This is an optimization exercise on Yosys and OpenROAD, whose aim is small area, a short achievable clock period and few clock cycles, not a production implementation.
In this exercise RTL edits were held to simulation tests only and were not proved equivalent to the original.
Some runs may be left out. An edit can pass the tests and still lose a function that they never use.
Treat power and IR drop as tool artefacts here; the default activity estimate runs too high for this design.

===== flow/design.v =====
module multiplicador (
    input  wire        clk,
    input  wire        load,
    input  wire        step,
    input  wire [31:0] multiplicand,
    input  wire [31:0] multiplier,
    output wire [31:0] mult_hi,
    output wire [31:0] mult_lo
);
reg [32:0] A;
reg [31:0] Q;
reg        Q_1;
reg [32:0] M;
wire [32:0] A_add = A + M;
wire [32:0] A_sub = A - M;
reg  [32:0] A_nxt;
always @(*) begin
    case ({Q[0], Q_1})
        2'b01:   A_nxt = A_add;
        2'b10:   A_nxt = A_sub;
        default: A_nxt = A;
    endcase
end
always @(posedge clk) begin
    if (load) begin
        A   <= 33'd0;
        Q   <= multiplier;
        Q_1 <= 1'b0;
        M   <= {multiplicand[31], multiplicand};
    end else if (step) begin
        {A, Q, Q_1} <= {A_nxt[32], A_nxt, Q};
    end
end
assign mult_hi = A[31:0];
assign mult_lo = Q;
endmodule
module divisor (
    input  wire        clk,
    input  wire        load,
    input  wire        step,
    input  wire [31:0] dividend,
    input  wire [31:0] divisor,
    output wire [31:0] div_hi,
    output wire [31:0] div_lo,
    output wire        divby0flag
);
reg [32:0] cima;    
reg [31:0] baixo;   
reg [31:0] quoc;    
reg        neg_q;
reg        neg_r;
wire [31:0] abs_dividend = dividend[31] ? -dividend : dividend;
wire [31:0] abs_divisor  = divisor[31]  ? -divisor  : divisor;
wire [32:0] shifted = {cima[31:0], quoc[31]};
wire [32:0] diff    = shifted - {1'b0, baixo};
assign divby0flag = (divisor == 32'd0);
always @(posedge clk) begin
    if (load) begin
        cima  <= 33'd0;
        baixo <= abs_divisor;
        quoc  <= abs_dividend;
        neg_q <= dividend[31] ^ divisor[31];
        neg_r <= dividend[31];
    end else if (step) begin
        if (!diff[32]) begin
            cima <= diff;
            quoc <= {quoc[30:0], 1'b1};
        end else begin
            cima <= shifted;
            quoc <= {quoc[30:0], 1'b0};
        end
    end
end
assign div_lo = neg_q ? -quoc : quoc;
assign div_hi = neg_r ? -cima[31:0] : cima[31:0];
endmodule
module muldiv (
    input  wire        clk,
    input  wire        rst,
    input  wire        start,
    input  wire        op,
    input  wire [31:0] a,
    input  wire [31:0] b,
    output reg         done,
    output reg         divby0,
    output wire [31:0] hi,
    output wire [31:0] lo
);
localparam IDLE = 2'd0, RUN = 2'd1, FIN = 2'd2;
reg  [1:0] state;
reg  [4:0] count;
reg        divOp;
reg        multOp;
wire accept = (state == IDLE) && start;
wire step   = (state == RUN);
wire [31:0] HiMul, LoMul, HiDiv, LoDiv;
wire        divby0flag;
multiplicador Multip (
    .clk(clk), .load(accept), .step(step),
    .multiplicand(a), .multiplier(b),
    .mult_hi(HiMul), .mult_lo(LoMul)
);
divisor Divisor (
    .clk(clk), .load(accept), .step(step),
    .dividend(a), .divisor(b),
    .div_hi(HiDiv), .div_lo(LoDiv), .divby0flag(divby0flag)
);
reg [31:0] HiOut, LoOut;
wire [31:0] Hi2Reg = divOp ? HiDiv : HiMul;
wire [31:0] Lo2Reg = divOp ? LoDiv : LoMul;
wire HiLoLoad = (state == FIN) && (multOp || divOp);
always @(posedge clk) begin
    if (rst) begin
        HiOut <= 32'd0;
        LoOut <= 32'd0;
    end else if (HiLoLoad) begin
        HiOut <= Hi2Reg;
        LoOut <= Lo2Reg;
    end
end
assign hi = HiOut;
assign lo = LoOut;
always @(posedge clk) begin
    if (rst) begin
        state  <= IDLE;
        count  <= 5'd0;
        divOp  <= 1'b0;
        multOp <= 1'b0;
        done   <= 1'b0;
        divby0 <= 1'b0;
    end else begin
        done <= 1'b0;
        case (state)
            IDLE: if (start) begin
                count  <= 5'd0;
                divby0 <= 1'b0;
                if (op && divby0flag) begin
                    divOp  <= 1'b0;
                    multOp <= 1'b0;
                    divby0 <= 1'b1;
                    state  <= FIN;
                end else begin
                    divOp  <= op;
                    multOp <= ~op;
                    state  <= RUN;
                end
            end
            RUN: begin
                count <= count + 5'd1;
                if (count == 5'd31) state <= FIN;
            end
            FIN: begin
                done  <= 1'b1;
                state <= IDLE;
            end
            default: state <= IDLE;
        endcase
    end
end
endmodule

===== flow/run.sh =====
#!/bin/bash
# synth_recipe.tcl (not shown) runs the flow's synth.tcl, then flattens the netlist and writes it again
# the make line also repeats each setting of config.mk as NAME=value (left out here)
make -C /OpenROAD-flow-scripts/flow DESIGN_CONFIG=/design/flow/config.mk WORK_HOME=/design/flow/orfs CLKGATE_MAP_FILE= SYNTH_SCRIPT=/design/flow/synth_recipe.tcl finish

===== flow/config.mk =====
export PLATFORM = sky130hd
export DESIGN_NAME = muldiv
export DESIGN_NICKNAME = muldiv
export VERILOG_FILES = /design/flow/design.v
export SDC_FILE = /design/flow/constraint.sdc
export NUM_CORES = 4
export LEC_CHECK = 0
export CAP_MARGIN = 20
export CORE_MARGIN = 2
export CORE_UTILIZATION = 40
export PLACE_DENSITY = 0.6
export SLEW_MARGIN = 20

===== flow/constraint.sdc =====
create_clock -name core_clock -period 5.0 [get_ports {clk}]
set_input_delay 1.0000 -clock core_clock [delete_from_list [all_inputs] [get_ports {clk}]]
set_output_delay 1.0000 -clock core_clock [all_outputs]
set_load 0.01 [all_outputs]

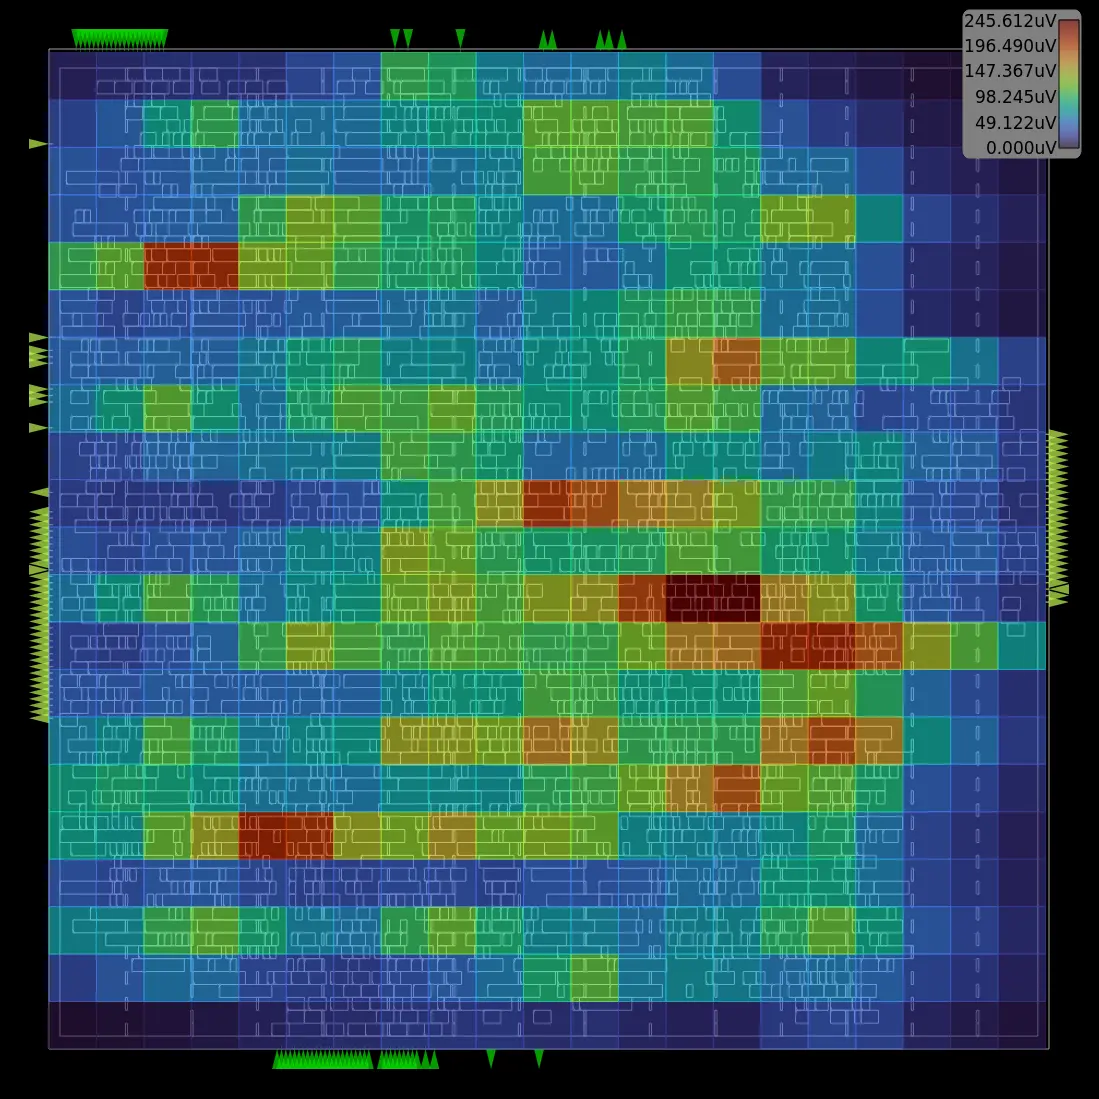
Run 1: IR drop over the die

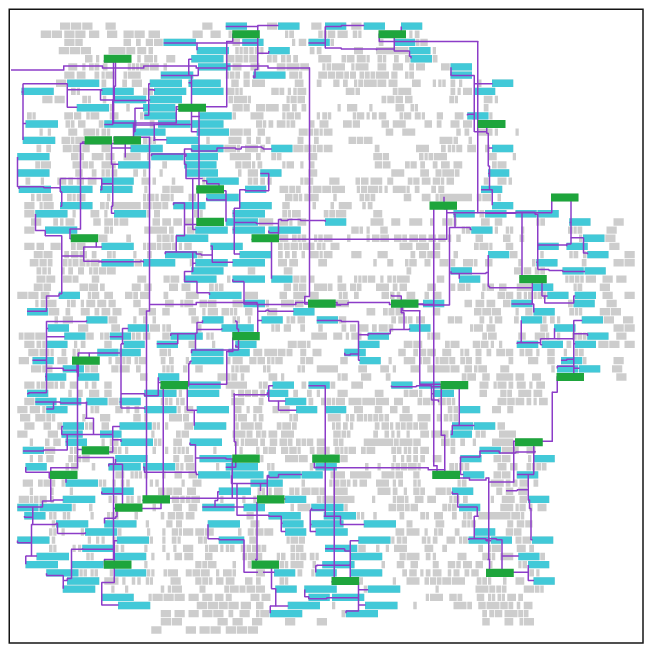
Run 1: routed clock nets over the placement
Scale: 3 px per um.
- cells driving clock nets: green (count 34)
- clock wires: purple (length 4,020 um)
- flip-flops: cyan (count 269)
- flops lie: spread over the die
final setup skew: 19.7 ps
Clk Latency, worst-skew pair: 570 ps

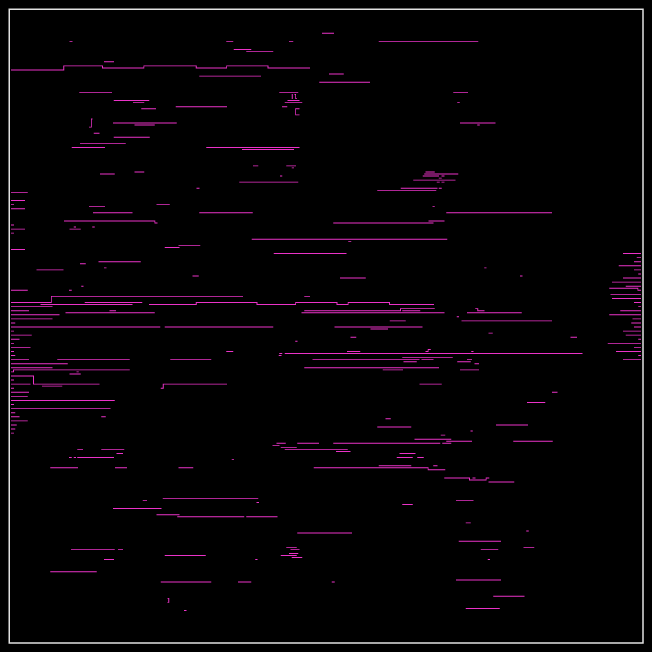
Run 1: M3 wires
Scale: 3 px per um.
- share of all routed wire: 5.0%
- nets with wire on the layer: 189
- longest straight run: 98.9 um
WL final: 52,300 um
met3 Usage GRT: 0.0321
via count: 15,000

==> impl_metrics.ini, run 1 <==
[critical_path]
path_buf_inv = 1
crit_start = Multip.M[5]$_DFFE_PP_
critPathMaxStageDelay_ps = 580
cp_top_family = simple AND/OR/NAND/NOR gates
reg2reg_to = Multip.A[28]$_SDFFE_PP0P_
worst_path_max_delay_cell = or4_1
crit_chain = or4_1 -> nor4_1 -> buf_4 -> and2_1 -> a21oi_1 -> xnor2_1 -> ha_1 -> and4_1 -> and4_1 -> nand4_1 -> a211oi_1 -> nor3_1 -> or4b_1 -> a21oi_1 -> mux2i_1 -> a221o_1
start_kind = register
critical_path_depth = 16
endpoint = Multip.A[28]$_SDFFE_PP0P_
r2r_cells = 16
r2r_start = Multip.M[5]$_DFFE_PP_
crit_fanout = 8
reg2reg_slack_ps = 390
crit_arrival_ps = 5060
cp-end-kind = register
required_ps = 5460
crit_type = register to register

[synth]
yosys.area_share.simple = 0.189
synth_top_family_by_area = compound AO/OA/AOI/OAI gates
syn_area_mm2 = 0.0171
ys_types = 78
ys_top_cells_by_area = edfxtp_1 23%, dfxtp_1 16%, nand2_1 5.6%
yosysTopAreaCell = edfxtp_1
seq_area_frac_synth = 0.391
yosys.area.top_type_share = 0.227
syn-num-nets = 2144
synthMuxAreaShare = 0.00944
synth_commonest_cells = 256 x nand2_1, 196 x nor2_1, 155 x a21oi_1, 140 x dfxtp_1, 134 x o21ai_0
synth-edff-count = 129
synth_ff_type = dfxtp_1
synth_warnings = 3
yosysMostFrequentCell = nand2_1
ys_async_sr_fraction = 0
synth-xor-area-share = 0.103
synth-compound-area-share = 0.213
ys_seq_elements = 269
netlist_instances = 2002
syn_area_per_cell_um2 = 8.54
synth_fa_ha_area_frac = 0.0550

[die]
core_mm2 = 0.0420
taps = 539
ios = 134
initial_utilization = 0.407
fp.dieH_um = 211
dieArea_mm2 = 0.0444
die_w_um = 211
core.rowCount = 75

[global_route]
grt_max_degree = 105
top_usage_layer = met2
antenna_found_initial = 0
grt_pass1_vias = 14000
grt-ovfl-total = 0
grtUsageMet1 = 0.323
grt_pass1_wl_um = 80500
grt_usage = 0.233
met2_usage = 0.370

[clock_tree]
cts_root_buf = clkbuf_16
cts_tree = yes
cts_resized = 0
cts.clk_slew.worst_paths_ps = 60
htree_levels = 2
ctsHoldBuffers = 0
cts_made_buffers = 34
cts_sinks = 269
cts_setup_buffers = 0
ctsLongestPathBuffers = 3

[layout]
multi_input_area_mm2 = 0.00978
final-clk-cell-share = 0.0574
buffers = 152
seq_share = 0.333
nNonClkInverters = 68
largest_class = multi-input gates
clockBufferCount = 43
fin_util = 0.477
drive_gt1_frac = 0.0523
fin_nets = 2222
regArea_mm2 = 0.00668
post-route-cell-area_mm2 = 0.0201
num-multi-input-gates = 1555
multi_input_area_share = 0.488
mostFrequentLayoutCell = nand2_1
design.seq.count = 269
layout.nonclk_buf_frac = 0.0752
area_growth_syn_to_layout_pct = 17.3
antenna_cells = 0
layout_common_cells = 256 x nand2_1, 195 x nor2_1, 155 x a21oi_1
stdcell_count = 2644
fillers = 4036

[drt]
ant_nets = 0
drt_iter0_drc = 1013
drc = 0
dr_wl_met3_um = 2630
drt_pass1_iterations = 5
met1Wirelength_um = 24600
post_drt_wl_per_cell_um = 19.8
routed_via_density = 5.67
dr_wl_met2_um = 23500
top_layer = met4

[outcome]
status = no timing/DRC/antenna violations

[placement]
dp.cells = 2582
place_area_mm2 = 0.0189
pre_cts_slack_ps = 357
hpwl_um = 39200
gp_congestion = 0.905
io_buffers = 133

[timing]
timing.fmax_mhz = 217
relSlewSlack = 0.364
hold_viol_final = 0
finalWorstSetupSlack_ps = 395
fin_setup_tns_ps = 0
tightest_slew_ps = 955
slew_viol_final = 0
setup_viol = 0
fin_crit_ps = 4610
holdWs_ps = 457
rsz0062_at_grt = false
fin_crit_sh = 0.921

[min_path]
holdCritPathClass = register to register
hold_end = divby0$_SDFFE_PP0P_
holdCritStartpoint = divby0$_SDFFE_PP0P_
whs_path_depth = 2

[flow_run]
maxCapViolCount = 0
Testbench counts for the RTL of run 1, summed over its fixed seeds: cycles 43,528.
Run 1, placement by cell class:
Scale: 2 px per um. Fill, decap, tap and diode cells in gray.
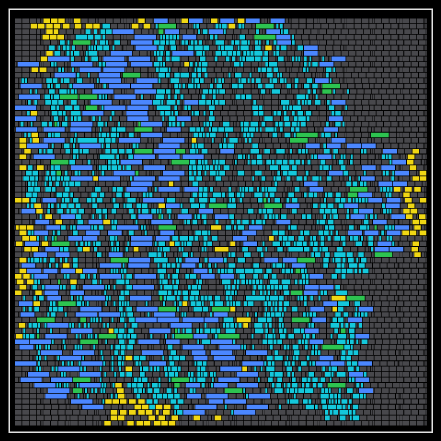

==> run 2: a larger rewrite; changed files in full <==
==> flow/design.v <==
module muldiv (
    input  wire        clk,
    input  wire        rst,
    input  wire        start,
    input  wire        op,
    input  wire [31:0] a,
    input  wire [31:0] b,
    output reg         done,
    output reg         divby0,
    output wire [31:0] hi,
    output wire [31:0] lo
);
localparam IDLE = 3'd0, PREP = 3'd1, MSTEP = 3'd2, DSTEP = 3'd3, FIX1 = 3'd4, FIX2 = 3'd5;
reg  [2:0]  state;
reg  [31:0] H, L;
reg         Lx;           
reg  [32:0] Y;            
reg  [4:0]  cnt;          
reg         opr, an, bn, zq, swp;
reg         bs1, bs2, bs4, bsc, binv, bcin;
assign hi = H;
assign lo = L;
function [4:0] blen;
    input [31:0] v;
    integer i;
    begin
        blen = 5'd0;
        for (i = 0; i < 31; i = i + 1)
            if (v[i] ^ v[31]) blen = i + 1;
    end
endfunction
wire [4:0] lza = blen(a);
wire [4:0] lzb = blen(b);
wire       pa  = a[31] & ~|(~a[31:1] & a[30:0]);
wire [5:0] La  = {1'b0, lza} + {5'd0, pa};
wire [5:0] Lb  = {1'b0, lzb} | {5'd0, (lzb == 5'd0)};
wire [6:0] kd  = {1'b0, La} - {1'b0, Lb};
wire       zq_in  = kd[6];
wire       swp_in = (lza < lzb);
wire [4:0] lm     = swp_in ? lza : lzb;
wire       by0    = (b == 32'd0);
wire [35:0] Yx = {{3{Y[32]}}, Y};
wire [35:0] X  = ({36{bs1}} & Yx)
               | ({36{bs2}} & {Yx[34:0], 1'b0})
               | ({36{bs4}} & {Yx[33:0], 2'b00})
               | {34'd0, bsc, bsc};
wire [35:0] Bop = X ^ {36{binv}};
wire [35:0] Aop = {Lx, Lx, Lx, L, 2'b00};
wire [35:0] S   = Aop + Bop + {35'd0, bcin};
wire [4:0]  shamt = opr ? cnt : {~cnt[3:0], 1'b0};
wire [32:0] shin  = (opr | ~swp) ? Y : {L[31], L};
wire [32:0] shout = shin << shamt;
wire [29:0] Hsh = H[29:0];
wire [29:0] Hp1 = Hsh + 30'd1;
wire [29:0] Hm1 = Hsh - 30'd1;
wire [29:0] Hc  = (S[35:34] == 2'b01) ? Hp1 : (S[35:34] == 2'b11) ? Hm1 : Hsh;
reg  [29:0] mask;
integer mi;
always @(*) begin
    for (mi = 0; mi < 30; mi = mi + 1)
        mask[mi] = ({cnt, 1'b0} <= (6'd29 - mi));
end
wire [31:0] Hmul = {(mask & Hc) | (~mask & Hsh), S[33:32]};
function [2:0] booth;    
    input [2:0] x;
    begin
        booth[2] = x[1] ^ x[0];
        booth[1] = (x[2] & ~x[1] & ~x[0]) | (~x[2] & x[1] & x[0]);
        booth[0] = x[2] & ~(x[1] & x[0]);
    end
endfunction
wire [2:0] bprep = booth({shout[31:30], shout[29] & (cnt != 5'd0)});
wire [2:0] bstep = booth({H[29:28], H[27] & (cnt != 5'd1)});
wire nq  = an ^ bn;
wire sub = ~nq;
wire acc = ~(S[35] ^ an);
always @(posedge clk) begin
    if (rst) begin
        state  <= IDLE;
        done   <= 1'b0;
        divby0 <= 1'b0;
    end else begin
        done <= 1'b0;
        case (state)
            IDLE: if (start) begin
                divby0 <= op & by0;
                if (op & by0) begin
                    done <= 1'b1;
                end else begin
                    state <= PREP;
                end
            end
            PREP: begin
                if (!opr)      state <= MSTEP;
                else if (zq) begin
                    state <= IDLE;
                    done  <= 1'b1;
                end else       state <= DSTEP;
            end
            MSTEP: if (cnt == 5'd0) begin
                state <= IDLE;
                done  <= 1'b1;
            end
            DSTEP: if (cnt == 5'd0) state <= FIX1;
            FIX1: if (nq) state <= FIX2;
                  else begin
                      state <= IDLE;
                      done  <= 1'b1;
                  end
            FIX2: begin
                state <= IDLE;
                done  <= 1'b1;
            end
            default: state <= IDLE;
        endcase
    end
end
always @(posedge clk) begin
    {bs1, bs2, bs4, bsc, binv, bcin} <= 6'd0;
    case (state)
        IDLE: begin
            L   <= a;
            Lx  <= a[31];
            Y   <= {b[31], b};
            opr <= op;
            an  <= a[31];
            bn  <= b[31];
            zq  <= zq_in;
            swp <= swp_in;
            cnt <= op ? kd[4:0] : {1'b0, lm[4:1]};
            bsc  <= op & a[31] & ~zq_in;
            binv <= op & a[31] & ~zq_in;
        end
        PREP: begin
            if (!opr) begin
                H  <= shout[31:0];
                if (!swp) Y <= {L[31], L};
                L  <= 32'd0;
                Lx <= 1'b0;
                {bs1, bs2, binv} <= bprep;
                bcin <= bprep[0];
            end else if (zq) begin
                H  <= S[33:2];
                L  <= 32'd0;
            end else begin
                Y  <= shout;
                {Lx, L} <= S[34:2];
                H  <= {32{nq}};
                bs4  <= 1'b1;
                binv <= sub;
                bcin <= sub;
            end
        end
        MSTEP: begin
            H <= Hmul;
            L <= S[31:0];
            cnt <= cnt - 5'd1;
            {bs1, bs2, binv} <= bstep;
            bcin <= bstep[0];
        end
        DSTEP: begin
            if (acc) {Lx, L} <= S[34:2];
            H <= {H[30:0], acc ^ nq};
            Y <= {Y[32], Y[32:1]};
            cnt <= cnt - 5'd1;
            if (cnt == 5'd0) begin
                bsc  <= an;
                bcin <= an;
            end else begin
                bs4  <= 1'b1;
                binv <= sub;
                bcin <= sub;
            end
        end
        FIX1: begin
            H <= S[33:2];
            L <= H;
            bsc  <= 1'b1;
            bcin <= 1'b1;
        end
        FIX2: begin
            L <= S[33:2];
        end
        default: ;
    endcase
end
endmodule
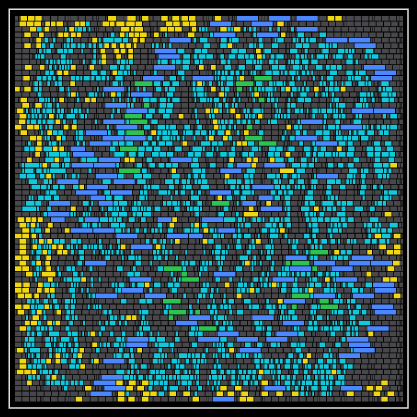
Run 2: placement by cell class
Scale: 2 px per um. Fill, decap, tap and diode cells in gray.
- flip-flops: blue (cells 119; share of their area 19%)
- other buffers and delay cells: yellow (cells 322; share of their area 15%)
- all other logic: cyan (cells 1,746; share of their area 62%)
- clock drivers and dummy loads: green (cells 32; share of their area 3.4%)

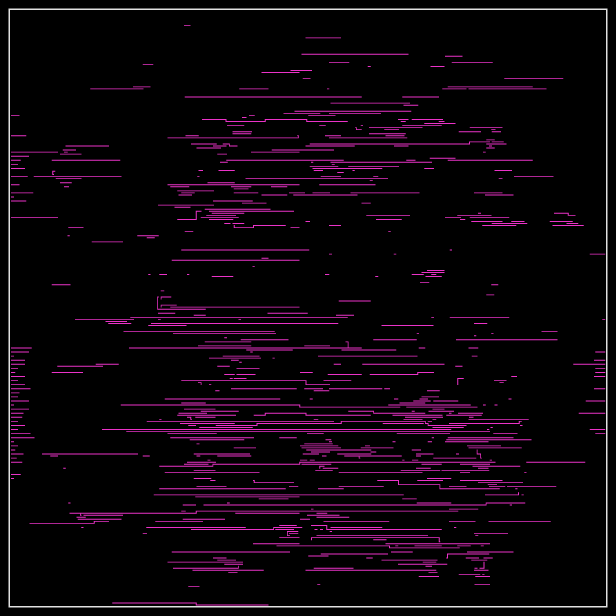
Run 2: M3 wires
Scale: 3 px per um.
- nets with wire on the layer: 356
- main direction: horizontal
- longest straight run: 121 um
- share of all routed wire: 8.8%
- wire length on this layer: 6,250 um

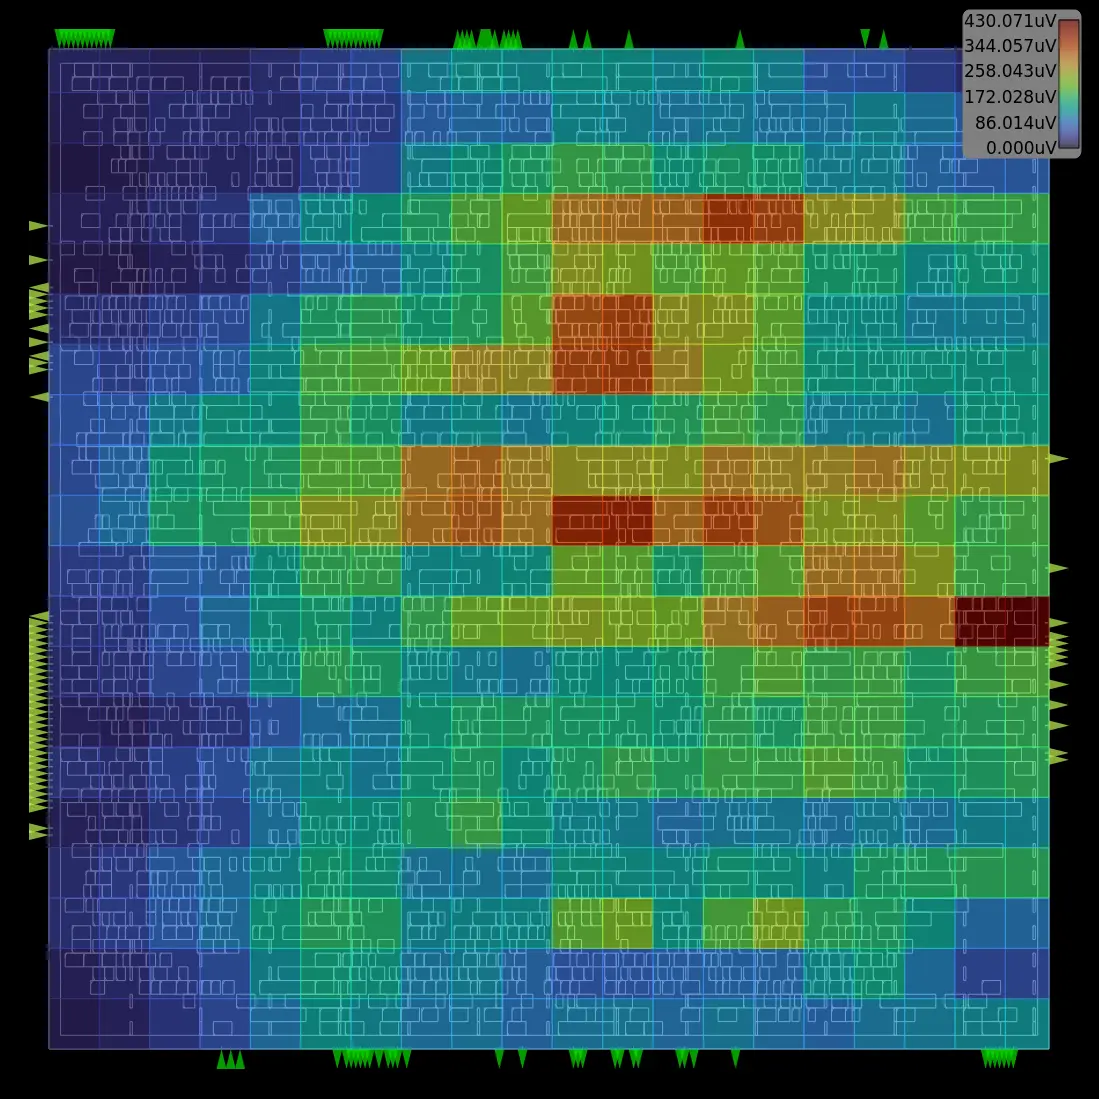
Run 2: IR drop over the die

==> run 2 against run 1 <==
Final area down 6.7%. Register-to-register slack lost 130 ps. First-iteration DRC count rose by 130%. Die area shrank 11%. Non-clock buffer count rose by 170. Worst setup slack lost 130 ps. Maximum frequency down 2.7%.
==> impl_metrics.ini, run 2 <==
[critical_path]
reg2reg_to = H[25]$_DFFE_PP_
crit_arrival_ps = 4890
path_buf_inv = 2
worst_path_max_delay_cell = o21a_1
crit_type = register to register
critical_path_depth = 17
critPathMaxStageDelay_ps = 620
required_ps = 5160
start_kind = register
r2r_cells = 17
crit_start = Y[14]$_DFFE_PP_
endpoint = H[25]$_DFFE_PP_
cp-end-kind = register
crit_chain = buf_4 -> a222oi_1 -> xnor2_1 -> ha_1 -> a21o_1 -> a21oi_1 -> o21bai_1 -> a221o_1 -> a21o_1 -> a22oi_1 -> o21a_1 -> a31oi_1 -> buf_4 -> mux2i_1 -> a211oi_1 -> a31oi_1 -> a22oi_1
cp_top_family = compound AO/OA/AOI/OAI gates
reg2reg_slack_ps = 270

[placement]
io_buffers = 133
hpwl_um = 56100
dp.cells = 2695
pre_cts_slack_ps = -811
place_area_mm2 = 0.0180

[layout]
final-clk-cell-share = 0.0324
fin_nets = 2331
drive_gt1_frac = 0.131
stdcell_count = 2730
largest_class = multi-input gates
post-route-cell-area_mm2 = 0.0187
nNonClkInverters = 67
fin_util = 0.499
seq_share = 0.185
layout.nonclk_buf_frac = 0.149
num-multi-input-gates = 1679
multi_input_area_share = 0.586
mostFrequentLayoutCell = nand2_1
layout_common_cells = 221 x nand2_1, 193 x a21oi_1, 187 x buf_4
buffers = 322
regArea_mm2 = 0.00347
multi_input_area_mm2 = 0.0110
area_growth_syn_to_layout_pct = 23.4
design.seq.count = 119

[die]
taps = 511
ios = 134
die_w_um = 199
core_mm2 = 0.0375
initial_utilization = 0.404
core.rowCount = 71
fp.dieH_um = 199

[global_route]
use_met3 = 0.0565
grt_pass1_vias = 16100
antenna_found_initial = 1
grt_max_degree = 59
grtUsageMet1 = 0.489
grt_usage = 0.357
met2_usage = 0.549
grt-ovfl-total = 0
top_usage_layer = met2

[synth]
synth_commonest_cells = 221 x nand2_1, 198 x a21oi_1, 168 x nor2_1, 144 x o21ai_0, 127 x clkbuf_1
synth-compound-area-share = 0.320
synth_warnings = 1
synth_top_family_by_area = compound AO/OA/AOI/OAI gates
synth-edff-count = 108
ys_seq_elements = 119
ys_top_cells_by_area = edfxtp_1 21%, a21oi_1 6.5%, mux2i_1 6.5%
syn_area_per_cell_um2 = 7.49
ys_types = 76
seq_area_frac_synth = 0.228
synth-xor-area-share = 0.0589
synth_fa_ha_area_frac = 0.0485
yosysTopAreaCell = edfxtp_1
yosys.area_share.simple = 0.209
syn-num-nets = 2148
syn_area_mm2 = 0.0152
netlist_instances = 2023
synthMuxAreaShare = 0.0795
synth_ff_type = edfxtp_1
ys_async_sr_fraction = 0

[timing]
relSlewSlack = 0.261
tightest_slew_ps = 1110
holdWs_ps = 503
slew_viol_final = 0
hold_viol_final = 0
finalWorstSetupSlack_ps = 267
setup_viol = 0
fin_crit_ps = 4730
fin_setup_tns_ps = 0
skew_ps = 16.3
fin_crit_sh = 0.947
timing.fmax_mhz = 211

[drt]
ant_nets = 0
drt_pass1_iterations = 10
routed_via_density = 6.48
drt_iter0_drc = 2340
met1Wirelength_um = 30100
dr_wl_met3_um = 6250
wirelength_um = 71400
drc = 0
post_drt_wl_per_cell_um = 26.2
dr_wl_met2_um = 31300

[clock_tree]
cts_sinks = 119
cts_made_buffers = 17
ctsLongestPathBuffers = 2
cts.clk_slew.worst_paths_ps = 60
cts_root_buf = clkbuf_16
htree_levels = 4
cts_resized = 8
ctsHoldBuffers = 0
cts_tree = yes
cts_setup_buffers = 0

[min_path]
whs_path_depth = 2
holdCritStartpoint = divby0$_SDFFE_PP0P_
holdCritPathClass = register to register
hold_end = divby0$_SDFFE_PP0P_

[flow_run]
maxCapViolCount = 0

[outcome]
status = no timing/DRC/antenna violations
Testbench counts for the RTL of run 2, summed over its fixed seeds: cycles 11,934.
Run 2, register map, names as in the netlist:
Scale: 2 px per um. Other sequential cells in the stronger gray, the rest of the logic in the fainter gray.
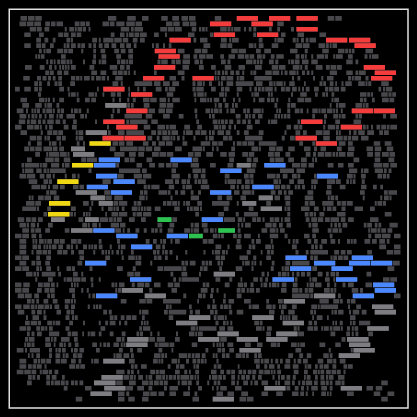

## Run 3: what changed since run 2
==> flow/flow/run.sh (new file) <==
#!/bin/bash
# The standard layout, with the smallest buffer on each port (the standard
# flow picks a delay cell). Each tool's own log stays under orfs/logs/.
set -euo pipefail
export BUFFER_PORTS_ARGS="-buffer_cell sky130_fd_sc_hd__buf_1"
bash standard.sh > flow.log 2>&1
==> flow/standard.sh (new file) <==
#!/bin/bash
# synth_recipe.tcl (not shown) runs the flow's synth.tcl, then flattens the netlist and writes it again
# the make line also repeats each setting of config.mk as NAME=value (left out here)
make -C /OpenROAD-flow-scripts/flow DESIGN_CONFIG=/design/flow/config.mk WORK_HOME=/design/flow/orfs CLKGATE_MAP_FILE= SYNTH_SCRIPT=/design/flow/synth_recipe.tcl "${@:-finish}"
removed: flow/run.sh
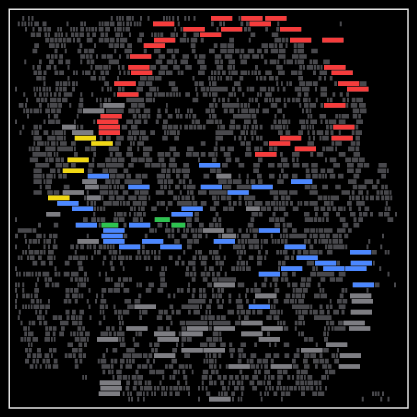
Run 3: register map, names as in the netlist
Scale: 2 px per um. Other sequential cells in the stronger gray, the rest of the logic in the fainter gray.
- `state`: green (placed flops 3)
- `L`: blue (placed flops 32; where a band across the middle)
- `cnt`: yellow (placed flops 5)
- `Y`: red (placed flops 33)

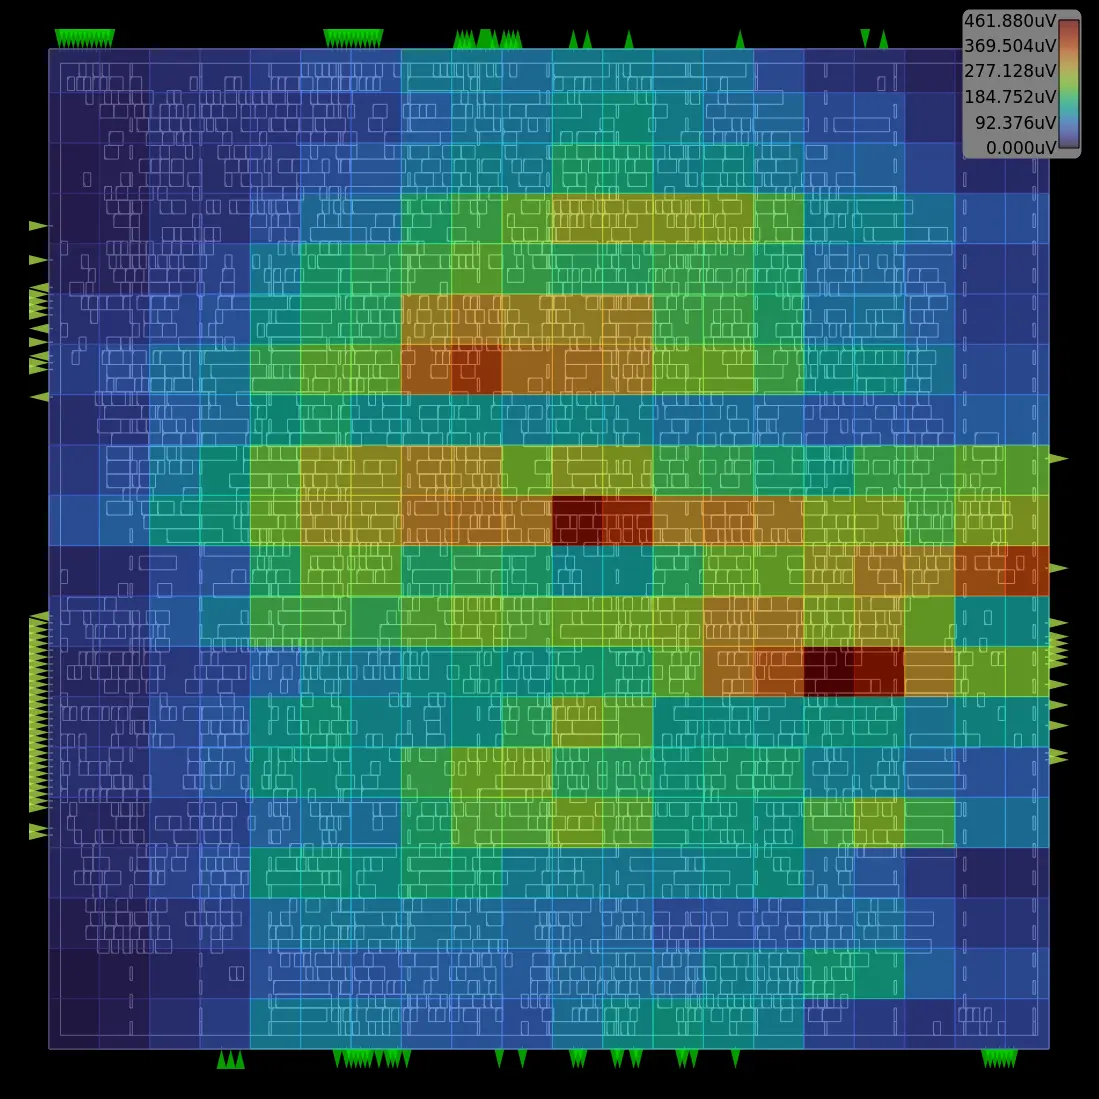
Run 3: IR drop over the die

==> run 3 against run 2 <==
Critical path type is now primary input to register. Synthesized area did not move. Flip-flop and latch count did not move. Worst setup slack improved by 30 ps. Still clean. Cell count fell by 2.7%. Register-to-register slack improved by 50 ps.
==> impl_metrics.ini, run 3 <==
[outcome]
status = no timing/DRC/antenna violations

[synth]
syn-num-nets = 2148
ys_async_sr_fraction = 0
yosysTopAreaCell = edfxtp_1
yosys.area_share.simple = 0.209
synth_commonest_cells = 221 x nand2_1, 198 x a21oi_1, 168 x nor2_1, 144 x o21ai_0, 127 x clkbuf_1
seq_area_frac_synth = 0.228
synth-edff-count = 108
netlist_instances = 2023
syn_area_per_cell_um2 = 7.49
synthMuxAreaShare = 0.0795
synth_ff_type = edfxtp_1
syn_area_mm2 = 0.0152
synth_fa_ha_area_frac = 0.0485
ys_types = 76

[critical_path]
critical_path_depth = 24
reg2reg_to = H[19]$_DFFE_PP_
reg2reg_slack_ps = 320
cp_top_family = compound AO/OA/AOI/OAI gates
cp-end-kind = register
crit_chain = clkbuf_4 -> and3_4 -> nor2_4 -> o21ai_1 -> a2111oi_2 -> a31oi_1 -> o21ai_1 -> a22oi_1 -> o22ai_1 -> o21ai_1 -> a311o_1 -> or4_4 -> nand3_2 -> ha_1 -> inv_1 -> ha_2 -> inv_1 -> fa_2 -> inv_2 -> a21o_1 -> a21oi_2 -> o31a_1 -> nand4b_1 -> nand2_1
crit_start = b[31]
path_buf_inv = 4
crit_arrival_ps = 5090
worst_path_max_delay_cell = or4_4
r2r_cells = 16

[drt]
drt_pass1_iterations = 10
post_drt_wl_per_cell_um = 26.1
vias = 17500
met1Wirelength_um = 28100
dr_wl_met3_um = 7060
drt_iter0_drc = 2384
dr_wl_met2_um = 30300
routed_via_density = 6.57

[clock_tree]
cts_setup_buffers = 0
clkLatencyLatePin_ps = 450
cts_root_buf = clkbuf_16
cts.clk_slew.worst_paths_ps = 70
cts_made_buffers = 17

[timing]
finalWorstSetupSlack_ps = 297
timing.fmax_mhz = 213
setup_viol = 0
slew_viol_final = 0

[die]
taps = 511
die_w_um = 199
core_mm2 = 0.0375

[layout]
stdcell_count = 2657
fin_util = 0.462
buffers = 248
design.seq.count = 119
mostFrequentLayoutCell = nand2_1
multi_input_area_share = 0.634
layout_common_cells = 221 x nand2_1, 193 x a21oi_1, 165 x nor2_1
layout.nonclk_buf_frac = 0.0805
clockBufferCount = 17
largest_class = multi-input gates

[placement]
hpwl_um = 53700
gp_congestion = 0.989

[global_route]
grtUsageMet1 = 0.454
grt_pass1_vias = 16100
top_usage_layer = met2

[min_path]
holdCritStartpoint = divby0$_SDFFE_PP0P_
hold_end = divby0$_SDFFE_PP0P_
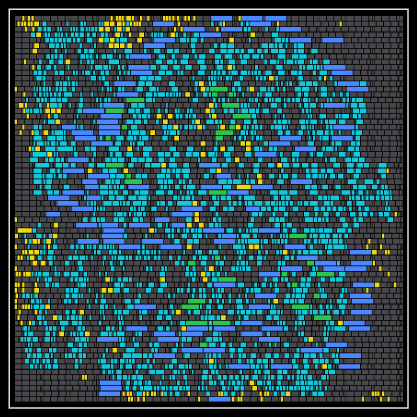
Run 3: placement by cell class
Scale: 2 px per um. Fill, decap, tap and diode cells in gray.
- flip-flops: blue (cells 119; share of their area 21%)
- clock drivers and dummy loads: green (cells 32; share of their area 3.5%)
- other buffers and delay cells: yellow (cells 248; share of their area 8.4%)
- all other logic: cyan (cells 1,746; share of their area 67%)

Run 3, sizing map:
Scale: 3 px per um.
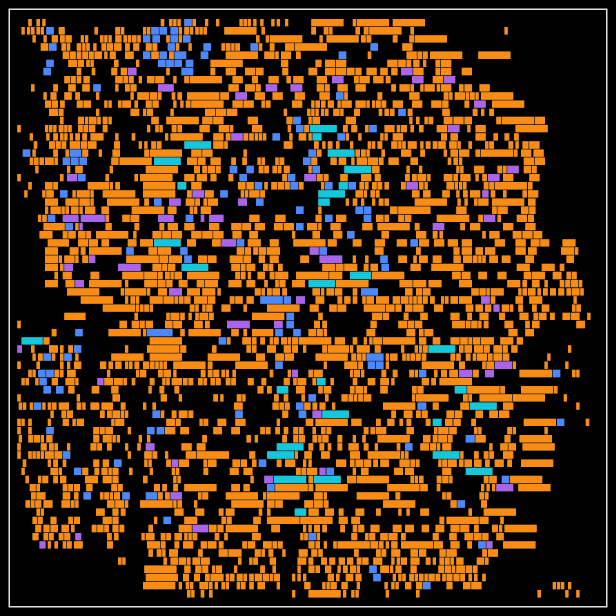

## Run 4: what changed since run 3
--- a/flow/design.v
+++ b/flow/design.v
@@ -40,4 +40,5 @@
 wire [4:0] lm     = swp_in ? lza : lzb;
 wire       by0    = (b == 32'd0);
+wire       zq0    = swp_in & ~pa;
 wire [35:0] Yx = {{3{Y[32]}}, Y};
 wire [35:0] X  = ({36{bs1}} & Yx)
@@ -85,5 +86,5 @@
             IDLE: if (start) begin
                 divby0 <= op & by0;
-                if (op & by0) begin
+                if (op & (by0 | zq0)) begin
                     done <= 1'b1;
                 end else begin
@@ -120,5 +121,6 @@
     case (state)
         IDLE: begin
-            L   <= a;
+            H   <= a;
+            L   <= a & {32{~(op & zq0)}};
             Lx  <= a[31];
             Y   <= {b[31], b};
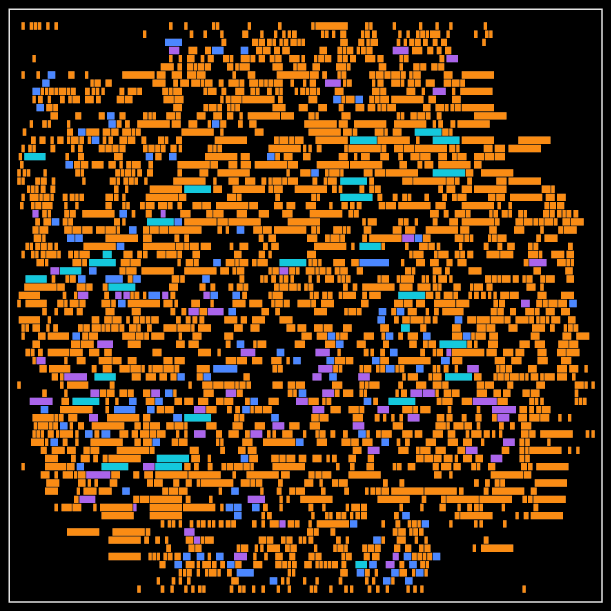
Run 4: sizing map
Scale: 3 px per um.
- drive 1 or less: orange (cells 1,824)
- drive 2: purple (cells 64)
- drive 6 and up: cyan (cells 28)
- drive 3 to 4: blue (cells 112)

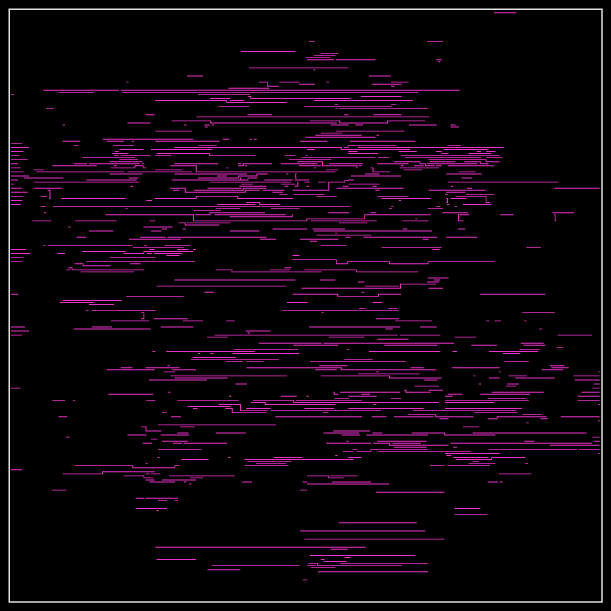
Run 4: M3 wires
Scale: 3 px per um.
- nets with wire on the layer: 345
- share of all routed wire: 10%
- wire length on this layer: 7,080 um
met3 Usage GRT: 0.0599
via count: 17,200
WL final: 68,300 um

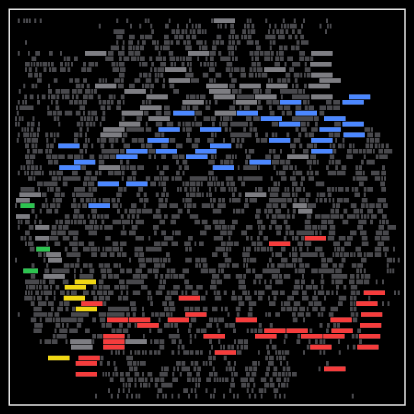
Run 4: register map, names as in the netlist
Scale: 2 px per um. Other sequential cells in the stronger gray, the rest of the logic in the fainter gray.
- `state`: green (placed flops 3)
- `cnt`: yellow (placed flops 5; where bottom left)
- `Y`: red (placed flops 33; where a band across the bottom)
- `L`: blue (placed flops 32)
- not colored: 46

==> run 4 against run 3 <==
Via count shrank 1.3%. Register-to-register slack lost 97 ps. Cell count shrank 6.1%. Die area shrank 1.6%. Synthesized area shrank 1.6%. Core utilization shrank 0.059 points. Worst setup slack lost 74 ps. Worst hold slack lost 11 ps.
==> impl_metrics.ini, run 4 <==
[outcome]
status = no timing/DRC/antenna violations

[synth]
ys_top_cells_by_area = edfxtp_1 22%, o21ai_0 5.4%, mux2i_1 4.8%
ys_async_sr_fraction = 0
synth_commonest_cells = 184 x nand2_1, 162 x o21ai_0, 157 x nor2_1, 136 x clkbuf_1, 116 x a21oi_1
synth_ff_type = edfxtp_1
synth-compound-area-share = 0.312
syn_area_mm2 = 0.0149
yosysTopAreaCell = edfxtp_1
synth_fa_ha_area_frac = 0.0493
synth-xor-area-share = 0.0581
synthMuxAreaShare = 0.0653
syn_area_per_cell_um2 = 7.75
synth_warnings = 1
netlist_instances = 1925
syn-num-nets = 2050
ys_seq_elements = 119
ys_types = 88
yosys.area.top_type_share = 0.217
synth-edff-count = 108
yosysMostFrequentCell = nand2_1
synth_top_family_by_area = compound AO/OA/AOI/OAI gates

[layout]
drive_gt1_frac = 0.101
final-clk-cell-share = 0.0357
area_growth_syn_to_layout_pct = 13.4
regArea_mm2 = 0.00347
largest_class = multi-input gates
nNonClkInverters = 50
post-route-cell-area_mm2 = 0.0169
layout_common_cells = 184 x nand2_1, 160 x o21ai_0, 154 x nor2_1
multi_input_area_share = 0.635
antenna_cells = 0
layout.nonclk_buf_frac = 0.0791
design.seq.count = 119
seq_share = 0.205
buffers = 236
stdcell_count = 2496
clockBufferCount = 18
fin_nets = 2140
fin_util = 0.461
largest_reg_flops = 33
fillers = 3769
mostFrequentLayoutCell = nand2_1
multi_input_area_mm2 = 0.0107

[global_route]
grt-ovfl-total = 0
met2_usage = 0.523
grtUsageMet1 = 0.466
grt_usage = 0.342
grt_pass1_vias = 15500
antenna_found_initial = 0
top_usage_layer = met2
grt_max_degree = 56

[die]
taps = 468
ios = 134
die_w_um = 197
dieArea_mm2 = 0.0389
core_mm2 = 0.0367
fp.dieH_um = 197
initial_utilization = 0.406

[placement]
io_buffers = 133
gp_congestion = 0.974
dp.cells = 2464
hpwl_um = 52600
pre_cts_slack_ps = -221
place_area_mm2 = 0.0163

[critical_path]
crit_fanout = 36
critical_path_depth = 14
cp_top_family = compound AO/OA/AOI/OAI gates
r2r_start = bs1$_DFF_P_
r2r_cells = 14
worst_path_max_delay_cell = a211oi_1
cp-end-kind = register
path_buf_inv = 2
required_ps = 5320
critPathMaxStageDelay_ps = 650
reg2reg_to = H[30]$_DFFE_PP_
reg2reg_slack_ps = 220
endpoint = H[30]$_DFFE_PP_
start_kind = register
crit_start = bs1$_DFF_P_
crit_arrival_ps = 5100
crit_type = register to register
crit_chain = buf_4 -> a222oi_1 -> xnor2_1 -> ha_1 -> o21ai_0 -> o21ba_2 -> a211oi_1 -> o2111a_1 -> o41a_1 -> buf_12 -> nand2_1 -> mux2_2 -> or4_1 -> nand3_1

[timing]
relSlewSlack = 0.247
hold_viol_final = 0
timing.fmax_mhz = 209
skew_ps = 15.6
fin_crit_ps = 4780
rsz0062_at_grt = false
slew_viol_final = 0
finalWorstSetupSlack_ps = 223
setup_viol = 0
fin_crit_sh = 0.955
fin_setup_tns_ps = 0

[clock_tree]
clkLatencyLatePin_ps = 460
cts_made_buffers = 17
cts_resized = 0
cts_sinks = 119
cts_tree = yes
cts.clk_slew.worst_paths_ps = 70
cts_root_buf = clkbuf_16
ctsHoldBuffers = 0
ctsLongestPathBuffers = 2
htree_levels = 4

[drt]
routed_via_density = 6.90
drc = 0
dr_wl_met3_um = 7080
ant_nets = 0
post_drt_wl_per_cell_um = 27.3
met1Wirelength_um = 27800
drt_iter0_drc = 2397
drt_pass1_iterations = 11
top_layer = met4

[min_path]
holdCritStartpoint = divby0$_SDFFE_PP0P_
holdCritPathClass = register to register
whs_path_depth = 2
hold_end = divby0$_SDFFE_PP0P_

[flow_run]
maxCapViolCount = 0
Testbench counts for the RTL of run 4, summed over its fixed seeds: cycles 11,676.
Run 4, IR drop over the die:
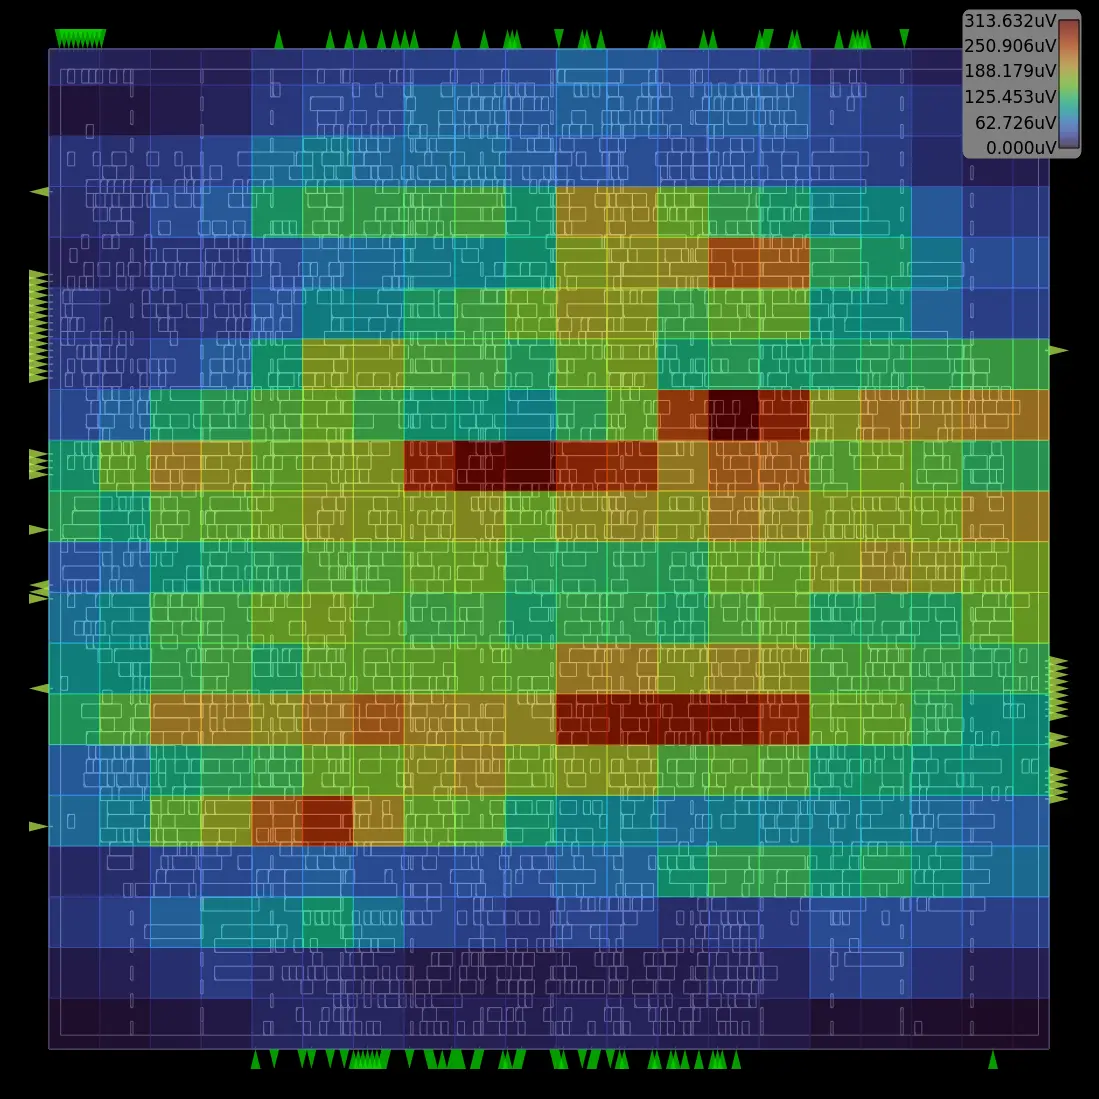

## Run 5: what changed since run 4
--- a/flow/config.mk
+++ b/flow/config.mk
@@ -10,3 +10,4 @@
 export CORE_UTILIZATION = 40
 export PLACE_DENSITY = 0.6
+export SETUP_SLACK_MARGIN = 0.5
 export SLEW_MARGIN = 20
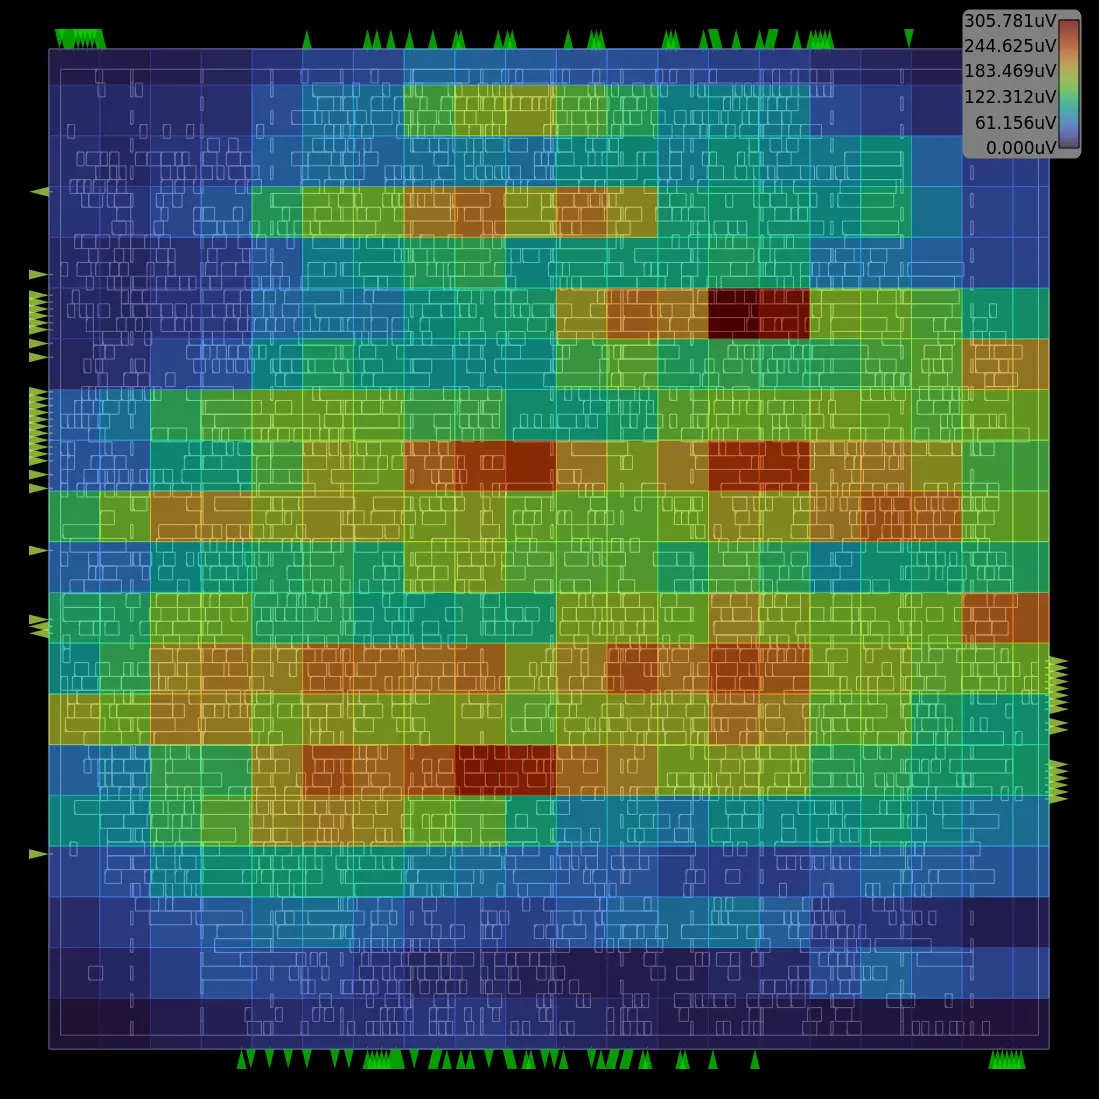
Run 5: IR drop over the die

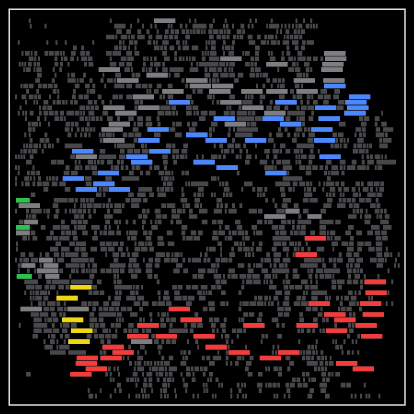
Run 5: register map, names as in the netlist
Scale: 2 px per um. Other sequential cells in the stronger gray, the rest of the logic in the fainter gray.
- `L`: blue (placed flops 32)
- `state`: green (placed flops 3)
- `Y`: red (placed flops 33; where a band across the bottom)
- `cnt`: yellow (placed flops 5; where bottom left)
- not colored: 46
sequential cell area share: 0.200
final core utilization: 0.471

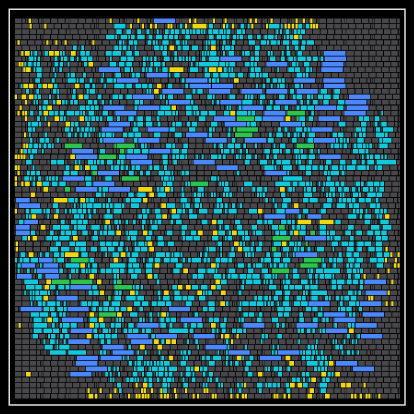
Run 5: placement by cell class
Scale: 2 px per um. Fill, decap, tap and diode cells in gray.
- clock drivers and dummy loads: green (cells 32; share of their area 3.4%)
- flip-flops: blue (cells 119; share of their area 21%)
- other buffers and delay cells: yellow (cells 265; share of their area 9.5%)
- all other logic: cyan (cells 1,641; share of their area 66%)
row count: 70
core box area: 0.0367 mm^2
final instance area: 0.0173 mm^2

==> run 5 against run 4 <==
Sequential share of layout area is 0.44 points lower. Synthesized cell count stayed put. Clock skew down 3.5 ps. Still clean on timing, DRC and antenna. Final area up 2.2%. Critical endpoint is now H[28]$_DFFE_PP_. Wire length increased by 3.5%. Flip-flop and latch count unchanged. Highest routed layer is now met5. Critical path depth shrank 5. Synthesized area unchanged.
==> impl_metrics.ini, run 5 <==
[critical_path]
crit_chain = mux2_2 -> o221ai_1 -> mux2i_1 -> o21ai_0 -> mux2i_1 -> mux2i_1 -> o21ai_0 -> a21oi_1 -> nand3_1
critPathMaxStageDelay_ps = 970
required_ps = 5180
critical_path_depth = 9
reg2reg_to = H[28]$_DFFE_PP_
crit_start = opr$_DFFE_PP_
cp_top_family = multiplexers
r2r_cells = 9
start_kind = register
reg2reg_slack_ps = 410
path_buf_inv = 0
cp-end-kind = register
r2r_start = opr$_DFFE_PP_
endpoint = H[28]$_DFFE_PP_
crit_arrival_ps = 4770
crit_fanout = 30
crit_type = register to register

[die]
initial_utilization = 0.406
taps = 468
dieArea_mm2 = 0.0389
die_w_um = 197
ios = 134

[drt]
top_layer = met5
drc = 0
routed_via_density = 6.90
vias = 17400
drt_pass1_iterations = 12
wirelength_um = 70600
ant_nets = 0
met1Wirelength_um = 28600
dr_wl_met2_um = 31200
dr_wl_met3_um = 7390
post_drt_wl_per_cell_um = 28.0

[timing]
timing.fmax_mhz = 218
fin_crit_ps = 4590
tightest_slew_ps = 1240
hold_viol_final = 0
fin_setup_tns_ps = 0
relSlewSlack = 0.167
fin_crit_sh = 0.919
holdWs_ps = 470
finalWorstSetupSlack_ps = 407
rsz0062_at_grt = true
slew_viol_final = 0

[clock_tree]
cts_root_buf = clkbuf_16
cts_resized = 6
clkLatencyLatePin_ps = 450
cts_setup_buffers = 2
cts_made_buffers = 17
cts_tree = yes
ctsHoldBuffers = 0
htree_levels = 4
cts.clk_slew.worst_paths_ps = 60
ctsLongestPathBuffers = 2
cts_sinks = 119

[synth]
syn-num-nets = 2050
synth_commonest_cells = 184 x nand2_1, 162 x o21ai_0, 157 x nor2_1, 136 x clkbuf_1, 116 x a21oi_1
synthMuxAreaShare = 0.0653
synth_fa_ha_area_frac = 0.0493
synth-compound-area-share = 0.312
ys_async_sr_fraction = 0
synth_ff_type = edfxtp_1
syn_area_per_cell_um2 = 7.75
yosys.area.top_type_share = 0.217
syn_area_mm2 = 0.0149
ys_seq_elements = 119
netlist_instances = 1925
synth_top_family_by_area = compound AO/OA/AOI/OAI gates
yosysMostFrequentCell = nand2_1
synth-xor-area-share = 0.0581
seq_area_frac_synth = 0.232
yosysTopAreaCell = edfxtp_1
ys_top_cells_by_area = edfxtp_1 22%, o21ai_0 5.4%, mux2i_1 4.8%

[layout]
fin_nets = 2169
multi_input_area_mm2 = 0.0109
mostFrequentLayoutCell = nand2_1
final-clk-cell-share = 0.0326
layout.nonclk_buf_frac = 0.0917
buffers = 265
antenna_cells = 0
design.seq.count = 119
multi_input_area_share = 0.631
area_growth_syn_to_layout_pct = 15.9
layout_common_cells = 181 x nand2_1, 159 x o21ai_0, 152 x nor2_1
largest_reg_flops = 33
num-multi-input-gates = 1591
clockBufferCount = 18
regArea_mm2 = 0.00347
fillers = 3696
nNonClkInverters = 50

[global_route]
grt_max_degree = 56
grt_pass1_vias = 15800
top_usage_layer = met2
grt_usage = 0.356
grt_pass1_wl_um = 104000
met2_usage = 0.551
antenna_found_initial = 1
grtUsageMet1 = 0.481

[placement]
place_area_mm2 = 0.0164
io_buffers = 133
hpwl_um = 54500
dp.cells = 2480

[outcome]
status = no timing/DRC/antenna violations

[min_path]
whs_path_depth = 2
holdCritPathClass = register to register
holdCritStartpoint = divby0$_SDFFE_PP0P_
Run 5, sizing map:
Scale: 3 px per um.
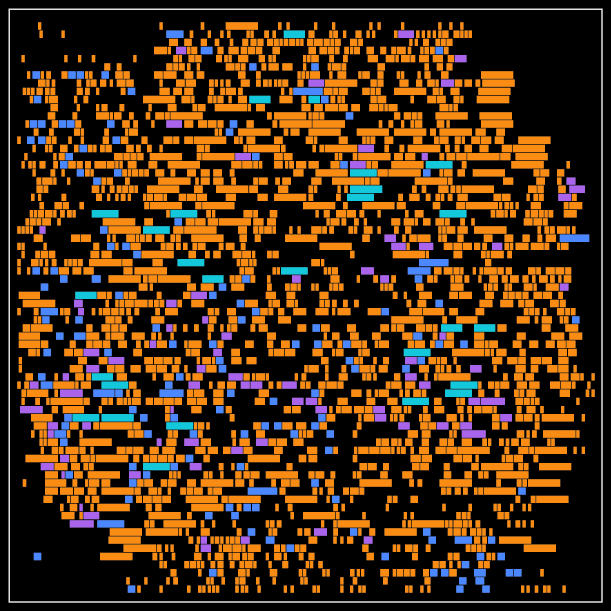

## Run 6: what changed since run 5
--- a/flow/config.mk
+++ b/flow/config.mk
@@ -9,4 +9,5 @@
 export CORE_MARGIN = 2
 export CORE_UTILIZATION = 40
+export GPL_TIMING_DRIVEN = 0
 export PLACE_DENSITY = 0.6
 export SETUP_SLACK_MARGIN = 0.5
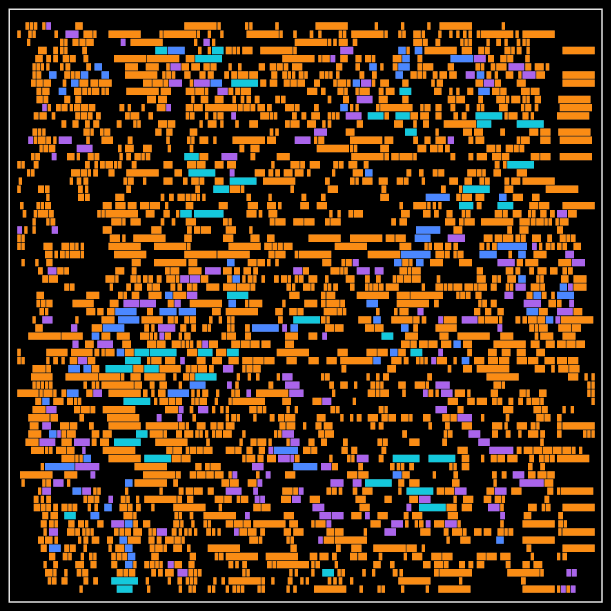
Run 6: sizing map
Scale: 3 px per um.
- drive 1 or less: orange (cells 1,835)
- drive 2: purple (cells 154)
- drive 6 and up: cyan (cells 46)
- drive 3 to 4: blue (cells 79)

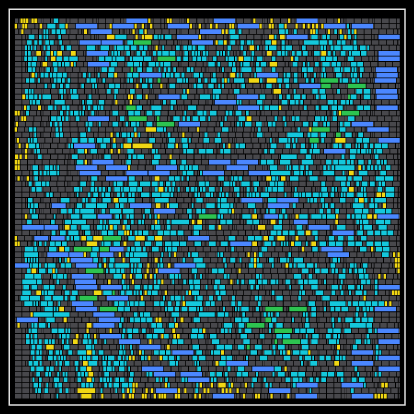
Run 6: placement by cell class
Scale: 2 px per um. Fill, decap, tap and diode cells in gray.
- other buffers and delay cells: yellow (cells 320; share of their area 9.6%)
- flip-flops: blue (cells 119; share of their area 20%)
- all other logic: cyan (cells 1,643; share of their area 67%)
- clock drivers and dummy loads: green (cells 32; share of their area 3.4%)

==> run 6 against run 5 <==
Die area did not move. Critical endpoint is now Y[25]$_DFFE_PP_. Non-clock buffer count is 55 higher. Synthesized cell count unchanged. Still clean. Wire length increased by 20%. Count of clock-buffer cells in the layout increased by 8. First-iteration DRC count is 1.1% higher. Flip-flop and latch count did not move.
==> impl_metrics.ini, run 6 <==
[timing]
skew_ps = 15.7
rsz0062_at_grt = true
timing.fmax_mhz = 215
fin_crit_ps = 4650
fin_crit_sh = 0.929
tightest_slew_ps = 1190
setup_viol = 0

[min_path]
hold_end = divby0$_SDFFE_PP0P_
whs_path_depth = 2
holdCritStartpoint = divby0$_SDFFE_PP0P_

[layout]
num-multi-input-gates = 1593
nNonClkInverters = 50
stdcell_count = 2582
fin_util = 0.481
multi_input_area_share = 0.634
antenna_cells = 0
area_growth_syn_to_layout_pct = 18.3
mostFrequentLayoutCell = nand2_1
design.seq.count = 119
layout.nonclk_buf_frac = 0.0932

[critical_path]
path_buf_inv = 2
reg2reg_slack_ps = 350
reg2reg_to = Y[25]$_DFFE_PP_
endpoint = Y[25]$_DFFE_PP_
cp_top_family = compound AO/OA/AOI/OAI gates
crit_type = register to register
worst_path_max_delay_cell = edfxtp_1
crit_arrival_ps = 4950
crit_start = cnt[3]$_DFFE_PP_

[synth]
ys_types = 88
ys_top_cells_by_area = edfxtp_1 22%, o21ai_0 5.4%, mux2i_1 4.8%
syn_area_mm2 = 0.0149
synthMuxAreaShare = 0.0653
ys_async_sr_fraction = 0
synth-edff-count = 108
yosys.area.top_type_share = 0.217
seq_area_frac_synth = 0.232
syn_area_per_cell_um2 = 7.75
netlist_instances = 1925
synth_fa_ha_area_frac = 0.0493
synth_top_family_by_area = compound AO/OA/AOI/OAI gates

[die]
taps = 468
dieArea_mm2 = 0.0389
core_mm2 = 0.0367
ios = 134

[drt]
met1Wirelength_um = 33900
drc = 0
ant_nets = 0
drt_iter0_drc = 2743

[global_route]
antenna_found_initial = 2
use_met3 = 0.123
grt_pass1_wl_um = 119000
grt_pass1_vias = 16700
grtUsageMet1 = 0.580

[clock_tree]
htree_levels = 4
cts_sinks = 119
cts_resized = 122
ctsHoldBuffers = 0
ctsLongestPathBuffers = 2

[flow_run]
maxCapViolCount = 0

[placement]
io_buffers = 117
place_area_mm2 = 0.0161

[outcome]
status = no timing/DRC/antenna violations
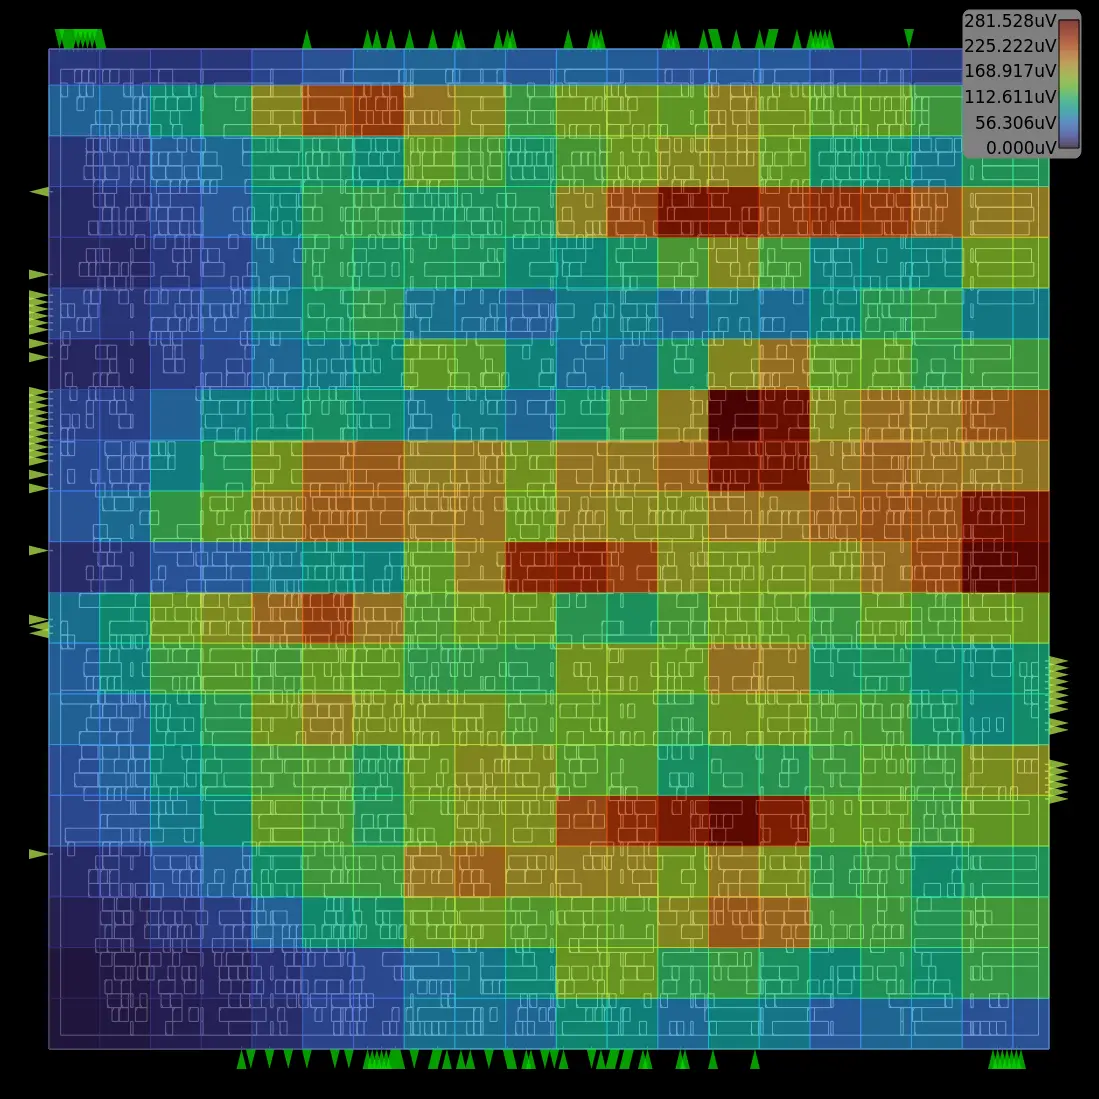
Run 6: IR drop over the die

Run 6, M3 wires:
Scale: 3 px per um.
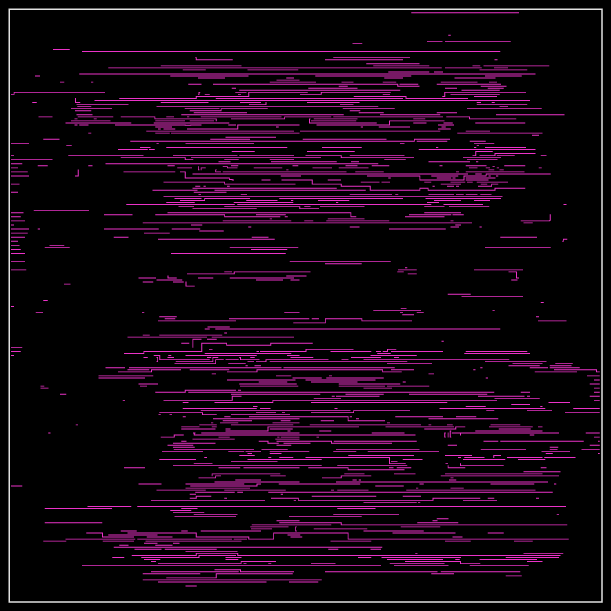

## Run 7: what changed since run 6
--- a/flow/config.mk
+++ b/flow/config.mk
@@ -9,6 +9,5 @@
 export CORE_MARGIN = 2
 export CORE_UTILIZATION = 40
-export GPL_TIMING_DRIVEN = 0
 export PLACE_DENSITY = 0.6
-export SETUP_SLACK_MARGIN = 0.5
+export SETUP_SLACK_MARGIN = 0.3
 export SLEW_MARGIN = 20
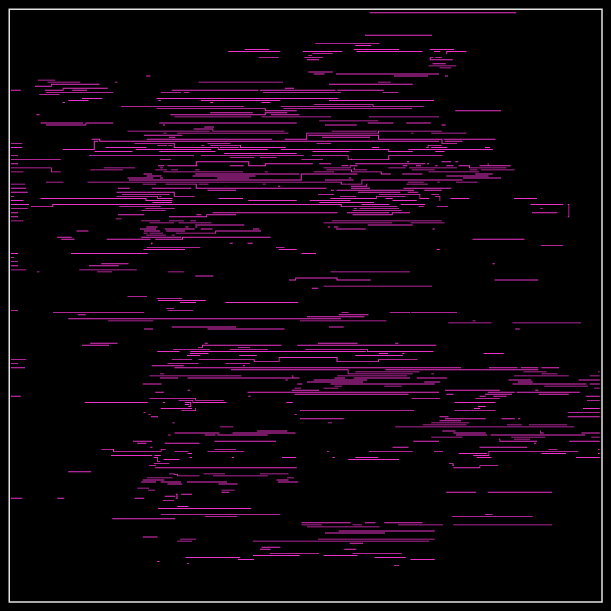
Run 7: M3 wires
Scale: 3 px per um.
- longest straight run: 113 um
- wire length on this layer: 7,220 um

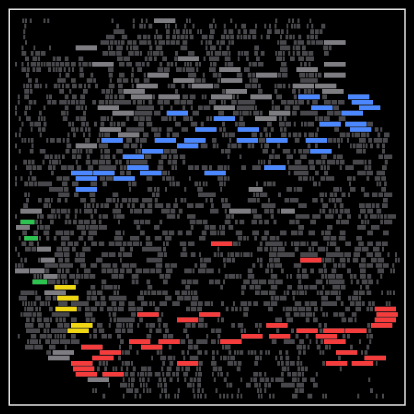
Run 7: register map, names as in the netlist
Scale: 2 px per um. Other sequential cells in the stronger gray, the rest of the logic in the fainter gray.
- `L`: blue (placed flops 32)
- `cnt`: yellow (placed flops 5; where bottom left)
- `Y`: red (placed flops 33; where a band across the bottom)
- `state`: green (placed flops 3)
- not colored: 46
Sequential Area: 0.00347 mm^2
sequential cell area share: 0.203

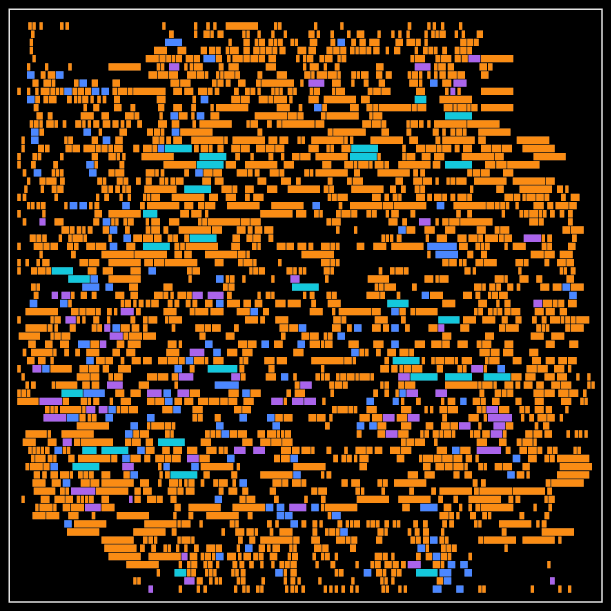
Run 7: sizing map
Scale: 3 px per um.
- drive 3 to 4: blue (cells 131)
- drive 1 or less: orange (cells 1,823)
- drive 6 and up: cyan (cells 30)
- drive 2: purple (cells 63)
Syn-to-layout area delta: 14.5%
final instance area: 0.0171 mm^2
Non-clk bufs: 255
final worst slack: 459 ps

==> run 7 against run 6 <==
Global-route usage fell by 6.8 points. Synthesized cell count unchanged. Flip-flop and latch count unchanged. Largest cell class unchanged. Highest routed layer unchanged.
==> impl_metrics.ini, run 7 <==
[outcome]
status = no timing/DRC/antenna violations

[global_route]
grtUsageMet1 = 0.491
grt-ovfl-total = 0
grt_usage = 0.358
met2_usage = 0.559
antenna_found_initial = 3
top_usage_layer = met2
use_met3 = 0.0632
grt_max_degree = 56
grt_pass1_wl_um = 104000
grt_pass1_vias = 15800

[synth]
synth_warnings = 1
ys_top_cells_by_area = edfxtp_1 22%, o21ai_0 5.4%, mux2i_1 4.8%
yosys.area_share.simple = 0.227
synthMuxAreaShare = 0.0653
synth_top_family_by_area = compound AO/OA/AOI/OAI gates
seq_area_frac_synth = 0.232
syn_area_per_cell_um2 = 7.75
synth_commonest_cells = 184 x nand2_1, 162 x o21ai_0, 157 x nor2_1, 136 x clkbuf_1, 116 x a21oi_1
synth-compound-area-share = 0.312
netlist_instances = 1925
ys_async_sr_fraction = 0
synth-xor-area-share = 0.0581
synth_fa_ha_area_frac = 0.0493
yosys.area.top_type_share = 0.217
syn_area_mm2 = 0.0149
syn-num-nets = 2050
yosysMostFrequentCell = nand2_1
yosysTopAreaCell = edfxtp_1
synth-edff-count = 108
ys_types = 88
ys_seq_elements = 119
synth_ff_type = edfxtp_1

[min_path]
holdCritStartpoint = divby0$_SDFFE_PP0P_
hold_end = divby0$_SDFFE_PP0P_
whs_path_depth = 2
holdCritPathClass = register to register

[layout]
final-clk-cell-share = 0.0327
layout.nonclk_buf_frac = 0.0890
largest_reg_flops = 33
num-multi-input-gates = 1591
stdcell_count = 2516
fin_util = 0.465
fillers = 3716
reg_top3 = Y (33), H (32), L (32)
clockBufferCount = 26
antenna_cells = 1
nNonClkInverters = 50
mostFrequentLayoutCell = nand2_1
multi_input_area_mm2 = 0.0108
design.seq.count = 119
fin_nets = 2159
top_register = Y
multi_input_area_share = 0.630
layout_common_cells = 184 x nand2_1, 159 x o21ai_0, 154 x nor2_1
largest_class = multi-input gates
drive_gt1_frac = 0.109

[die]
ios = 134
initial_utilization = 0.406
core.rowCount = 70
fp.dieH_um = 197
taps = 468
dieArea_mm2 = 0.0389
core_mm2 = 0.0367
die_w_um = 197

[drt]
post_drt_wl_per_cell_um = 28.3
ant_nets = 0
vias = 17300
routed_via_density = 6.86
top_layer = met5
drt_pass1_iterations = 10
drt_iter0_drc = 2566
met1Wirelength_um = 29100
dr_wl_met2_um = 31600
wirelength_um = 71100
dr_wl_met3_um = 7220
drc = 0

[critical_path]
reg2reg_to = H[31]$_DFFE_PP_
crit_start = Y[11]$_DFFE_PP_
worst_path_max_delay_cell = o41a_4
cp-end-kind = register
path_buf_inv = 2
critical_path_depth = 15
endpoint = H[31]$_DFFE_PP_
crit_arrival_ps = 4720
required_ps = 5180
crit_chain = a222oi_1 -> xnor2_1 -> ha_1 -> a21o_1 -> a21o_1 -> a221o_1 -> a21o_1 -> o41a_4 -> buf_4 -> buf_4 -> nor4_1 -> a21oi_1 -> nor2_1 -> mux2i_1 -> a32oi_1
reg2reg_slack_ps = 460
crit_type = register to register
r2r_cells = 15
crit_fanout = 19
critPathMaxStageDelay_ps = 550
cpMostUsedCell = a21o_1
r2r_start = Y[11]$_DFFE_PP_
cp_top_family = compound AO/OA/AOI/OAI gates
start_kind = register

[timing]
timing.fmax_mhz = 220
rsz0062_at_grt = true
skew_ps = 13.8
fin_setup_tns_ps = 0
slew_viol_final = 0
setup_viol = 0
fin_crit_ps = 4540
relSlewSlack = 0.272
holdWs_ps = 458
tightest_slew_ps = 1080
fin_crit_sh = 0.908
hold_viol_final = 0

[placement]
place_area_mm2 = 0.0164
pre_cts_slack_ps = -60.8
dp.cells = 2481
io_buffers = 133
hpwl_um = 55500
gp_congestion = 0.999

[clock_tree]
htree_levels = 4
cts.clk_slew.worst_paths_ps = 70
cts_made_buffers = 17
clkLatencyLatePin_ps = 450
ctsHoldBuffers = 0
cts_setup_buffers = 0
cts_sinks = 119
cts_resized = 1
ctsLongestPathBuffers = 2
cts_root_buf = clkbuf_16
cts_tree = yes

[flow_run]
maxCapViolCount = 0
Run 7, placement by cell class:
Scale: 2 px per um. Fill, decap, tap and diode cells in gray.
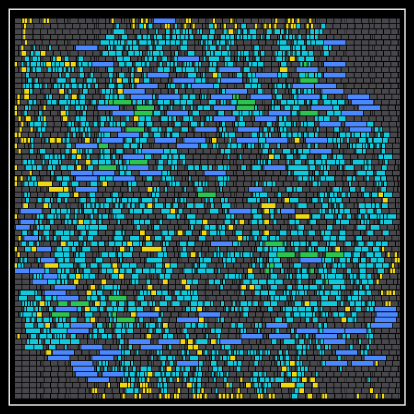

## Run 8: what changed since run 7
--- a/flow/config.mk
+++ b/flow/config.mk
@@ -6,4 +6,5 @@
 export NUM_CORES = 4
 export LEC_CHECK = 0
+export ABC_AREA = 1
 export CAP_MARGIN = 20
 export CORE_MARGIN = 2
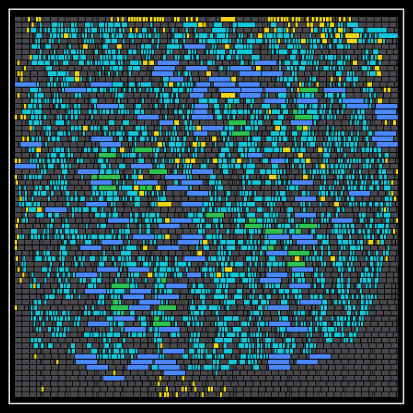
Run 8: placement by cell class
Scale: 2 px per um. Fill, decap, tap and diode cells in gray.
- flip-flops: blue (cells 119; share of their area 21%)
- other buffers and delay cells: yellow (cells 209; share of their area 7.1%)
- clock drivers and dummy loads: green (cells 32; share of their area 3.6%)
- all other logic: cyan (cells 2,045; share of their area 68%)

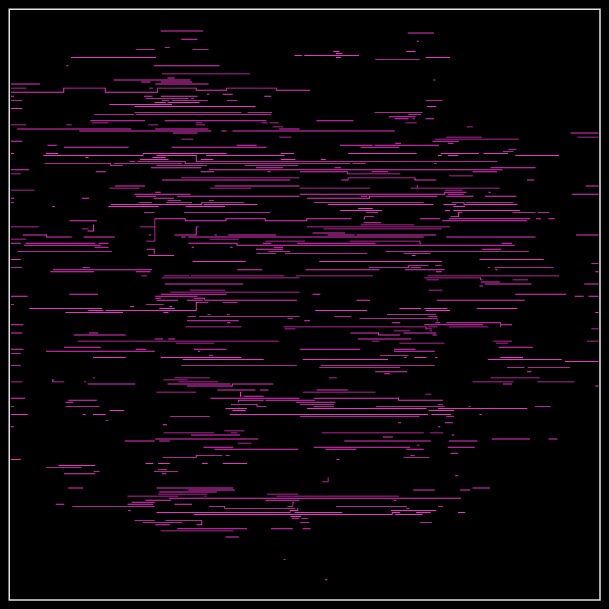
Run 8: M3 wires
Scale: 3 px per um.
- share of all routed wire: 9.9%
- nets with wire on the layer: 357
met3 Usage GRT: 0.0447
WL final: 69,000 um
via count: 17,400

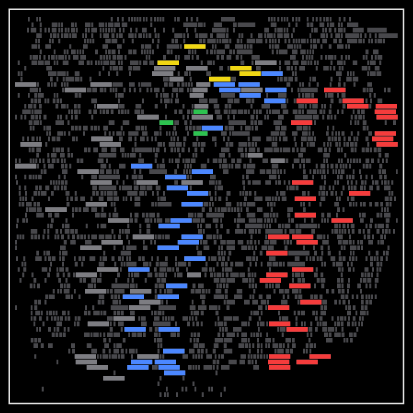
Run 8: register map, names as in the netlist
Scale: 2 px per um. Other sequential cells in the stronger gray, the rest of the logic in the fainter gray.
- `cnt`: yellow (placed flops 5; where top middle)
- `state`: green (placed flops 3)
- `L`: blue (placed flops 32)
- `Y`: red (placed flops 33)
- not colored: 46
sequential cell area share: 0.206

==> run 8 against run 7 <==
Still clean on timing, DRC and antenna. Clock skew rose by 2.9 ps. Wire length fell by 2.9%. Count of clock-buffer cells in the layout fell by 9. First-iteration DRC count fell by 9.4%. Worst setup slack improved by 55 ps. Maximum frequency rose by 1.2%. Flip-flop and latch count did not move. Final area fell by 1.6%. Cell count rose by 14%. Critical endpoint is now H[19]$_DFFE_PP_. Largest cell class unchanged.
==> impl_metrics.ini, run 8 <==
[layout]
mostFrequentLayoutCell = nand2_1
fillers = 3860
largest_class = multi-input gates
design.seq.count = 119
layout_common_cells = 616 x nand2_1, 237 x inv_1, 203 x o21ai_0
antenna_cells = 0
stdcell_count = 2873
nNonClkInverters = 259
post-route-cell-area_mm2 = 0.0168
area_growth_syn_to_layout_pct = 13.5
regArea_mm2 = 0.00347
clockBufferCount = 17
num-multi-input-gates = 1786
top_register = Y
fin_nets = 2517

[flow_run]
maxCapViolCount = 0

[die]
initial_utilization = 0.405
core.rowCount = 70
core_mm2 = 0.0365
ios = 134
fp.dieH_um = 196
dieArea_mm2 = 0.0386
taps = 468
die_w_um = 196

[drt]
post_drt_wl_per_cell_um = 24.0
top_layer = met4
ant_nets = 0
drc = 0
dr_wl_met2_um = 29000
drt_pass1_iterations = 6
met1Wirelength_um = 29000

[timing]
relSlewSlack = 0.432
skew_ps = 16.6
fin_setup_tns_ps = 0
slew_viol_final = 0
timing.fmax_mhz = 223
holdWs_ps = 559
rsz0062_at_grt = true
setup_viol = 0
fin_crit_ps = 4490

[critical_path]
r2r_cells = 22
reg2reg_to = H[19]$_DFFE_PP_
crit_arrival_ps = 4760
crit_chain = clkinvlp_4 -> o221ai_1 -> xor2_1 -> ha_1 -> nand2_1 -> nor2_1 -> inv_1 -> nor2_1 -> inv_1 -> nor4b_2 -> nand3_1 -> nand3_1 -> or2_2 -> nand2_1 -> inv_2 -> o21ai_1 -> a21oi_1 -> a21boi_2 -> o211a_1 -> or2_2 -> nand3_1 -> a32oi_1
reg2reg_slack_ps = 510
cpMostUsedCell = nand3_1
crit_fanout = 10
cp_top_family = compound AO/OA/AOI/OAI gates
required_ps = 5280
start_kind = register
crit_start = bs4$_DFF_P_
r2r_start = bs4$_DFF_P_

[synth]
ys_types = 74
yosys.area_share.simple = 0.274
synth-compound-area-share = 0.262
ys_top_cells_by_area = edfxtp_1 22%, nand2_1 16%, o21ai_0 7.1%
synthMuxAreaShare = 0.00879
syn_area_per_cell_um2 = 6.51
seq_area_frac_synth = 0.234
synth_ff_type = edfxtp_1
syn_area_mm2 = 0.0148
synth_commonest_cells = 617 x nand2_1, 243 x inv_1, 209 x o21ai_0, 184 x nor2_1, 129 x a21oi_1

[outcome]
status = no timing/DRC/antenna violations

[clock_tree]
htree_levels = 4
cts_resized = 0
ctsHoldBuffers = 0
cts_made_buffers = 17
cts_sinks = 119
cts.clk_slew.worst_paths_ps = 70
cts_setup_buffers = 0

[global_route]
grt-ovfl-total = 0
top_usage_layer = met2
grt_pass1_vias = 15900
met2_usage = 0.520
grt_max_degree = 56

[min_path]
whs_path_depth = 2
holdCritStartpoint = divby0$_SDFFE_PP0P_
holdCritPathClass = register to register

[placement]
pre_cts_slack_ps = -141
Run 8, sizing map:
Scale: 3 px per um.
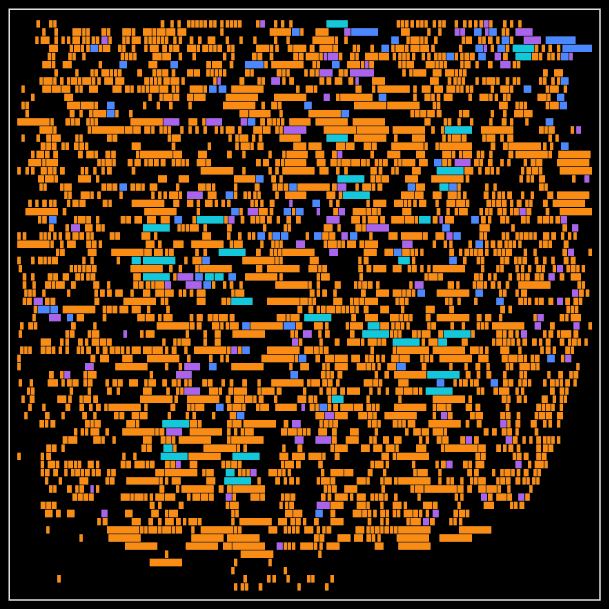

## Run 9: what changed since run 8
--- a/flow/config.mk
+++ b/flow/config.mk
@@ -6,5 +6,4 @@
 export NUM_CORES = 4
 export LEC_CHECK = 0
-export ABC_AREA = 1
 export CAP_MARGIN = 20
 export CORE_MARGIN = 2
@@ -13,2 +12,3 @@
 export SETUP_SLACK_MARGIN = 0.3
 export SLEW_MARGIN = 20
+export TNS_END_PERCENT = 10
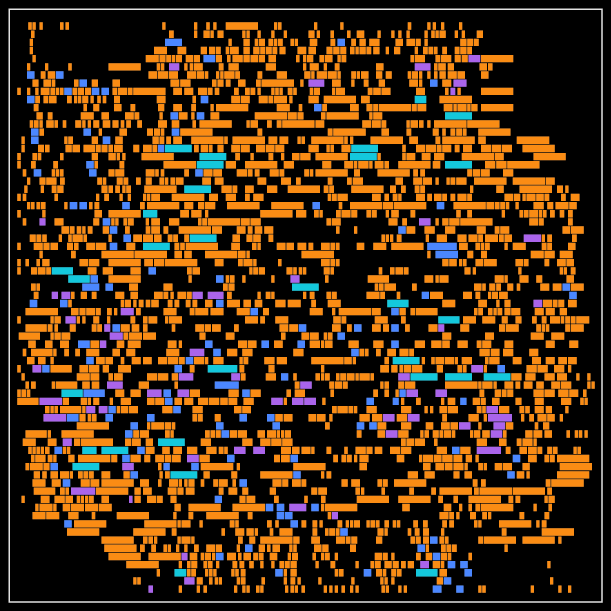
Run 9: sizing map
Scale: 3 px per um.
- drive 3 to 4: blue (cells 128)
- drive 2: purple (cells 62)
- drive 6 and up: cyan (cells 30)
- drive 1 or less: orange (cells 1,827)
Syn-to-layout area delta: 14.4%
final worst slack: 476 ps
final instance area: 0.0171 mm^2

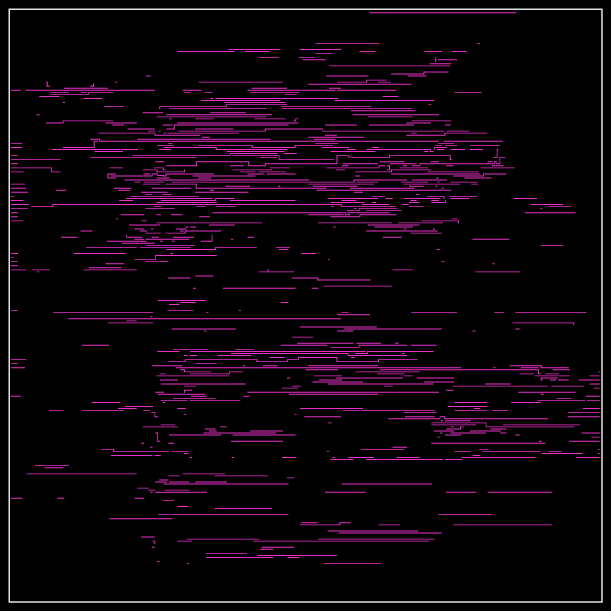
Run 9: M3 wires
Scale: 3 px per um.
- main direction: horizontal
- share of all routed wire: 10%
- nets with wire on the layer: 361
- wire length on this layer: 7,200 um
met3 Usage GRT: 0.0632
WL final: 71,000 um
via count: 17,300

==> run 9 against run 8 <==
Still clean on timing, DRC and antenna. Core utilization is 0.48 points higher. Flip-flop and latch count unchanged. Global-route usage rose by 0.77 points. Non-clock buffer count grew 46. Worst setup slack worse by 38 ps. Wire length increased by 2.9%. Worst hold slack lost 100 ps. Final area grew 1.5%. Largest cell class unchanged.
==> impl_metrics.ini, run 9 <==
[outcome]
status = no timing/DRC/antenna violations

[layout]
fin_util = 0.465
mostFrequentLayoutCell = nand2_1
multi_input_area_share = 0.629
antenna_cells = 2
fin_nets = 2159
largest_reg_flops = 33
layout.nonclk_buf_frac = 0.0890
layout_common_cells = 184 x nand2_1, 159 x o21ai_0, 154 x nor2_1
nNonClkInverters = 50
final-clk-cell-share = 0.0327
fillers = 3715
design.seq.count = 119
largest_class = multi-input gates
multi_input_area_mm2 = 0.0107
regArea_mm2 = 0.00347
top_register = Y
stdcell_count = 2517
drive_gt1_frac = 0.107
clockBufferCount = 26
buffers = 255
reg_top3 = Y (33), H (32), L (32)
seq_share = 0.203
num-multi-input-gates = 1591

[clock_tree]
cts.clk_slew.worst_paths_ps = 60
clkLatencyLatePin_ps = 450
cts_setup_buffers = 0
ctsHoldBuffers = 0
cts_made_buffers = 17
cts_sinks = 119
cts_resized = 1
cts_tree = yes
htree_levels = 4
cts_root_buf = clkbuf_16
ctsLongestPathBuffers = 2

[global_route]
grt-ovfl-total = 0
antenna_found_initial = 3
grt_usage = 0.358
grt_pass1_vias = 15800
grtUsageMet1 = 0.491
top_usage_layer = met2
met2_usage = 0.559
grt_max_degree = 56
grt_pass1_wl_um = 104000

[drt]
drt_iter0_drc = 2594
met1Wirelength_um = 29000
drc = 0
dr_wl_met2_um = 31600
dr_wl_met3_um = 7200
top_layer = met5
routed_via_density = 6.89
drt_pass1_iterations = 9
post_drt_wl_per_cell_um = 28.2
ant_nets = 0

[critical_path]
r2r_start = Y[11]$_DFFE_PP_
critPathMaxStageDelay_ps = 620
cp_top_family = simple AND/OR/NAND/NOR gates
crit_start = a[16]
cpMostUsedCell = inv_1
reg2reg_to = H[31]$_DFFE_PP_
required_ps = 5380
crit_arrival_ps = 4900
crit_type = primary input to register
crit_chain = buf_1 -> nor2_1 -> a21oi_1 -> nor3_1 -> nand4_1 -> a2111oi_0 -> buf_4 -> nand3_1 -> ha_1 -> inv_1 -> ha_1 -> inv_1 -> fa_2 -> inv_1 -> a21o_1 -> a21oi_1 -> nor3_1 -> nor2_1 -> or4_4 -> nand2_1
r2r_cells = 15
endpoint = binv$_DFF_P_
critical_path_depth = 20
start_kind = primary input
reg2reg_slack_ps = 500
path_buf_inv = 5
worst_path_max_delay_cell = a2111oi_0
crit_fanout = 9
cp-end-kind = register

[synth]
synth_ff_type = edfxtp_1
synth_warnings = 1
yosysMostFrequentCell = nand2_1
synth_top_family_by_area = compound AO/OA/AOI/OAI gates
ys_async_sr_fraction = 0
ys_types = 88
yosys.area_share.simple = 0.227
synth_fa_ha_area_frac = 0.0493
ys_top_cells_by_area = edfxtp_1 22%, o21ai_0 5.4%, mux2i_1 4.8%
yosys.area.top_type_share = 0.217
seq_area_frac_synth = 0.232
synth-edff-count = 108
syn_area_mm2 = 0.0149
synth_commonest_cells = 184 x nand2_1, 162 x o21ai_0, 157 x nor2_1, 136 x clkbuf_1, 116 x a21oi_1
ys_seq_elements = 119
syn-num-nets = 2050
synthMuxAreaShare = 0.0653
syn_area_per_cell_um2 = 7.75
yosysTopAreaCell = edfxtp_1
synth-compound-area-share = 0.312
netlist_instances = 1925
synth-xor-area-share = 0.0581

[timing]
holdWs_ps = 458
timing.fmax_mhz = 221
hold_viol_final = 0
fin_crit_sh = 0.905
rsz0062_at_grt = true
skew_ps = 14.0
relSlewSlack = 0.263
slew_viol_final = 0
setup_viol = 0
fin_crit_ps = 4520
fin_setup_tns_ps = 0
tightest_slew_ps = 1090

[min_path]
holdCritStartpoint = divby0$_SDFFE_PP0P_
hold_end = divby0$_SDFFE_PP0P_
whs_path_depth = 2
holdCritPathClass = register to register

[die]
die_w_um = 197
fp.dieH_um = 197
taps = 468
initial_utilization = 0.406
core_mm2 = 0.0367
dieArea_mm2 = 0.0389
core.rowCount = 70
ios = 134

[placement]
place_area_mm2 = 0.0164
io_buffers = 133
pre_cts_slack_ps = -60.8
hpwl_um = 55500
dp.cells = 2481
gp_congestion = 0.999

[flow_run]
maxCapViolCount = 0
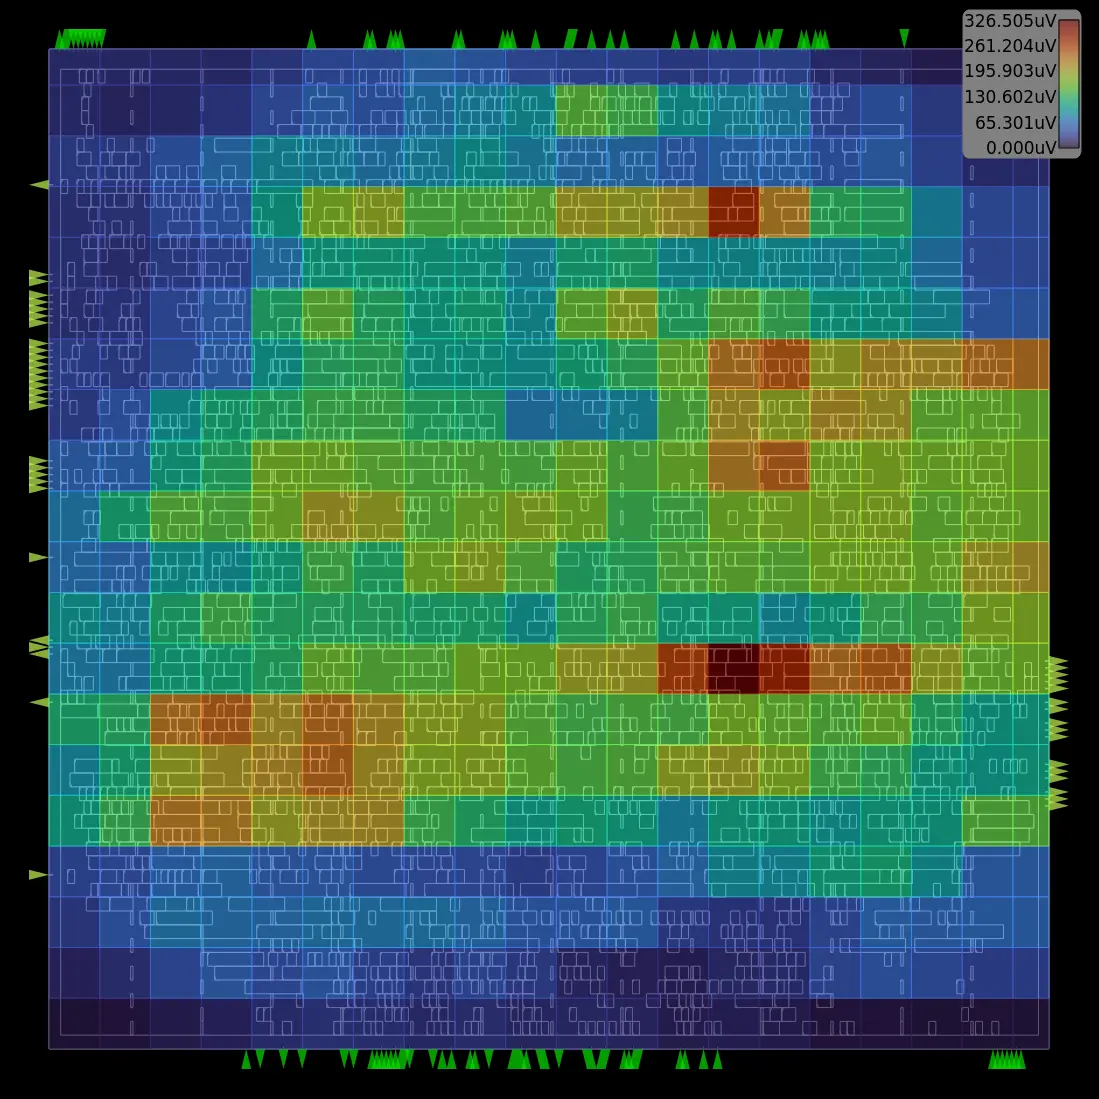
Run 9: IR drop over the die

Run 9, register map, names as in the netlist:
Scale: 2 px per um. Other sequential cells in the stronger gray, the rest of the logic in the fainter gray.
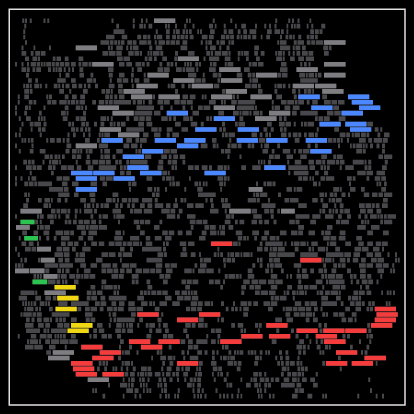

## Run 10: what changed since run 9
--- a/flow/config.mk
+++ b/flow/config.mk
@@ -6,9 +6,9 @@
 export NUM_CORES = 4
 export LEC_CHECK = 0
+export ABC_AREA = 1
 export CAP_MARGIN = 20
 export CORE_MARGIN = 2
 export CORE_UTILIZATION = 40
 export PLACE_DENSITY = 0.6
-export SETUP_SLACK_MARGIN = 0.3
+export SETUP_SLACK_MARGIN = 0.45
 export SLEW_MARGIN = 20
-export TNS_END_PERCENT = 10
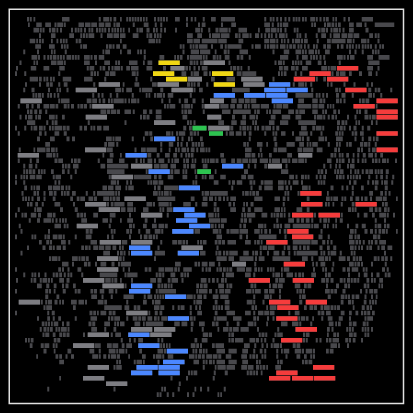
Run 10: register map, names as in the netlist
Scale: 2 px per um. Other sequential cells in the stronger gray, the rest of the logic in the fainter gray.
- `Y`: red (placed flops 33)
- `state`: green (placed flops 3)
- `cnt`: yellow (placed flops 5; where top middle)
- `L`: blue (placed flops 32)
- not colored: 46
final core utilization: 0.460
Sequential Area: 0.00346 mm^2
sequential cell area share: 0.206

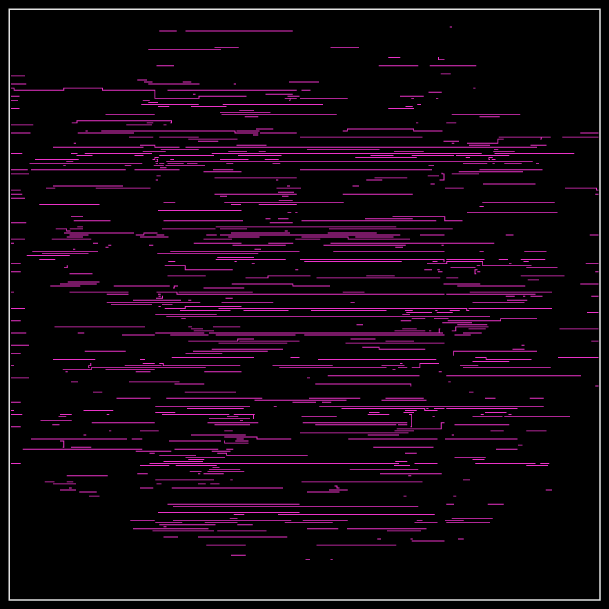
Run 10: M3 wires
Scale: 3 px per um.
- nets with wire on the layer: 382
- longest straight run: 122 um
- main direction: horizontal
- wire length on this layer: 7,420 um

==> run 10 against run 9 <==
Die area shrank 0.73%. Worst setup slack lost 28 ps. Flip-flop and latch count is the same. Cell count grew 14%. Largest cell class unchanged. Worst hold slack gained 78 ps. Critical path type unchanged.
==> impl_metrics.ini, run 10 <==
[global_route]
top_usage_layer = met2
use_met3 = 0.0556
met2_usage = 0.532
grt-ovfl-total = 0
grt_max_degree = 56
grt_usage = 0.358
antenna_found_initial = 3
grtUsageMet1 = 0.499
grt_pass1_wl_um = 103000
grt_pass1_vias = 16000

[synth]
yosysMostFrequentCell = nand2_1
ys_seq_elements = 119
ys_types = 74
synth-edff-count = 108
yosys.area.top_type_share = 0.219
netlist_instances = 2273
synth_warnings = 1
synth_commonest_cells = 617 x nand2_1, 243 x inv_1, 209 x o21ai_0, 184 x nor2_1, 129 x a21oi_1
synth_fa_ha_area_frac = 0.0497
syn_area_per_cell_um2 = 6.51
ys_top_cells_by_area = edfxtp_1 22%, nand2_1 16%, o21ai_0 7.1%
synth_ff_type = edfxtp_1
seq_area_frac_synth = 0.234
synth-xor-area-share = 0.0733
yosys.area_share.simple = 0.274
syn_area_mm2 = 0.0148
yosysTopAreaCell = edfxtp_1
synth-compound-area-share = 0.262
syn-num-nets = 2398
ys_async_sr_fraction = 0

[layout]
antenna_cells = 0
layout_common_cells = 614 x nand2_1, 238 x inv_1, 203 x o21ai_0
drive_gt1_frac = 0.0907
multi_input_area_share = 0.598
layout.nonclk_buf_frac = 0.0688
fin_nets = 2516
buffers = 209
fillers = 3899
post-route-cell-area_mm2 = 0.0168
multi_input_area_mm2 = 0.0100
final-clk-cell-share = 0.0346
nNonClkInverters = 258
top_register = Y
mostFrequentLayoutCell = nand2_1
area_growth_syn_to_layout_pct = 13.6
stdcell_count = 2872
clockBufferCount = 18
design.seq.count = 119

[die]
core_mm2 = 0.0365
die_w_um = 196
fp.dieH_um = 196
core.rowCount = 70
dieArea_mm2 = 0.0386
initial_utilization = 0.405
ios = 134
taps = 468

[placement]
place_area_mm2 = 0.0159
dp.cells = 2823
hpwl_um = 55600
pre_cts_slack_ps = 17.8
gp_congestion = 0.986
io_buffers = 133

[drt]
drt_pass1_iterations = 6
ant_nets = 0
vias = 17600
dr_wl_met3_um = 7420
routed_via_density = 6.12
dr_wl_met2_um = 30000
post_drt_wl_per_cell_um = 24.6
wirelength_um = 70600
top_layer = met4
drc = 0
met1Wirelength_um = 29000

[min_path]
holdCritStartpoint = divby0$_SDFFE_PP0P_
holdCritPathClass = register to register
hold_end = divby0$_SDFFE_PP0P_

[timing]
timing.fmax_mhz = 220
hold_viol_final = 0
skew_ps = 15.0
tightest_slew_ps = 929
fin_setup_tns_ps = 0
fin_crit_sh = 0.910
rsz0062_at_grt = true
finalWorstSetupSlack_ps = 449
holdWs_ps = 536
setup_viol = 0
slew_viol_final = 0

[clock_tree]
clkLatencyLatePin_ps = 440
ctsHoldBuffers = 0
cts_root_buf = clkbuf_16
ctsLongestPathBuffers = 2
cts_sinks = 119
cts.clk_slew.worst_paths_ps = 60
cts_setup_buffers = 0
cts_tree = yes

[critical_path]
required_ps = 5190
cpMostUsedCell = nand2_1
cp-end-kind = register
reg2reg_to = H[19]$_DFFE_PP_
critPathMaxStageDelay_ps = 410
endpoint = zq$_DFFE_PP_
crit_type = primary input to register
critical_path_depth = 43
path_buf_inv = 7
r2r_cells = 19
reg2reg_slack_ps = 660
crit_start = b[31]
cp_top_family = simple AND/OR/NAND/NOR gates

[outcome]
status = no timing/DRC/antenna violations

[flow_run]
maxCapViolCount = 0
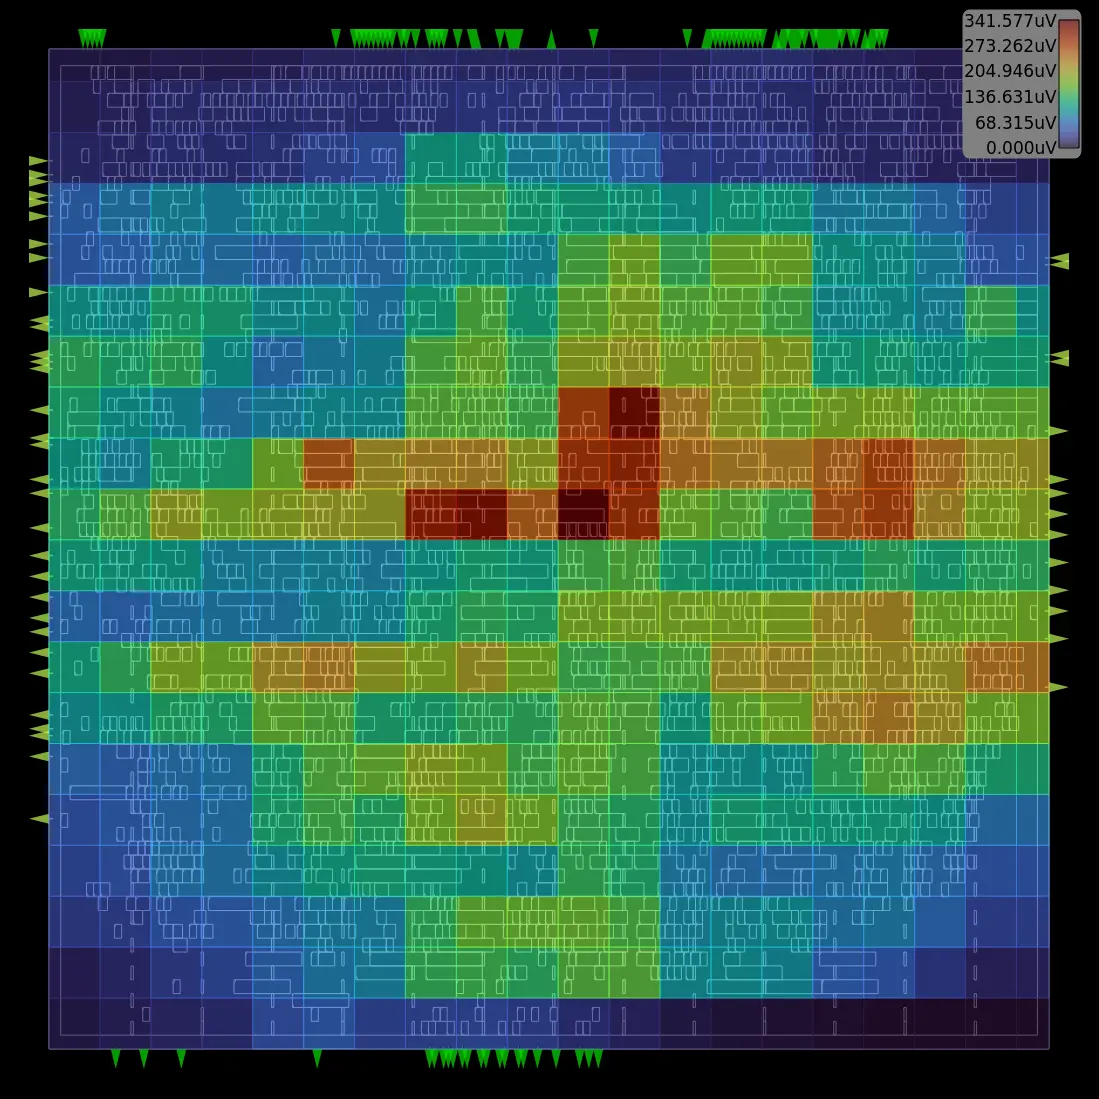
Run 10: IR drop over the die

Run 10, placement by cell class:
Scale: 2 px per um. Fill, decap, tap and diode cells in gray.
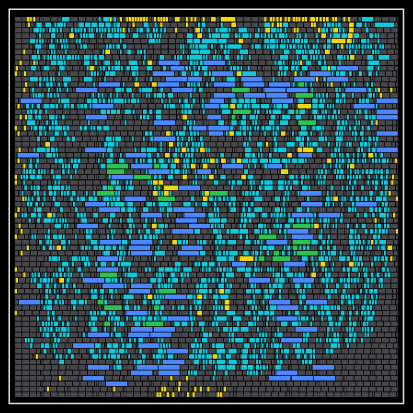

## Run 11: what changed since run 10
--- a/flow/config.mk
+++ b/flow/config.mk
@@ -10,5 +10,6 @@
 export CORE_MARGIN = 2
 export CORE_UTILIZATION = 40
+export CTS_BUF_LIST = sky130_fd_sc_hd__clkbuf_4 sky130_fd_sc_hd__clkbuf_8
 export PLACE_DENSITY = 0.6
-export SETUP_SLACK_MARGIN = 0.45
+export SETUP_SLACK_MARGIN = 0.3
 export SLEW_MARGIN = 20
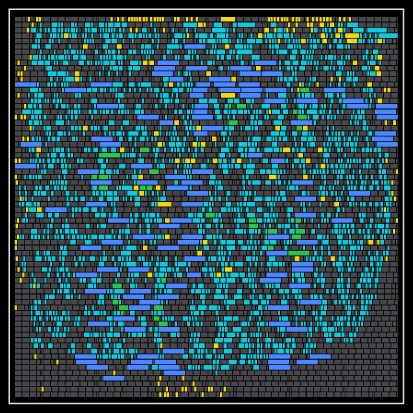
Run 11: placement by cell class
Scale: 2 px per um. Fill, decap, tap and diode cells in gray.
- all other logic: cyan (cells 2,045; share of their area 69%)
- flip-flops: blue (cells 119; share of their area 22%)
- clock drivers and dummy loads: green (cells 32; share of their area 2.5%)
- other buffers and delay cells: yellow (cells 209; share of their area 7.2%)

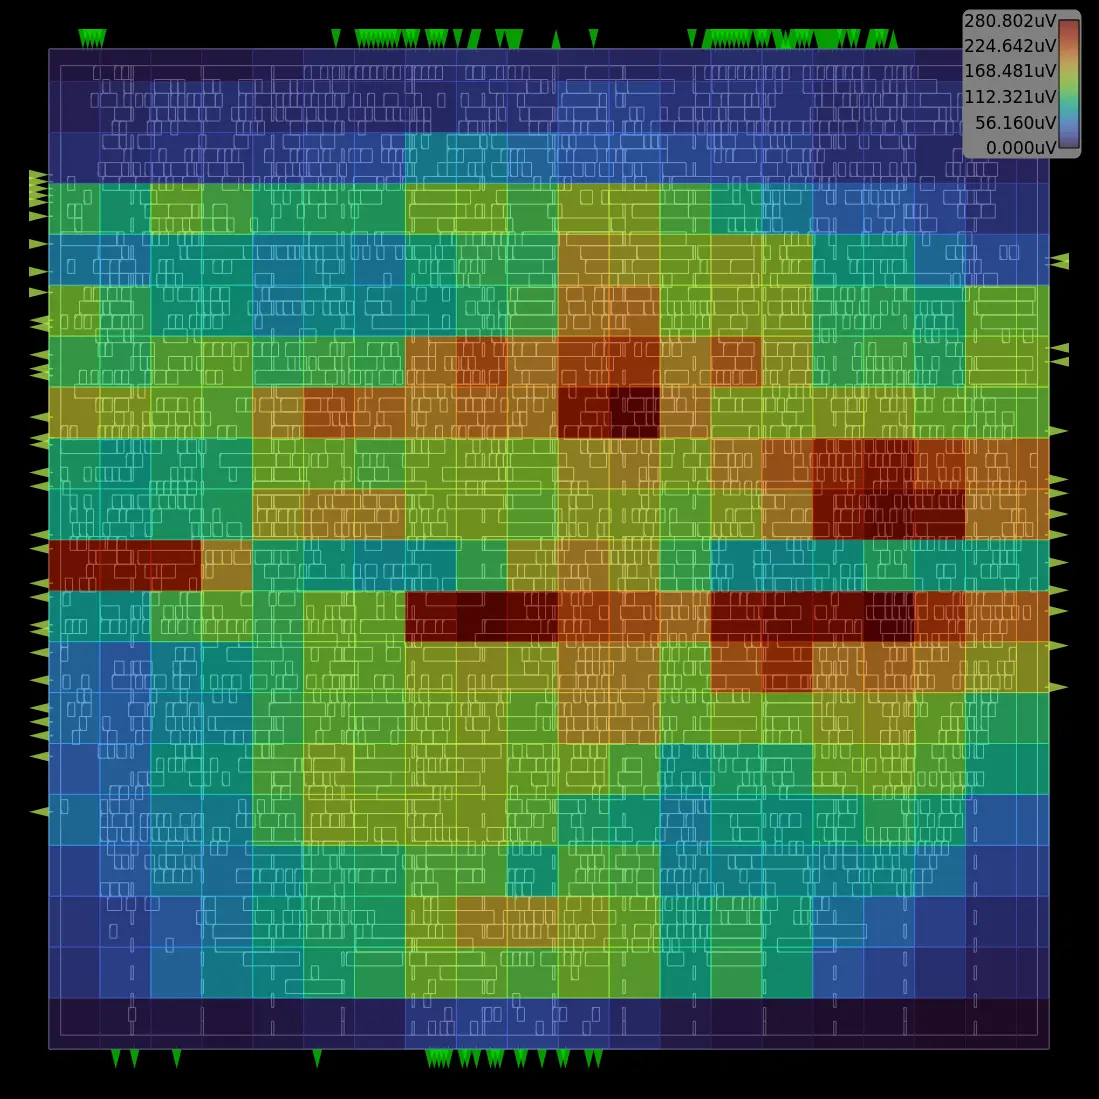
Run 11: IR drop over the die

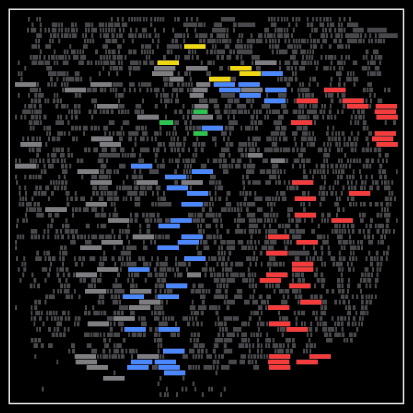
Run 11: register map, names as in the netlist
Scale: 2 px per um. Other sequential cells in the stronger gray, the rest of the logic in the fainter gray.
- `cnt`: yellow (placed flops 5; where top middle)
- `state`: green (placed flops 3)
- `L`: blue (placed flops 32)
- `Y`: red (placed flops 33)
- not colored: 46
sequential cell area share: 0.209
Sequential Area: 0.00347 mm^2
final core utilization: 0.455

==> run 11 against run 10 <==
Still clean on timing, DRC and antenna. Sequential share of layout area grew 0.26 points. Cell count barely moved. Via count down 0.44%. Die area is the same. Non-clock buffer count is the same. First-iteration DRC count is 9.6% lower. Critical endpoint is now H[19]$_DFFE_PP_.
==> impl_metrics.ini, run 11 <==
[outcome]
status = no timing/DRC/antenna violations

[layout]
fillers = 3885
top_register = Y
mostFrequentLayoutCell = nand2_1
design.seq.count = 119
stdcell_count = 2874
area_growth_syn_to_layout_pct = 12.2
num-multi-input-gates = 1786
largest_reg_flops = 33
fin_nets = 2517
drive_gt1_frac = 0.0881
multi_input_area_mm2 = 0.0100
buffers = 209
largest_class = multi-input gates
clockBufferCount = 17
post-route-cell-area_mm2 = 0.0166
nNonClkInverters = 259
antenna_cells = 1
final-clk-cell-share = 0.0241

[global_route]
grt_pass1_vias = 15900
grt-ovfl-total = 0
grtUsageMet1 = 0.489
grt_pass1_wl_um = 101000
top_usage_layer = met2
grt_usage = 0.350
met2_usage = 0.515
use_met3 = 0.0484

[clock_tree]
cts.clk_slew.worst_paths_ps = 90
cts_resized = 0
clkLatencyLatePin_ps = 490
htree_levels = 4
ctsLongestPathBuffers = 2
cts_made_buffers = 17
cts_tree = yes
cts_sinks = 119

[timing]
fin_setup_tns_ps = 0
hold_viol_final = 0
timing.fmax_mhz = 222
finalWorstSetupSlack_ps = 487
relSlewSlack = 0.424
setup_viol = 0
skew_ps = 21.8
tightest_slew_ps = 855

[die]
core_mm2 = 0.0365
core.rowCount = 70
dieArea_mm2 = 0.0386
taps = 468
initial_utilization = 0.405
fp.dieH_um = 196

[drt]
routed_via_density = 6.08
dr_wl_met2_um = 28800
drt_pass1_iterations = 6
wirelength_um = 68900
drc = 0
ant_nets = 0
top_layer = met4
drt_iter0_drc = 2254

[critical_path]
cp_top_family = compound AO/OA/AOI/OAI gates
reg2reg_slack_ps = 490
r2r_start = bs4$_DFF_P_
crit_chain = buf_6 -> nand2_1 -> nand3_1 -> xor2_1 -> ha_1 -> a21oi_1 -> o21ai_0 -> a21oi_1 -> o2111ai_1 -> or3b_1 -> or2_1 -> nand2_4 -> o21ai_1 -> a21oi_1 -> a21boi_2 -> o211a_1 -> or2_2 -> nand3_1 -> a32oi_1
worst_path_max_delay_cell = or3b_1
r2r_cells = 19
required_ps = 5300
cpMostUsedCell = a21oi_1
reg2reg_to = H[19]$_DFFE_PP_
crit_type = register to register
path_buf_inv = 1
endpoint = H[19]$_DFFE_PP_
crit_start = bs4$_DFF_P_
crit_arrival_ps = 4820

[synth]
synth-compound-area-share = 0.262
ys_types = 74
syn_area_mm2 = 0.0148
synth-edff-count = 108
synth_fa_ha_area_frac = 0.0497
yosysTopAreaCell = edfxtp_1
syn_area_per_cell_um2 = 6.51
syn-num-nets = 2398
synth_ff_type = edfxtp_1
synth_commonest_cells = 617 x nand2_1, 243 x inv_1, 209 x o21ai_0, 184 x nor2_1, 129 x a21oi_1
ys_top_cells_by_area = edfxtp_1 22%, nand2_1 16%, o21ai_0 7.1%
seq_area_frac_synth = 0.234
synth_warnings = 1
yosys.area_share.simple = 0.274
yosysMostFrequentCell = nand2_1
netlist_instances = 2273
synthMuxAreaShare = 0.00879
yosys.area.top_type_share = 0.219
synth-xor-area-share = 0.0733

[min_path]
hold_end = divby0$_SDFFE_PP0P_
holdCritPathClass = register to register
holdCritStartpoint = divby0$_SDFFE_PP0P_

[placement]
dp.cells = 2838
gp_congestion = 1.01
hpwl_um = 54700
io_buffers = 133
pre_cts_slack_ps = -141

[flow_run]
maxCapViolCount = 0

==> screenshots <==
M3 wires.
Scale: 3 px per um.
image #1
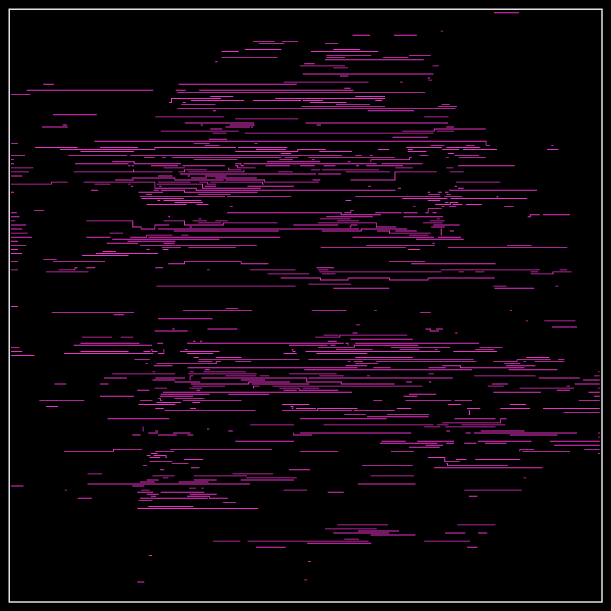
image #2
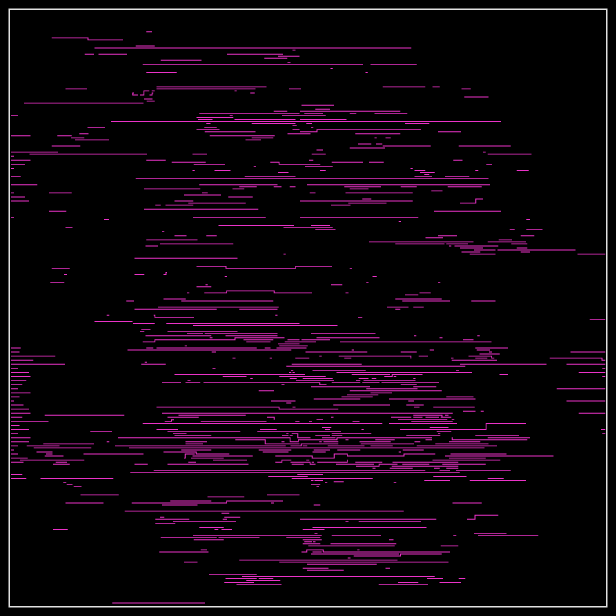
image #3
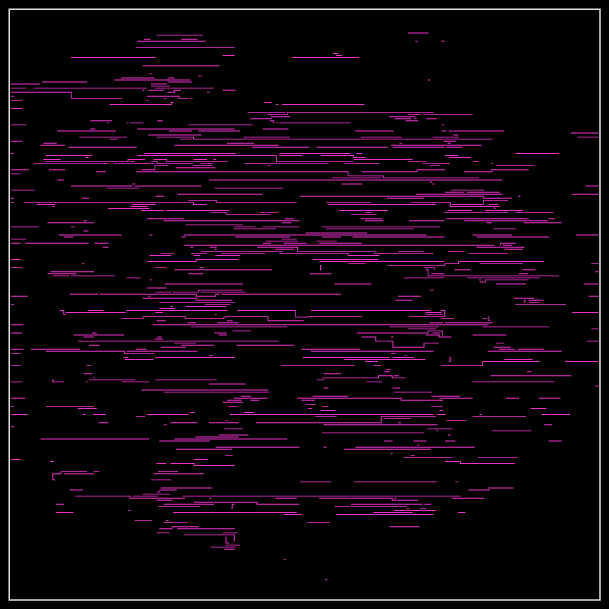
- run 3 = image #2
- run 11 = image #3
- run 5 = image #1

Key to image #3:
- main direction: horizontal
- wire length on this layer: 7,080 um
- share of all routed wire: 10%


==> notes/layouts.md <==
Pictures saved along the way, in no particular order.

Sizing map.
Scale: 3 px per um.
picture 1
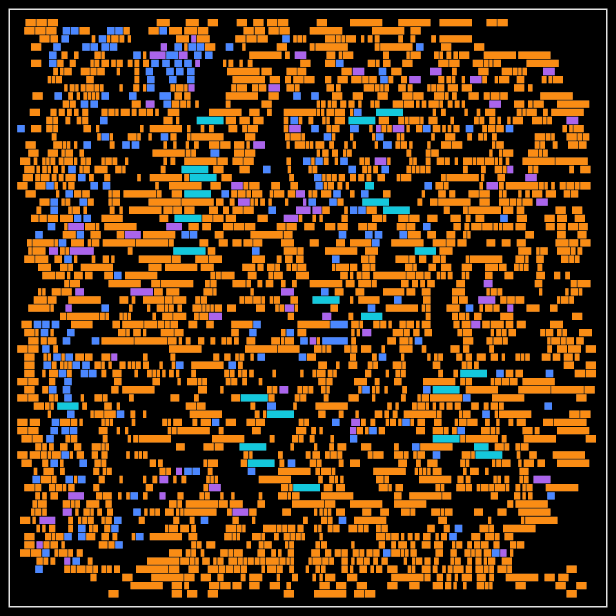
picture 2
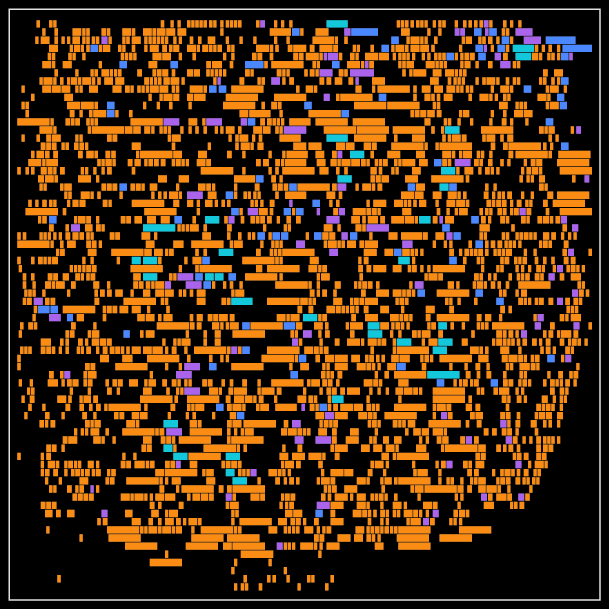
picture 3
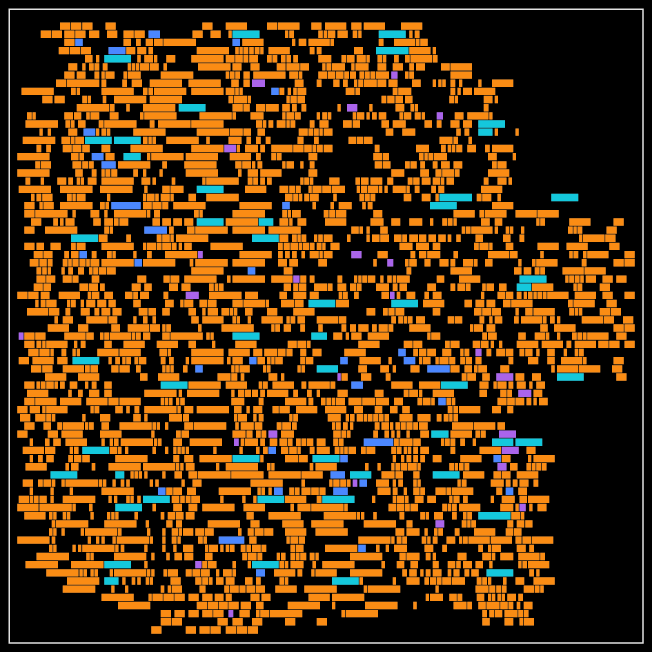
- run 1 = picture 3
- run 2 = picture 1
- run 11 = picture 2

Key to picture 2:
- drive 6 and up: cyan (cells 35)
- drive 1 or less: orange (cells 2,193)
- drive 3 to 4: blue (cells 82)
- drive 2: purple (cells 95)

==> static timing again, ports no longer ideal <==
How much do the figures lean on ideal ports? The routed layouts below were timed once more, with nothing changed but the port constraints. Step 1: set_driving_cell puts a clkbuf_16 on clk and a buf_2 on each other input, an assumption about the parent block. Step 2 times the ports against the registers' clock, not the clock port: input delays grow and output delays shrink by t, the midpoint of the rising clock arrivals with the driver on. a / b / c = ideal / step 1 / step 2; a / b = the first two.
run | shift t [ns] | setup WS [ns] | worst setup path after step 2 | slew at the worst register clock pin (ns) | pins driven straight from the clock port
run 1 | 0.613 | 0.395 / 0.395 / 0.395 | register to register | 0.06 / 0.06 | 1
run 2 | 0.490 | 0.267 / 0.267 / -0.108 | input to register | 0.07 / 0.07 | 1
run 3 | 0.499 | 0.297 / 0.322 / -0.170 | input to register | 0.07 / 0.07 | 1
run 4 | 0.502 | 0.223 / 0.223 / -0.196 | input to register | 0.07 / 0.07 | 1
run 5 | 0.496 | 0.407 / 0.407 / 0.110 | input to register | 0.07 / 0.07 | 1
run 6 | 0.520 | 0.353 / 0.353 / 0.077 | input to register | 0.07 / 0.07 | 1
run 7 | 0.498 | 0.459 / 0.459 / 0.031 | input to register | 0.07 / 0.07 | 1
run 8 | 0.504 | 0.515 / 0.515 / 0.172 | input to register | 0.07 / 0.07 | 1
run 9 | 0.498 | 0.476 / 0.497 / 0.010 | input to register | 0.07 / 0.07 | 1
run 10 | 0.489 | 0.449 / 0.458 / -0.032 | input to register | 0.07 / 0.07 | 1
run 11 | 0.528 | 0.487 / 0.487 / 0.178 | input to register | 0.10 / 0.10 | 1
Met with ideal ports but missed after step 2: setup timing in run 2, run 3, run 4 and run 10. For run 10, which loses most, drivers alone change the setup slack by +0.009 ns; drivers and shift together by -0.481 ns.
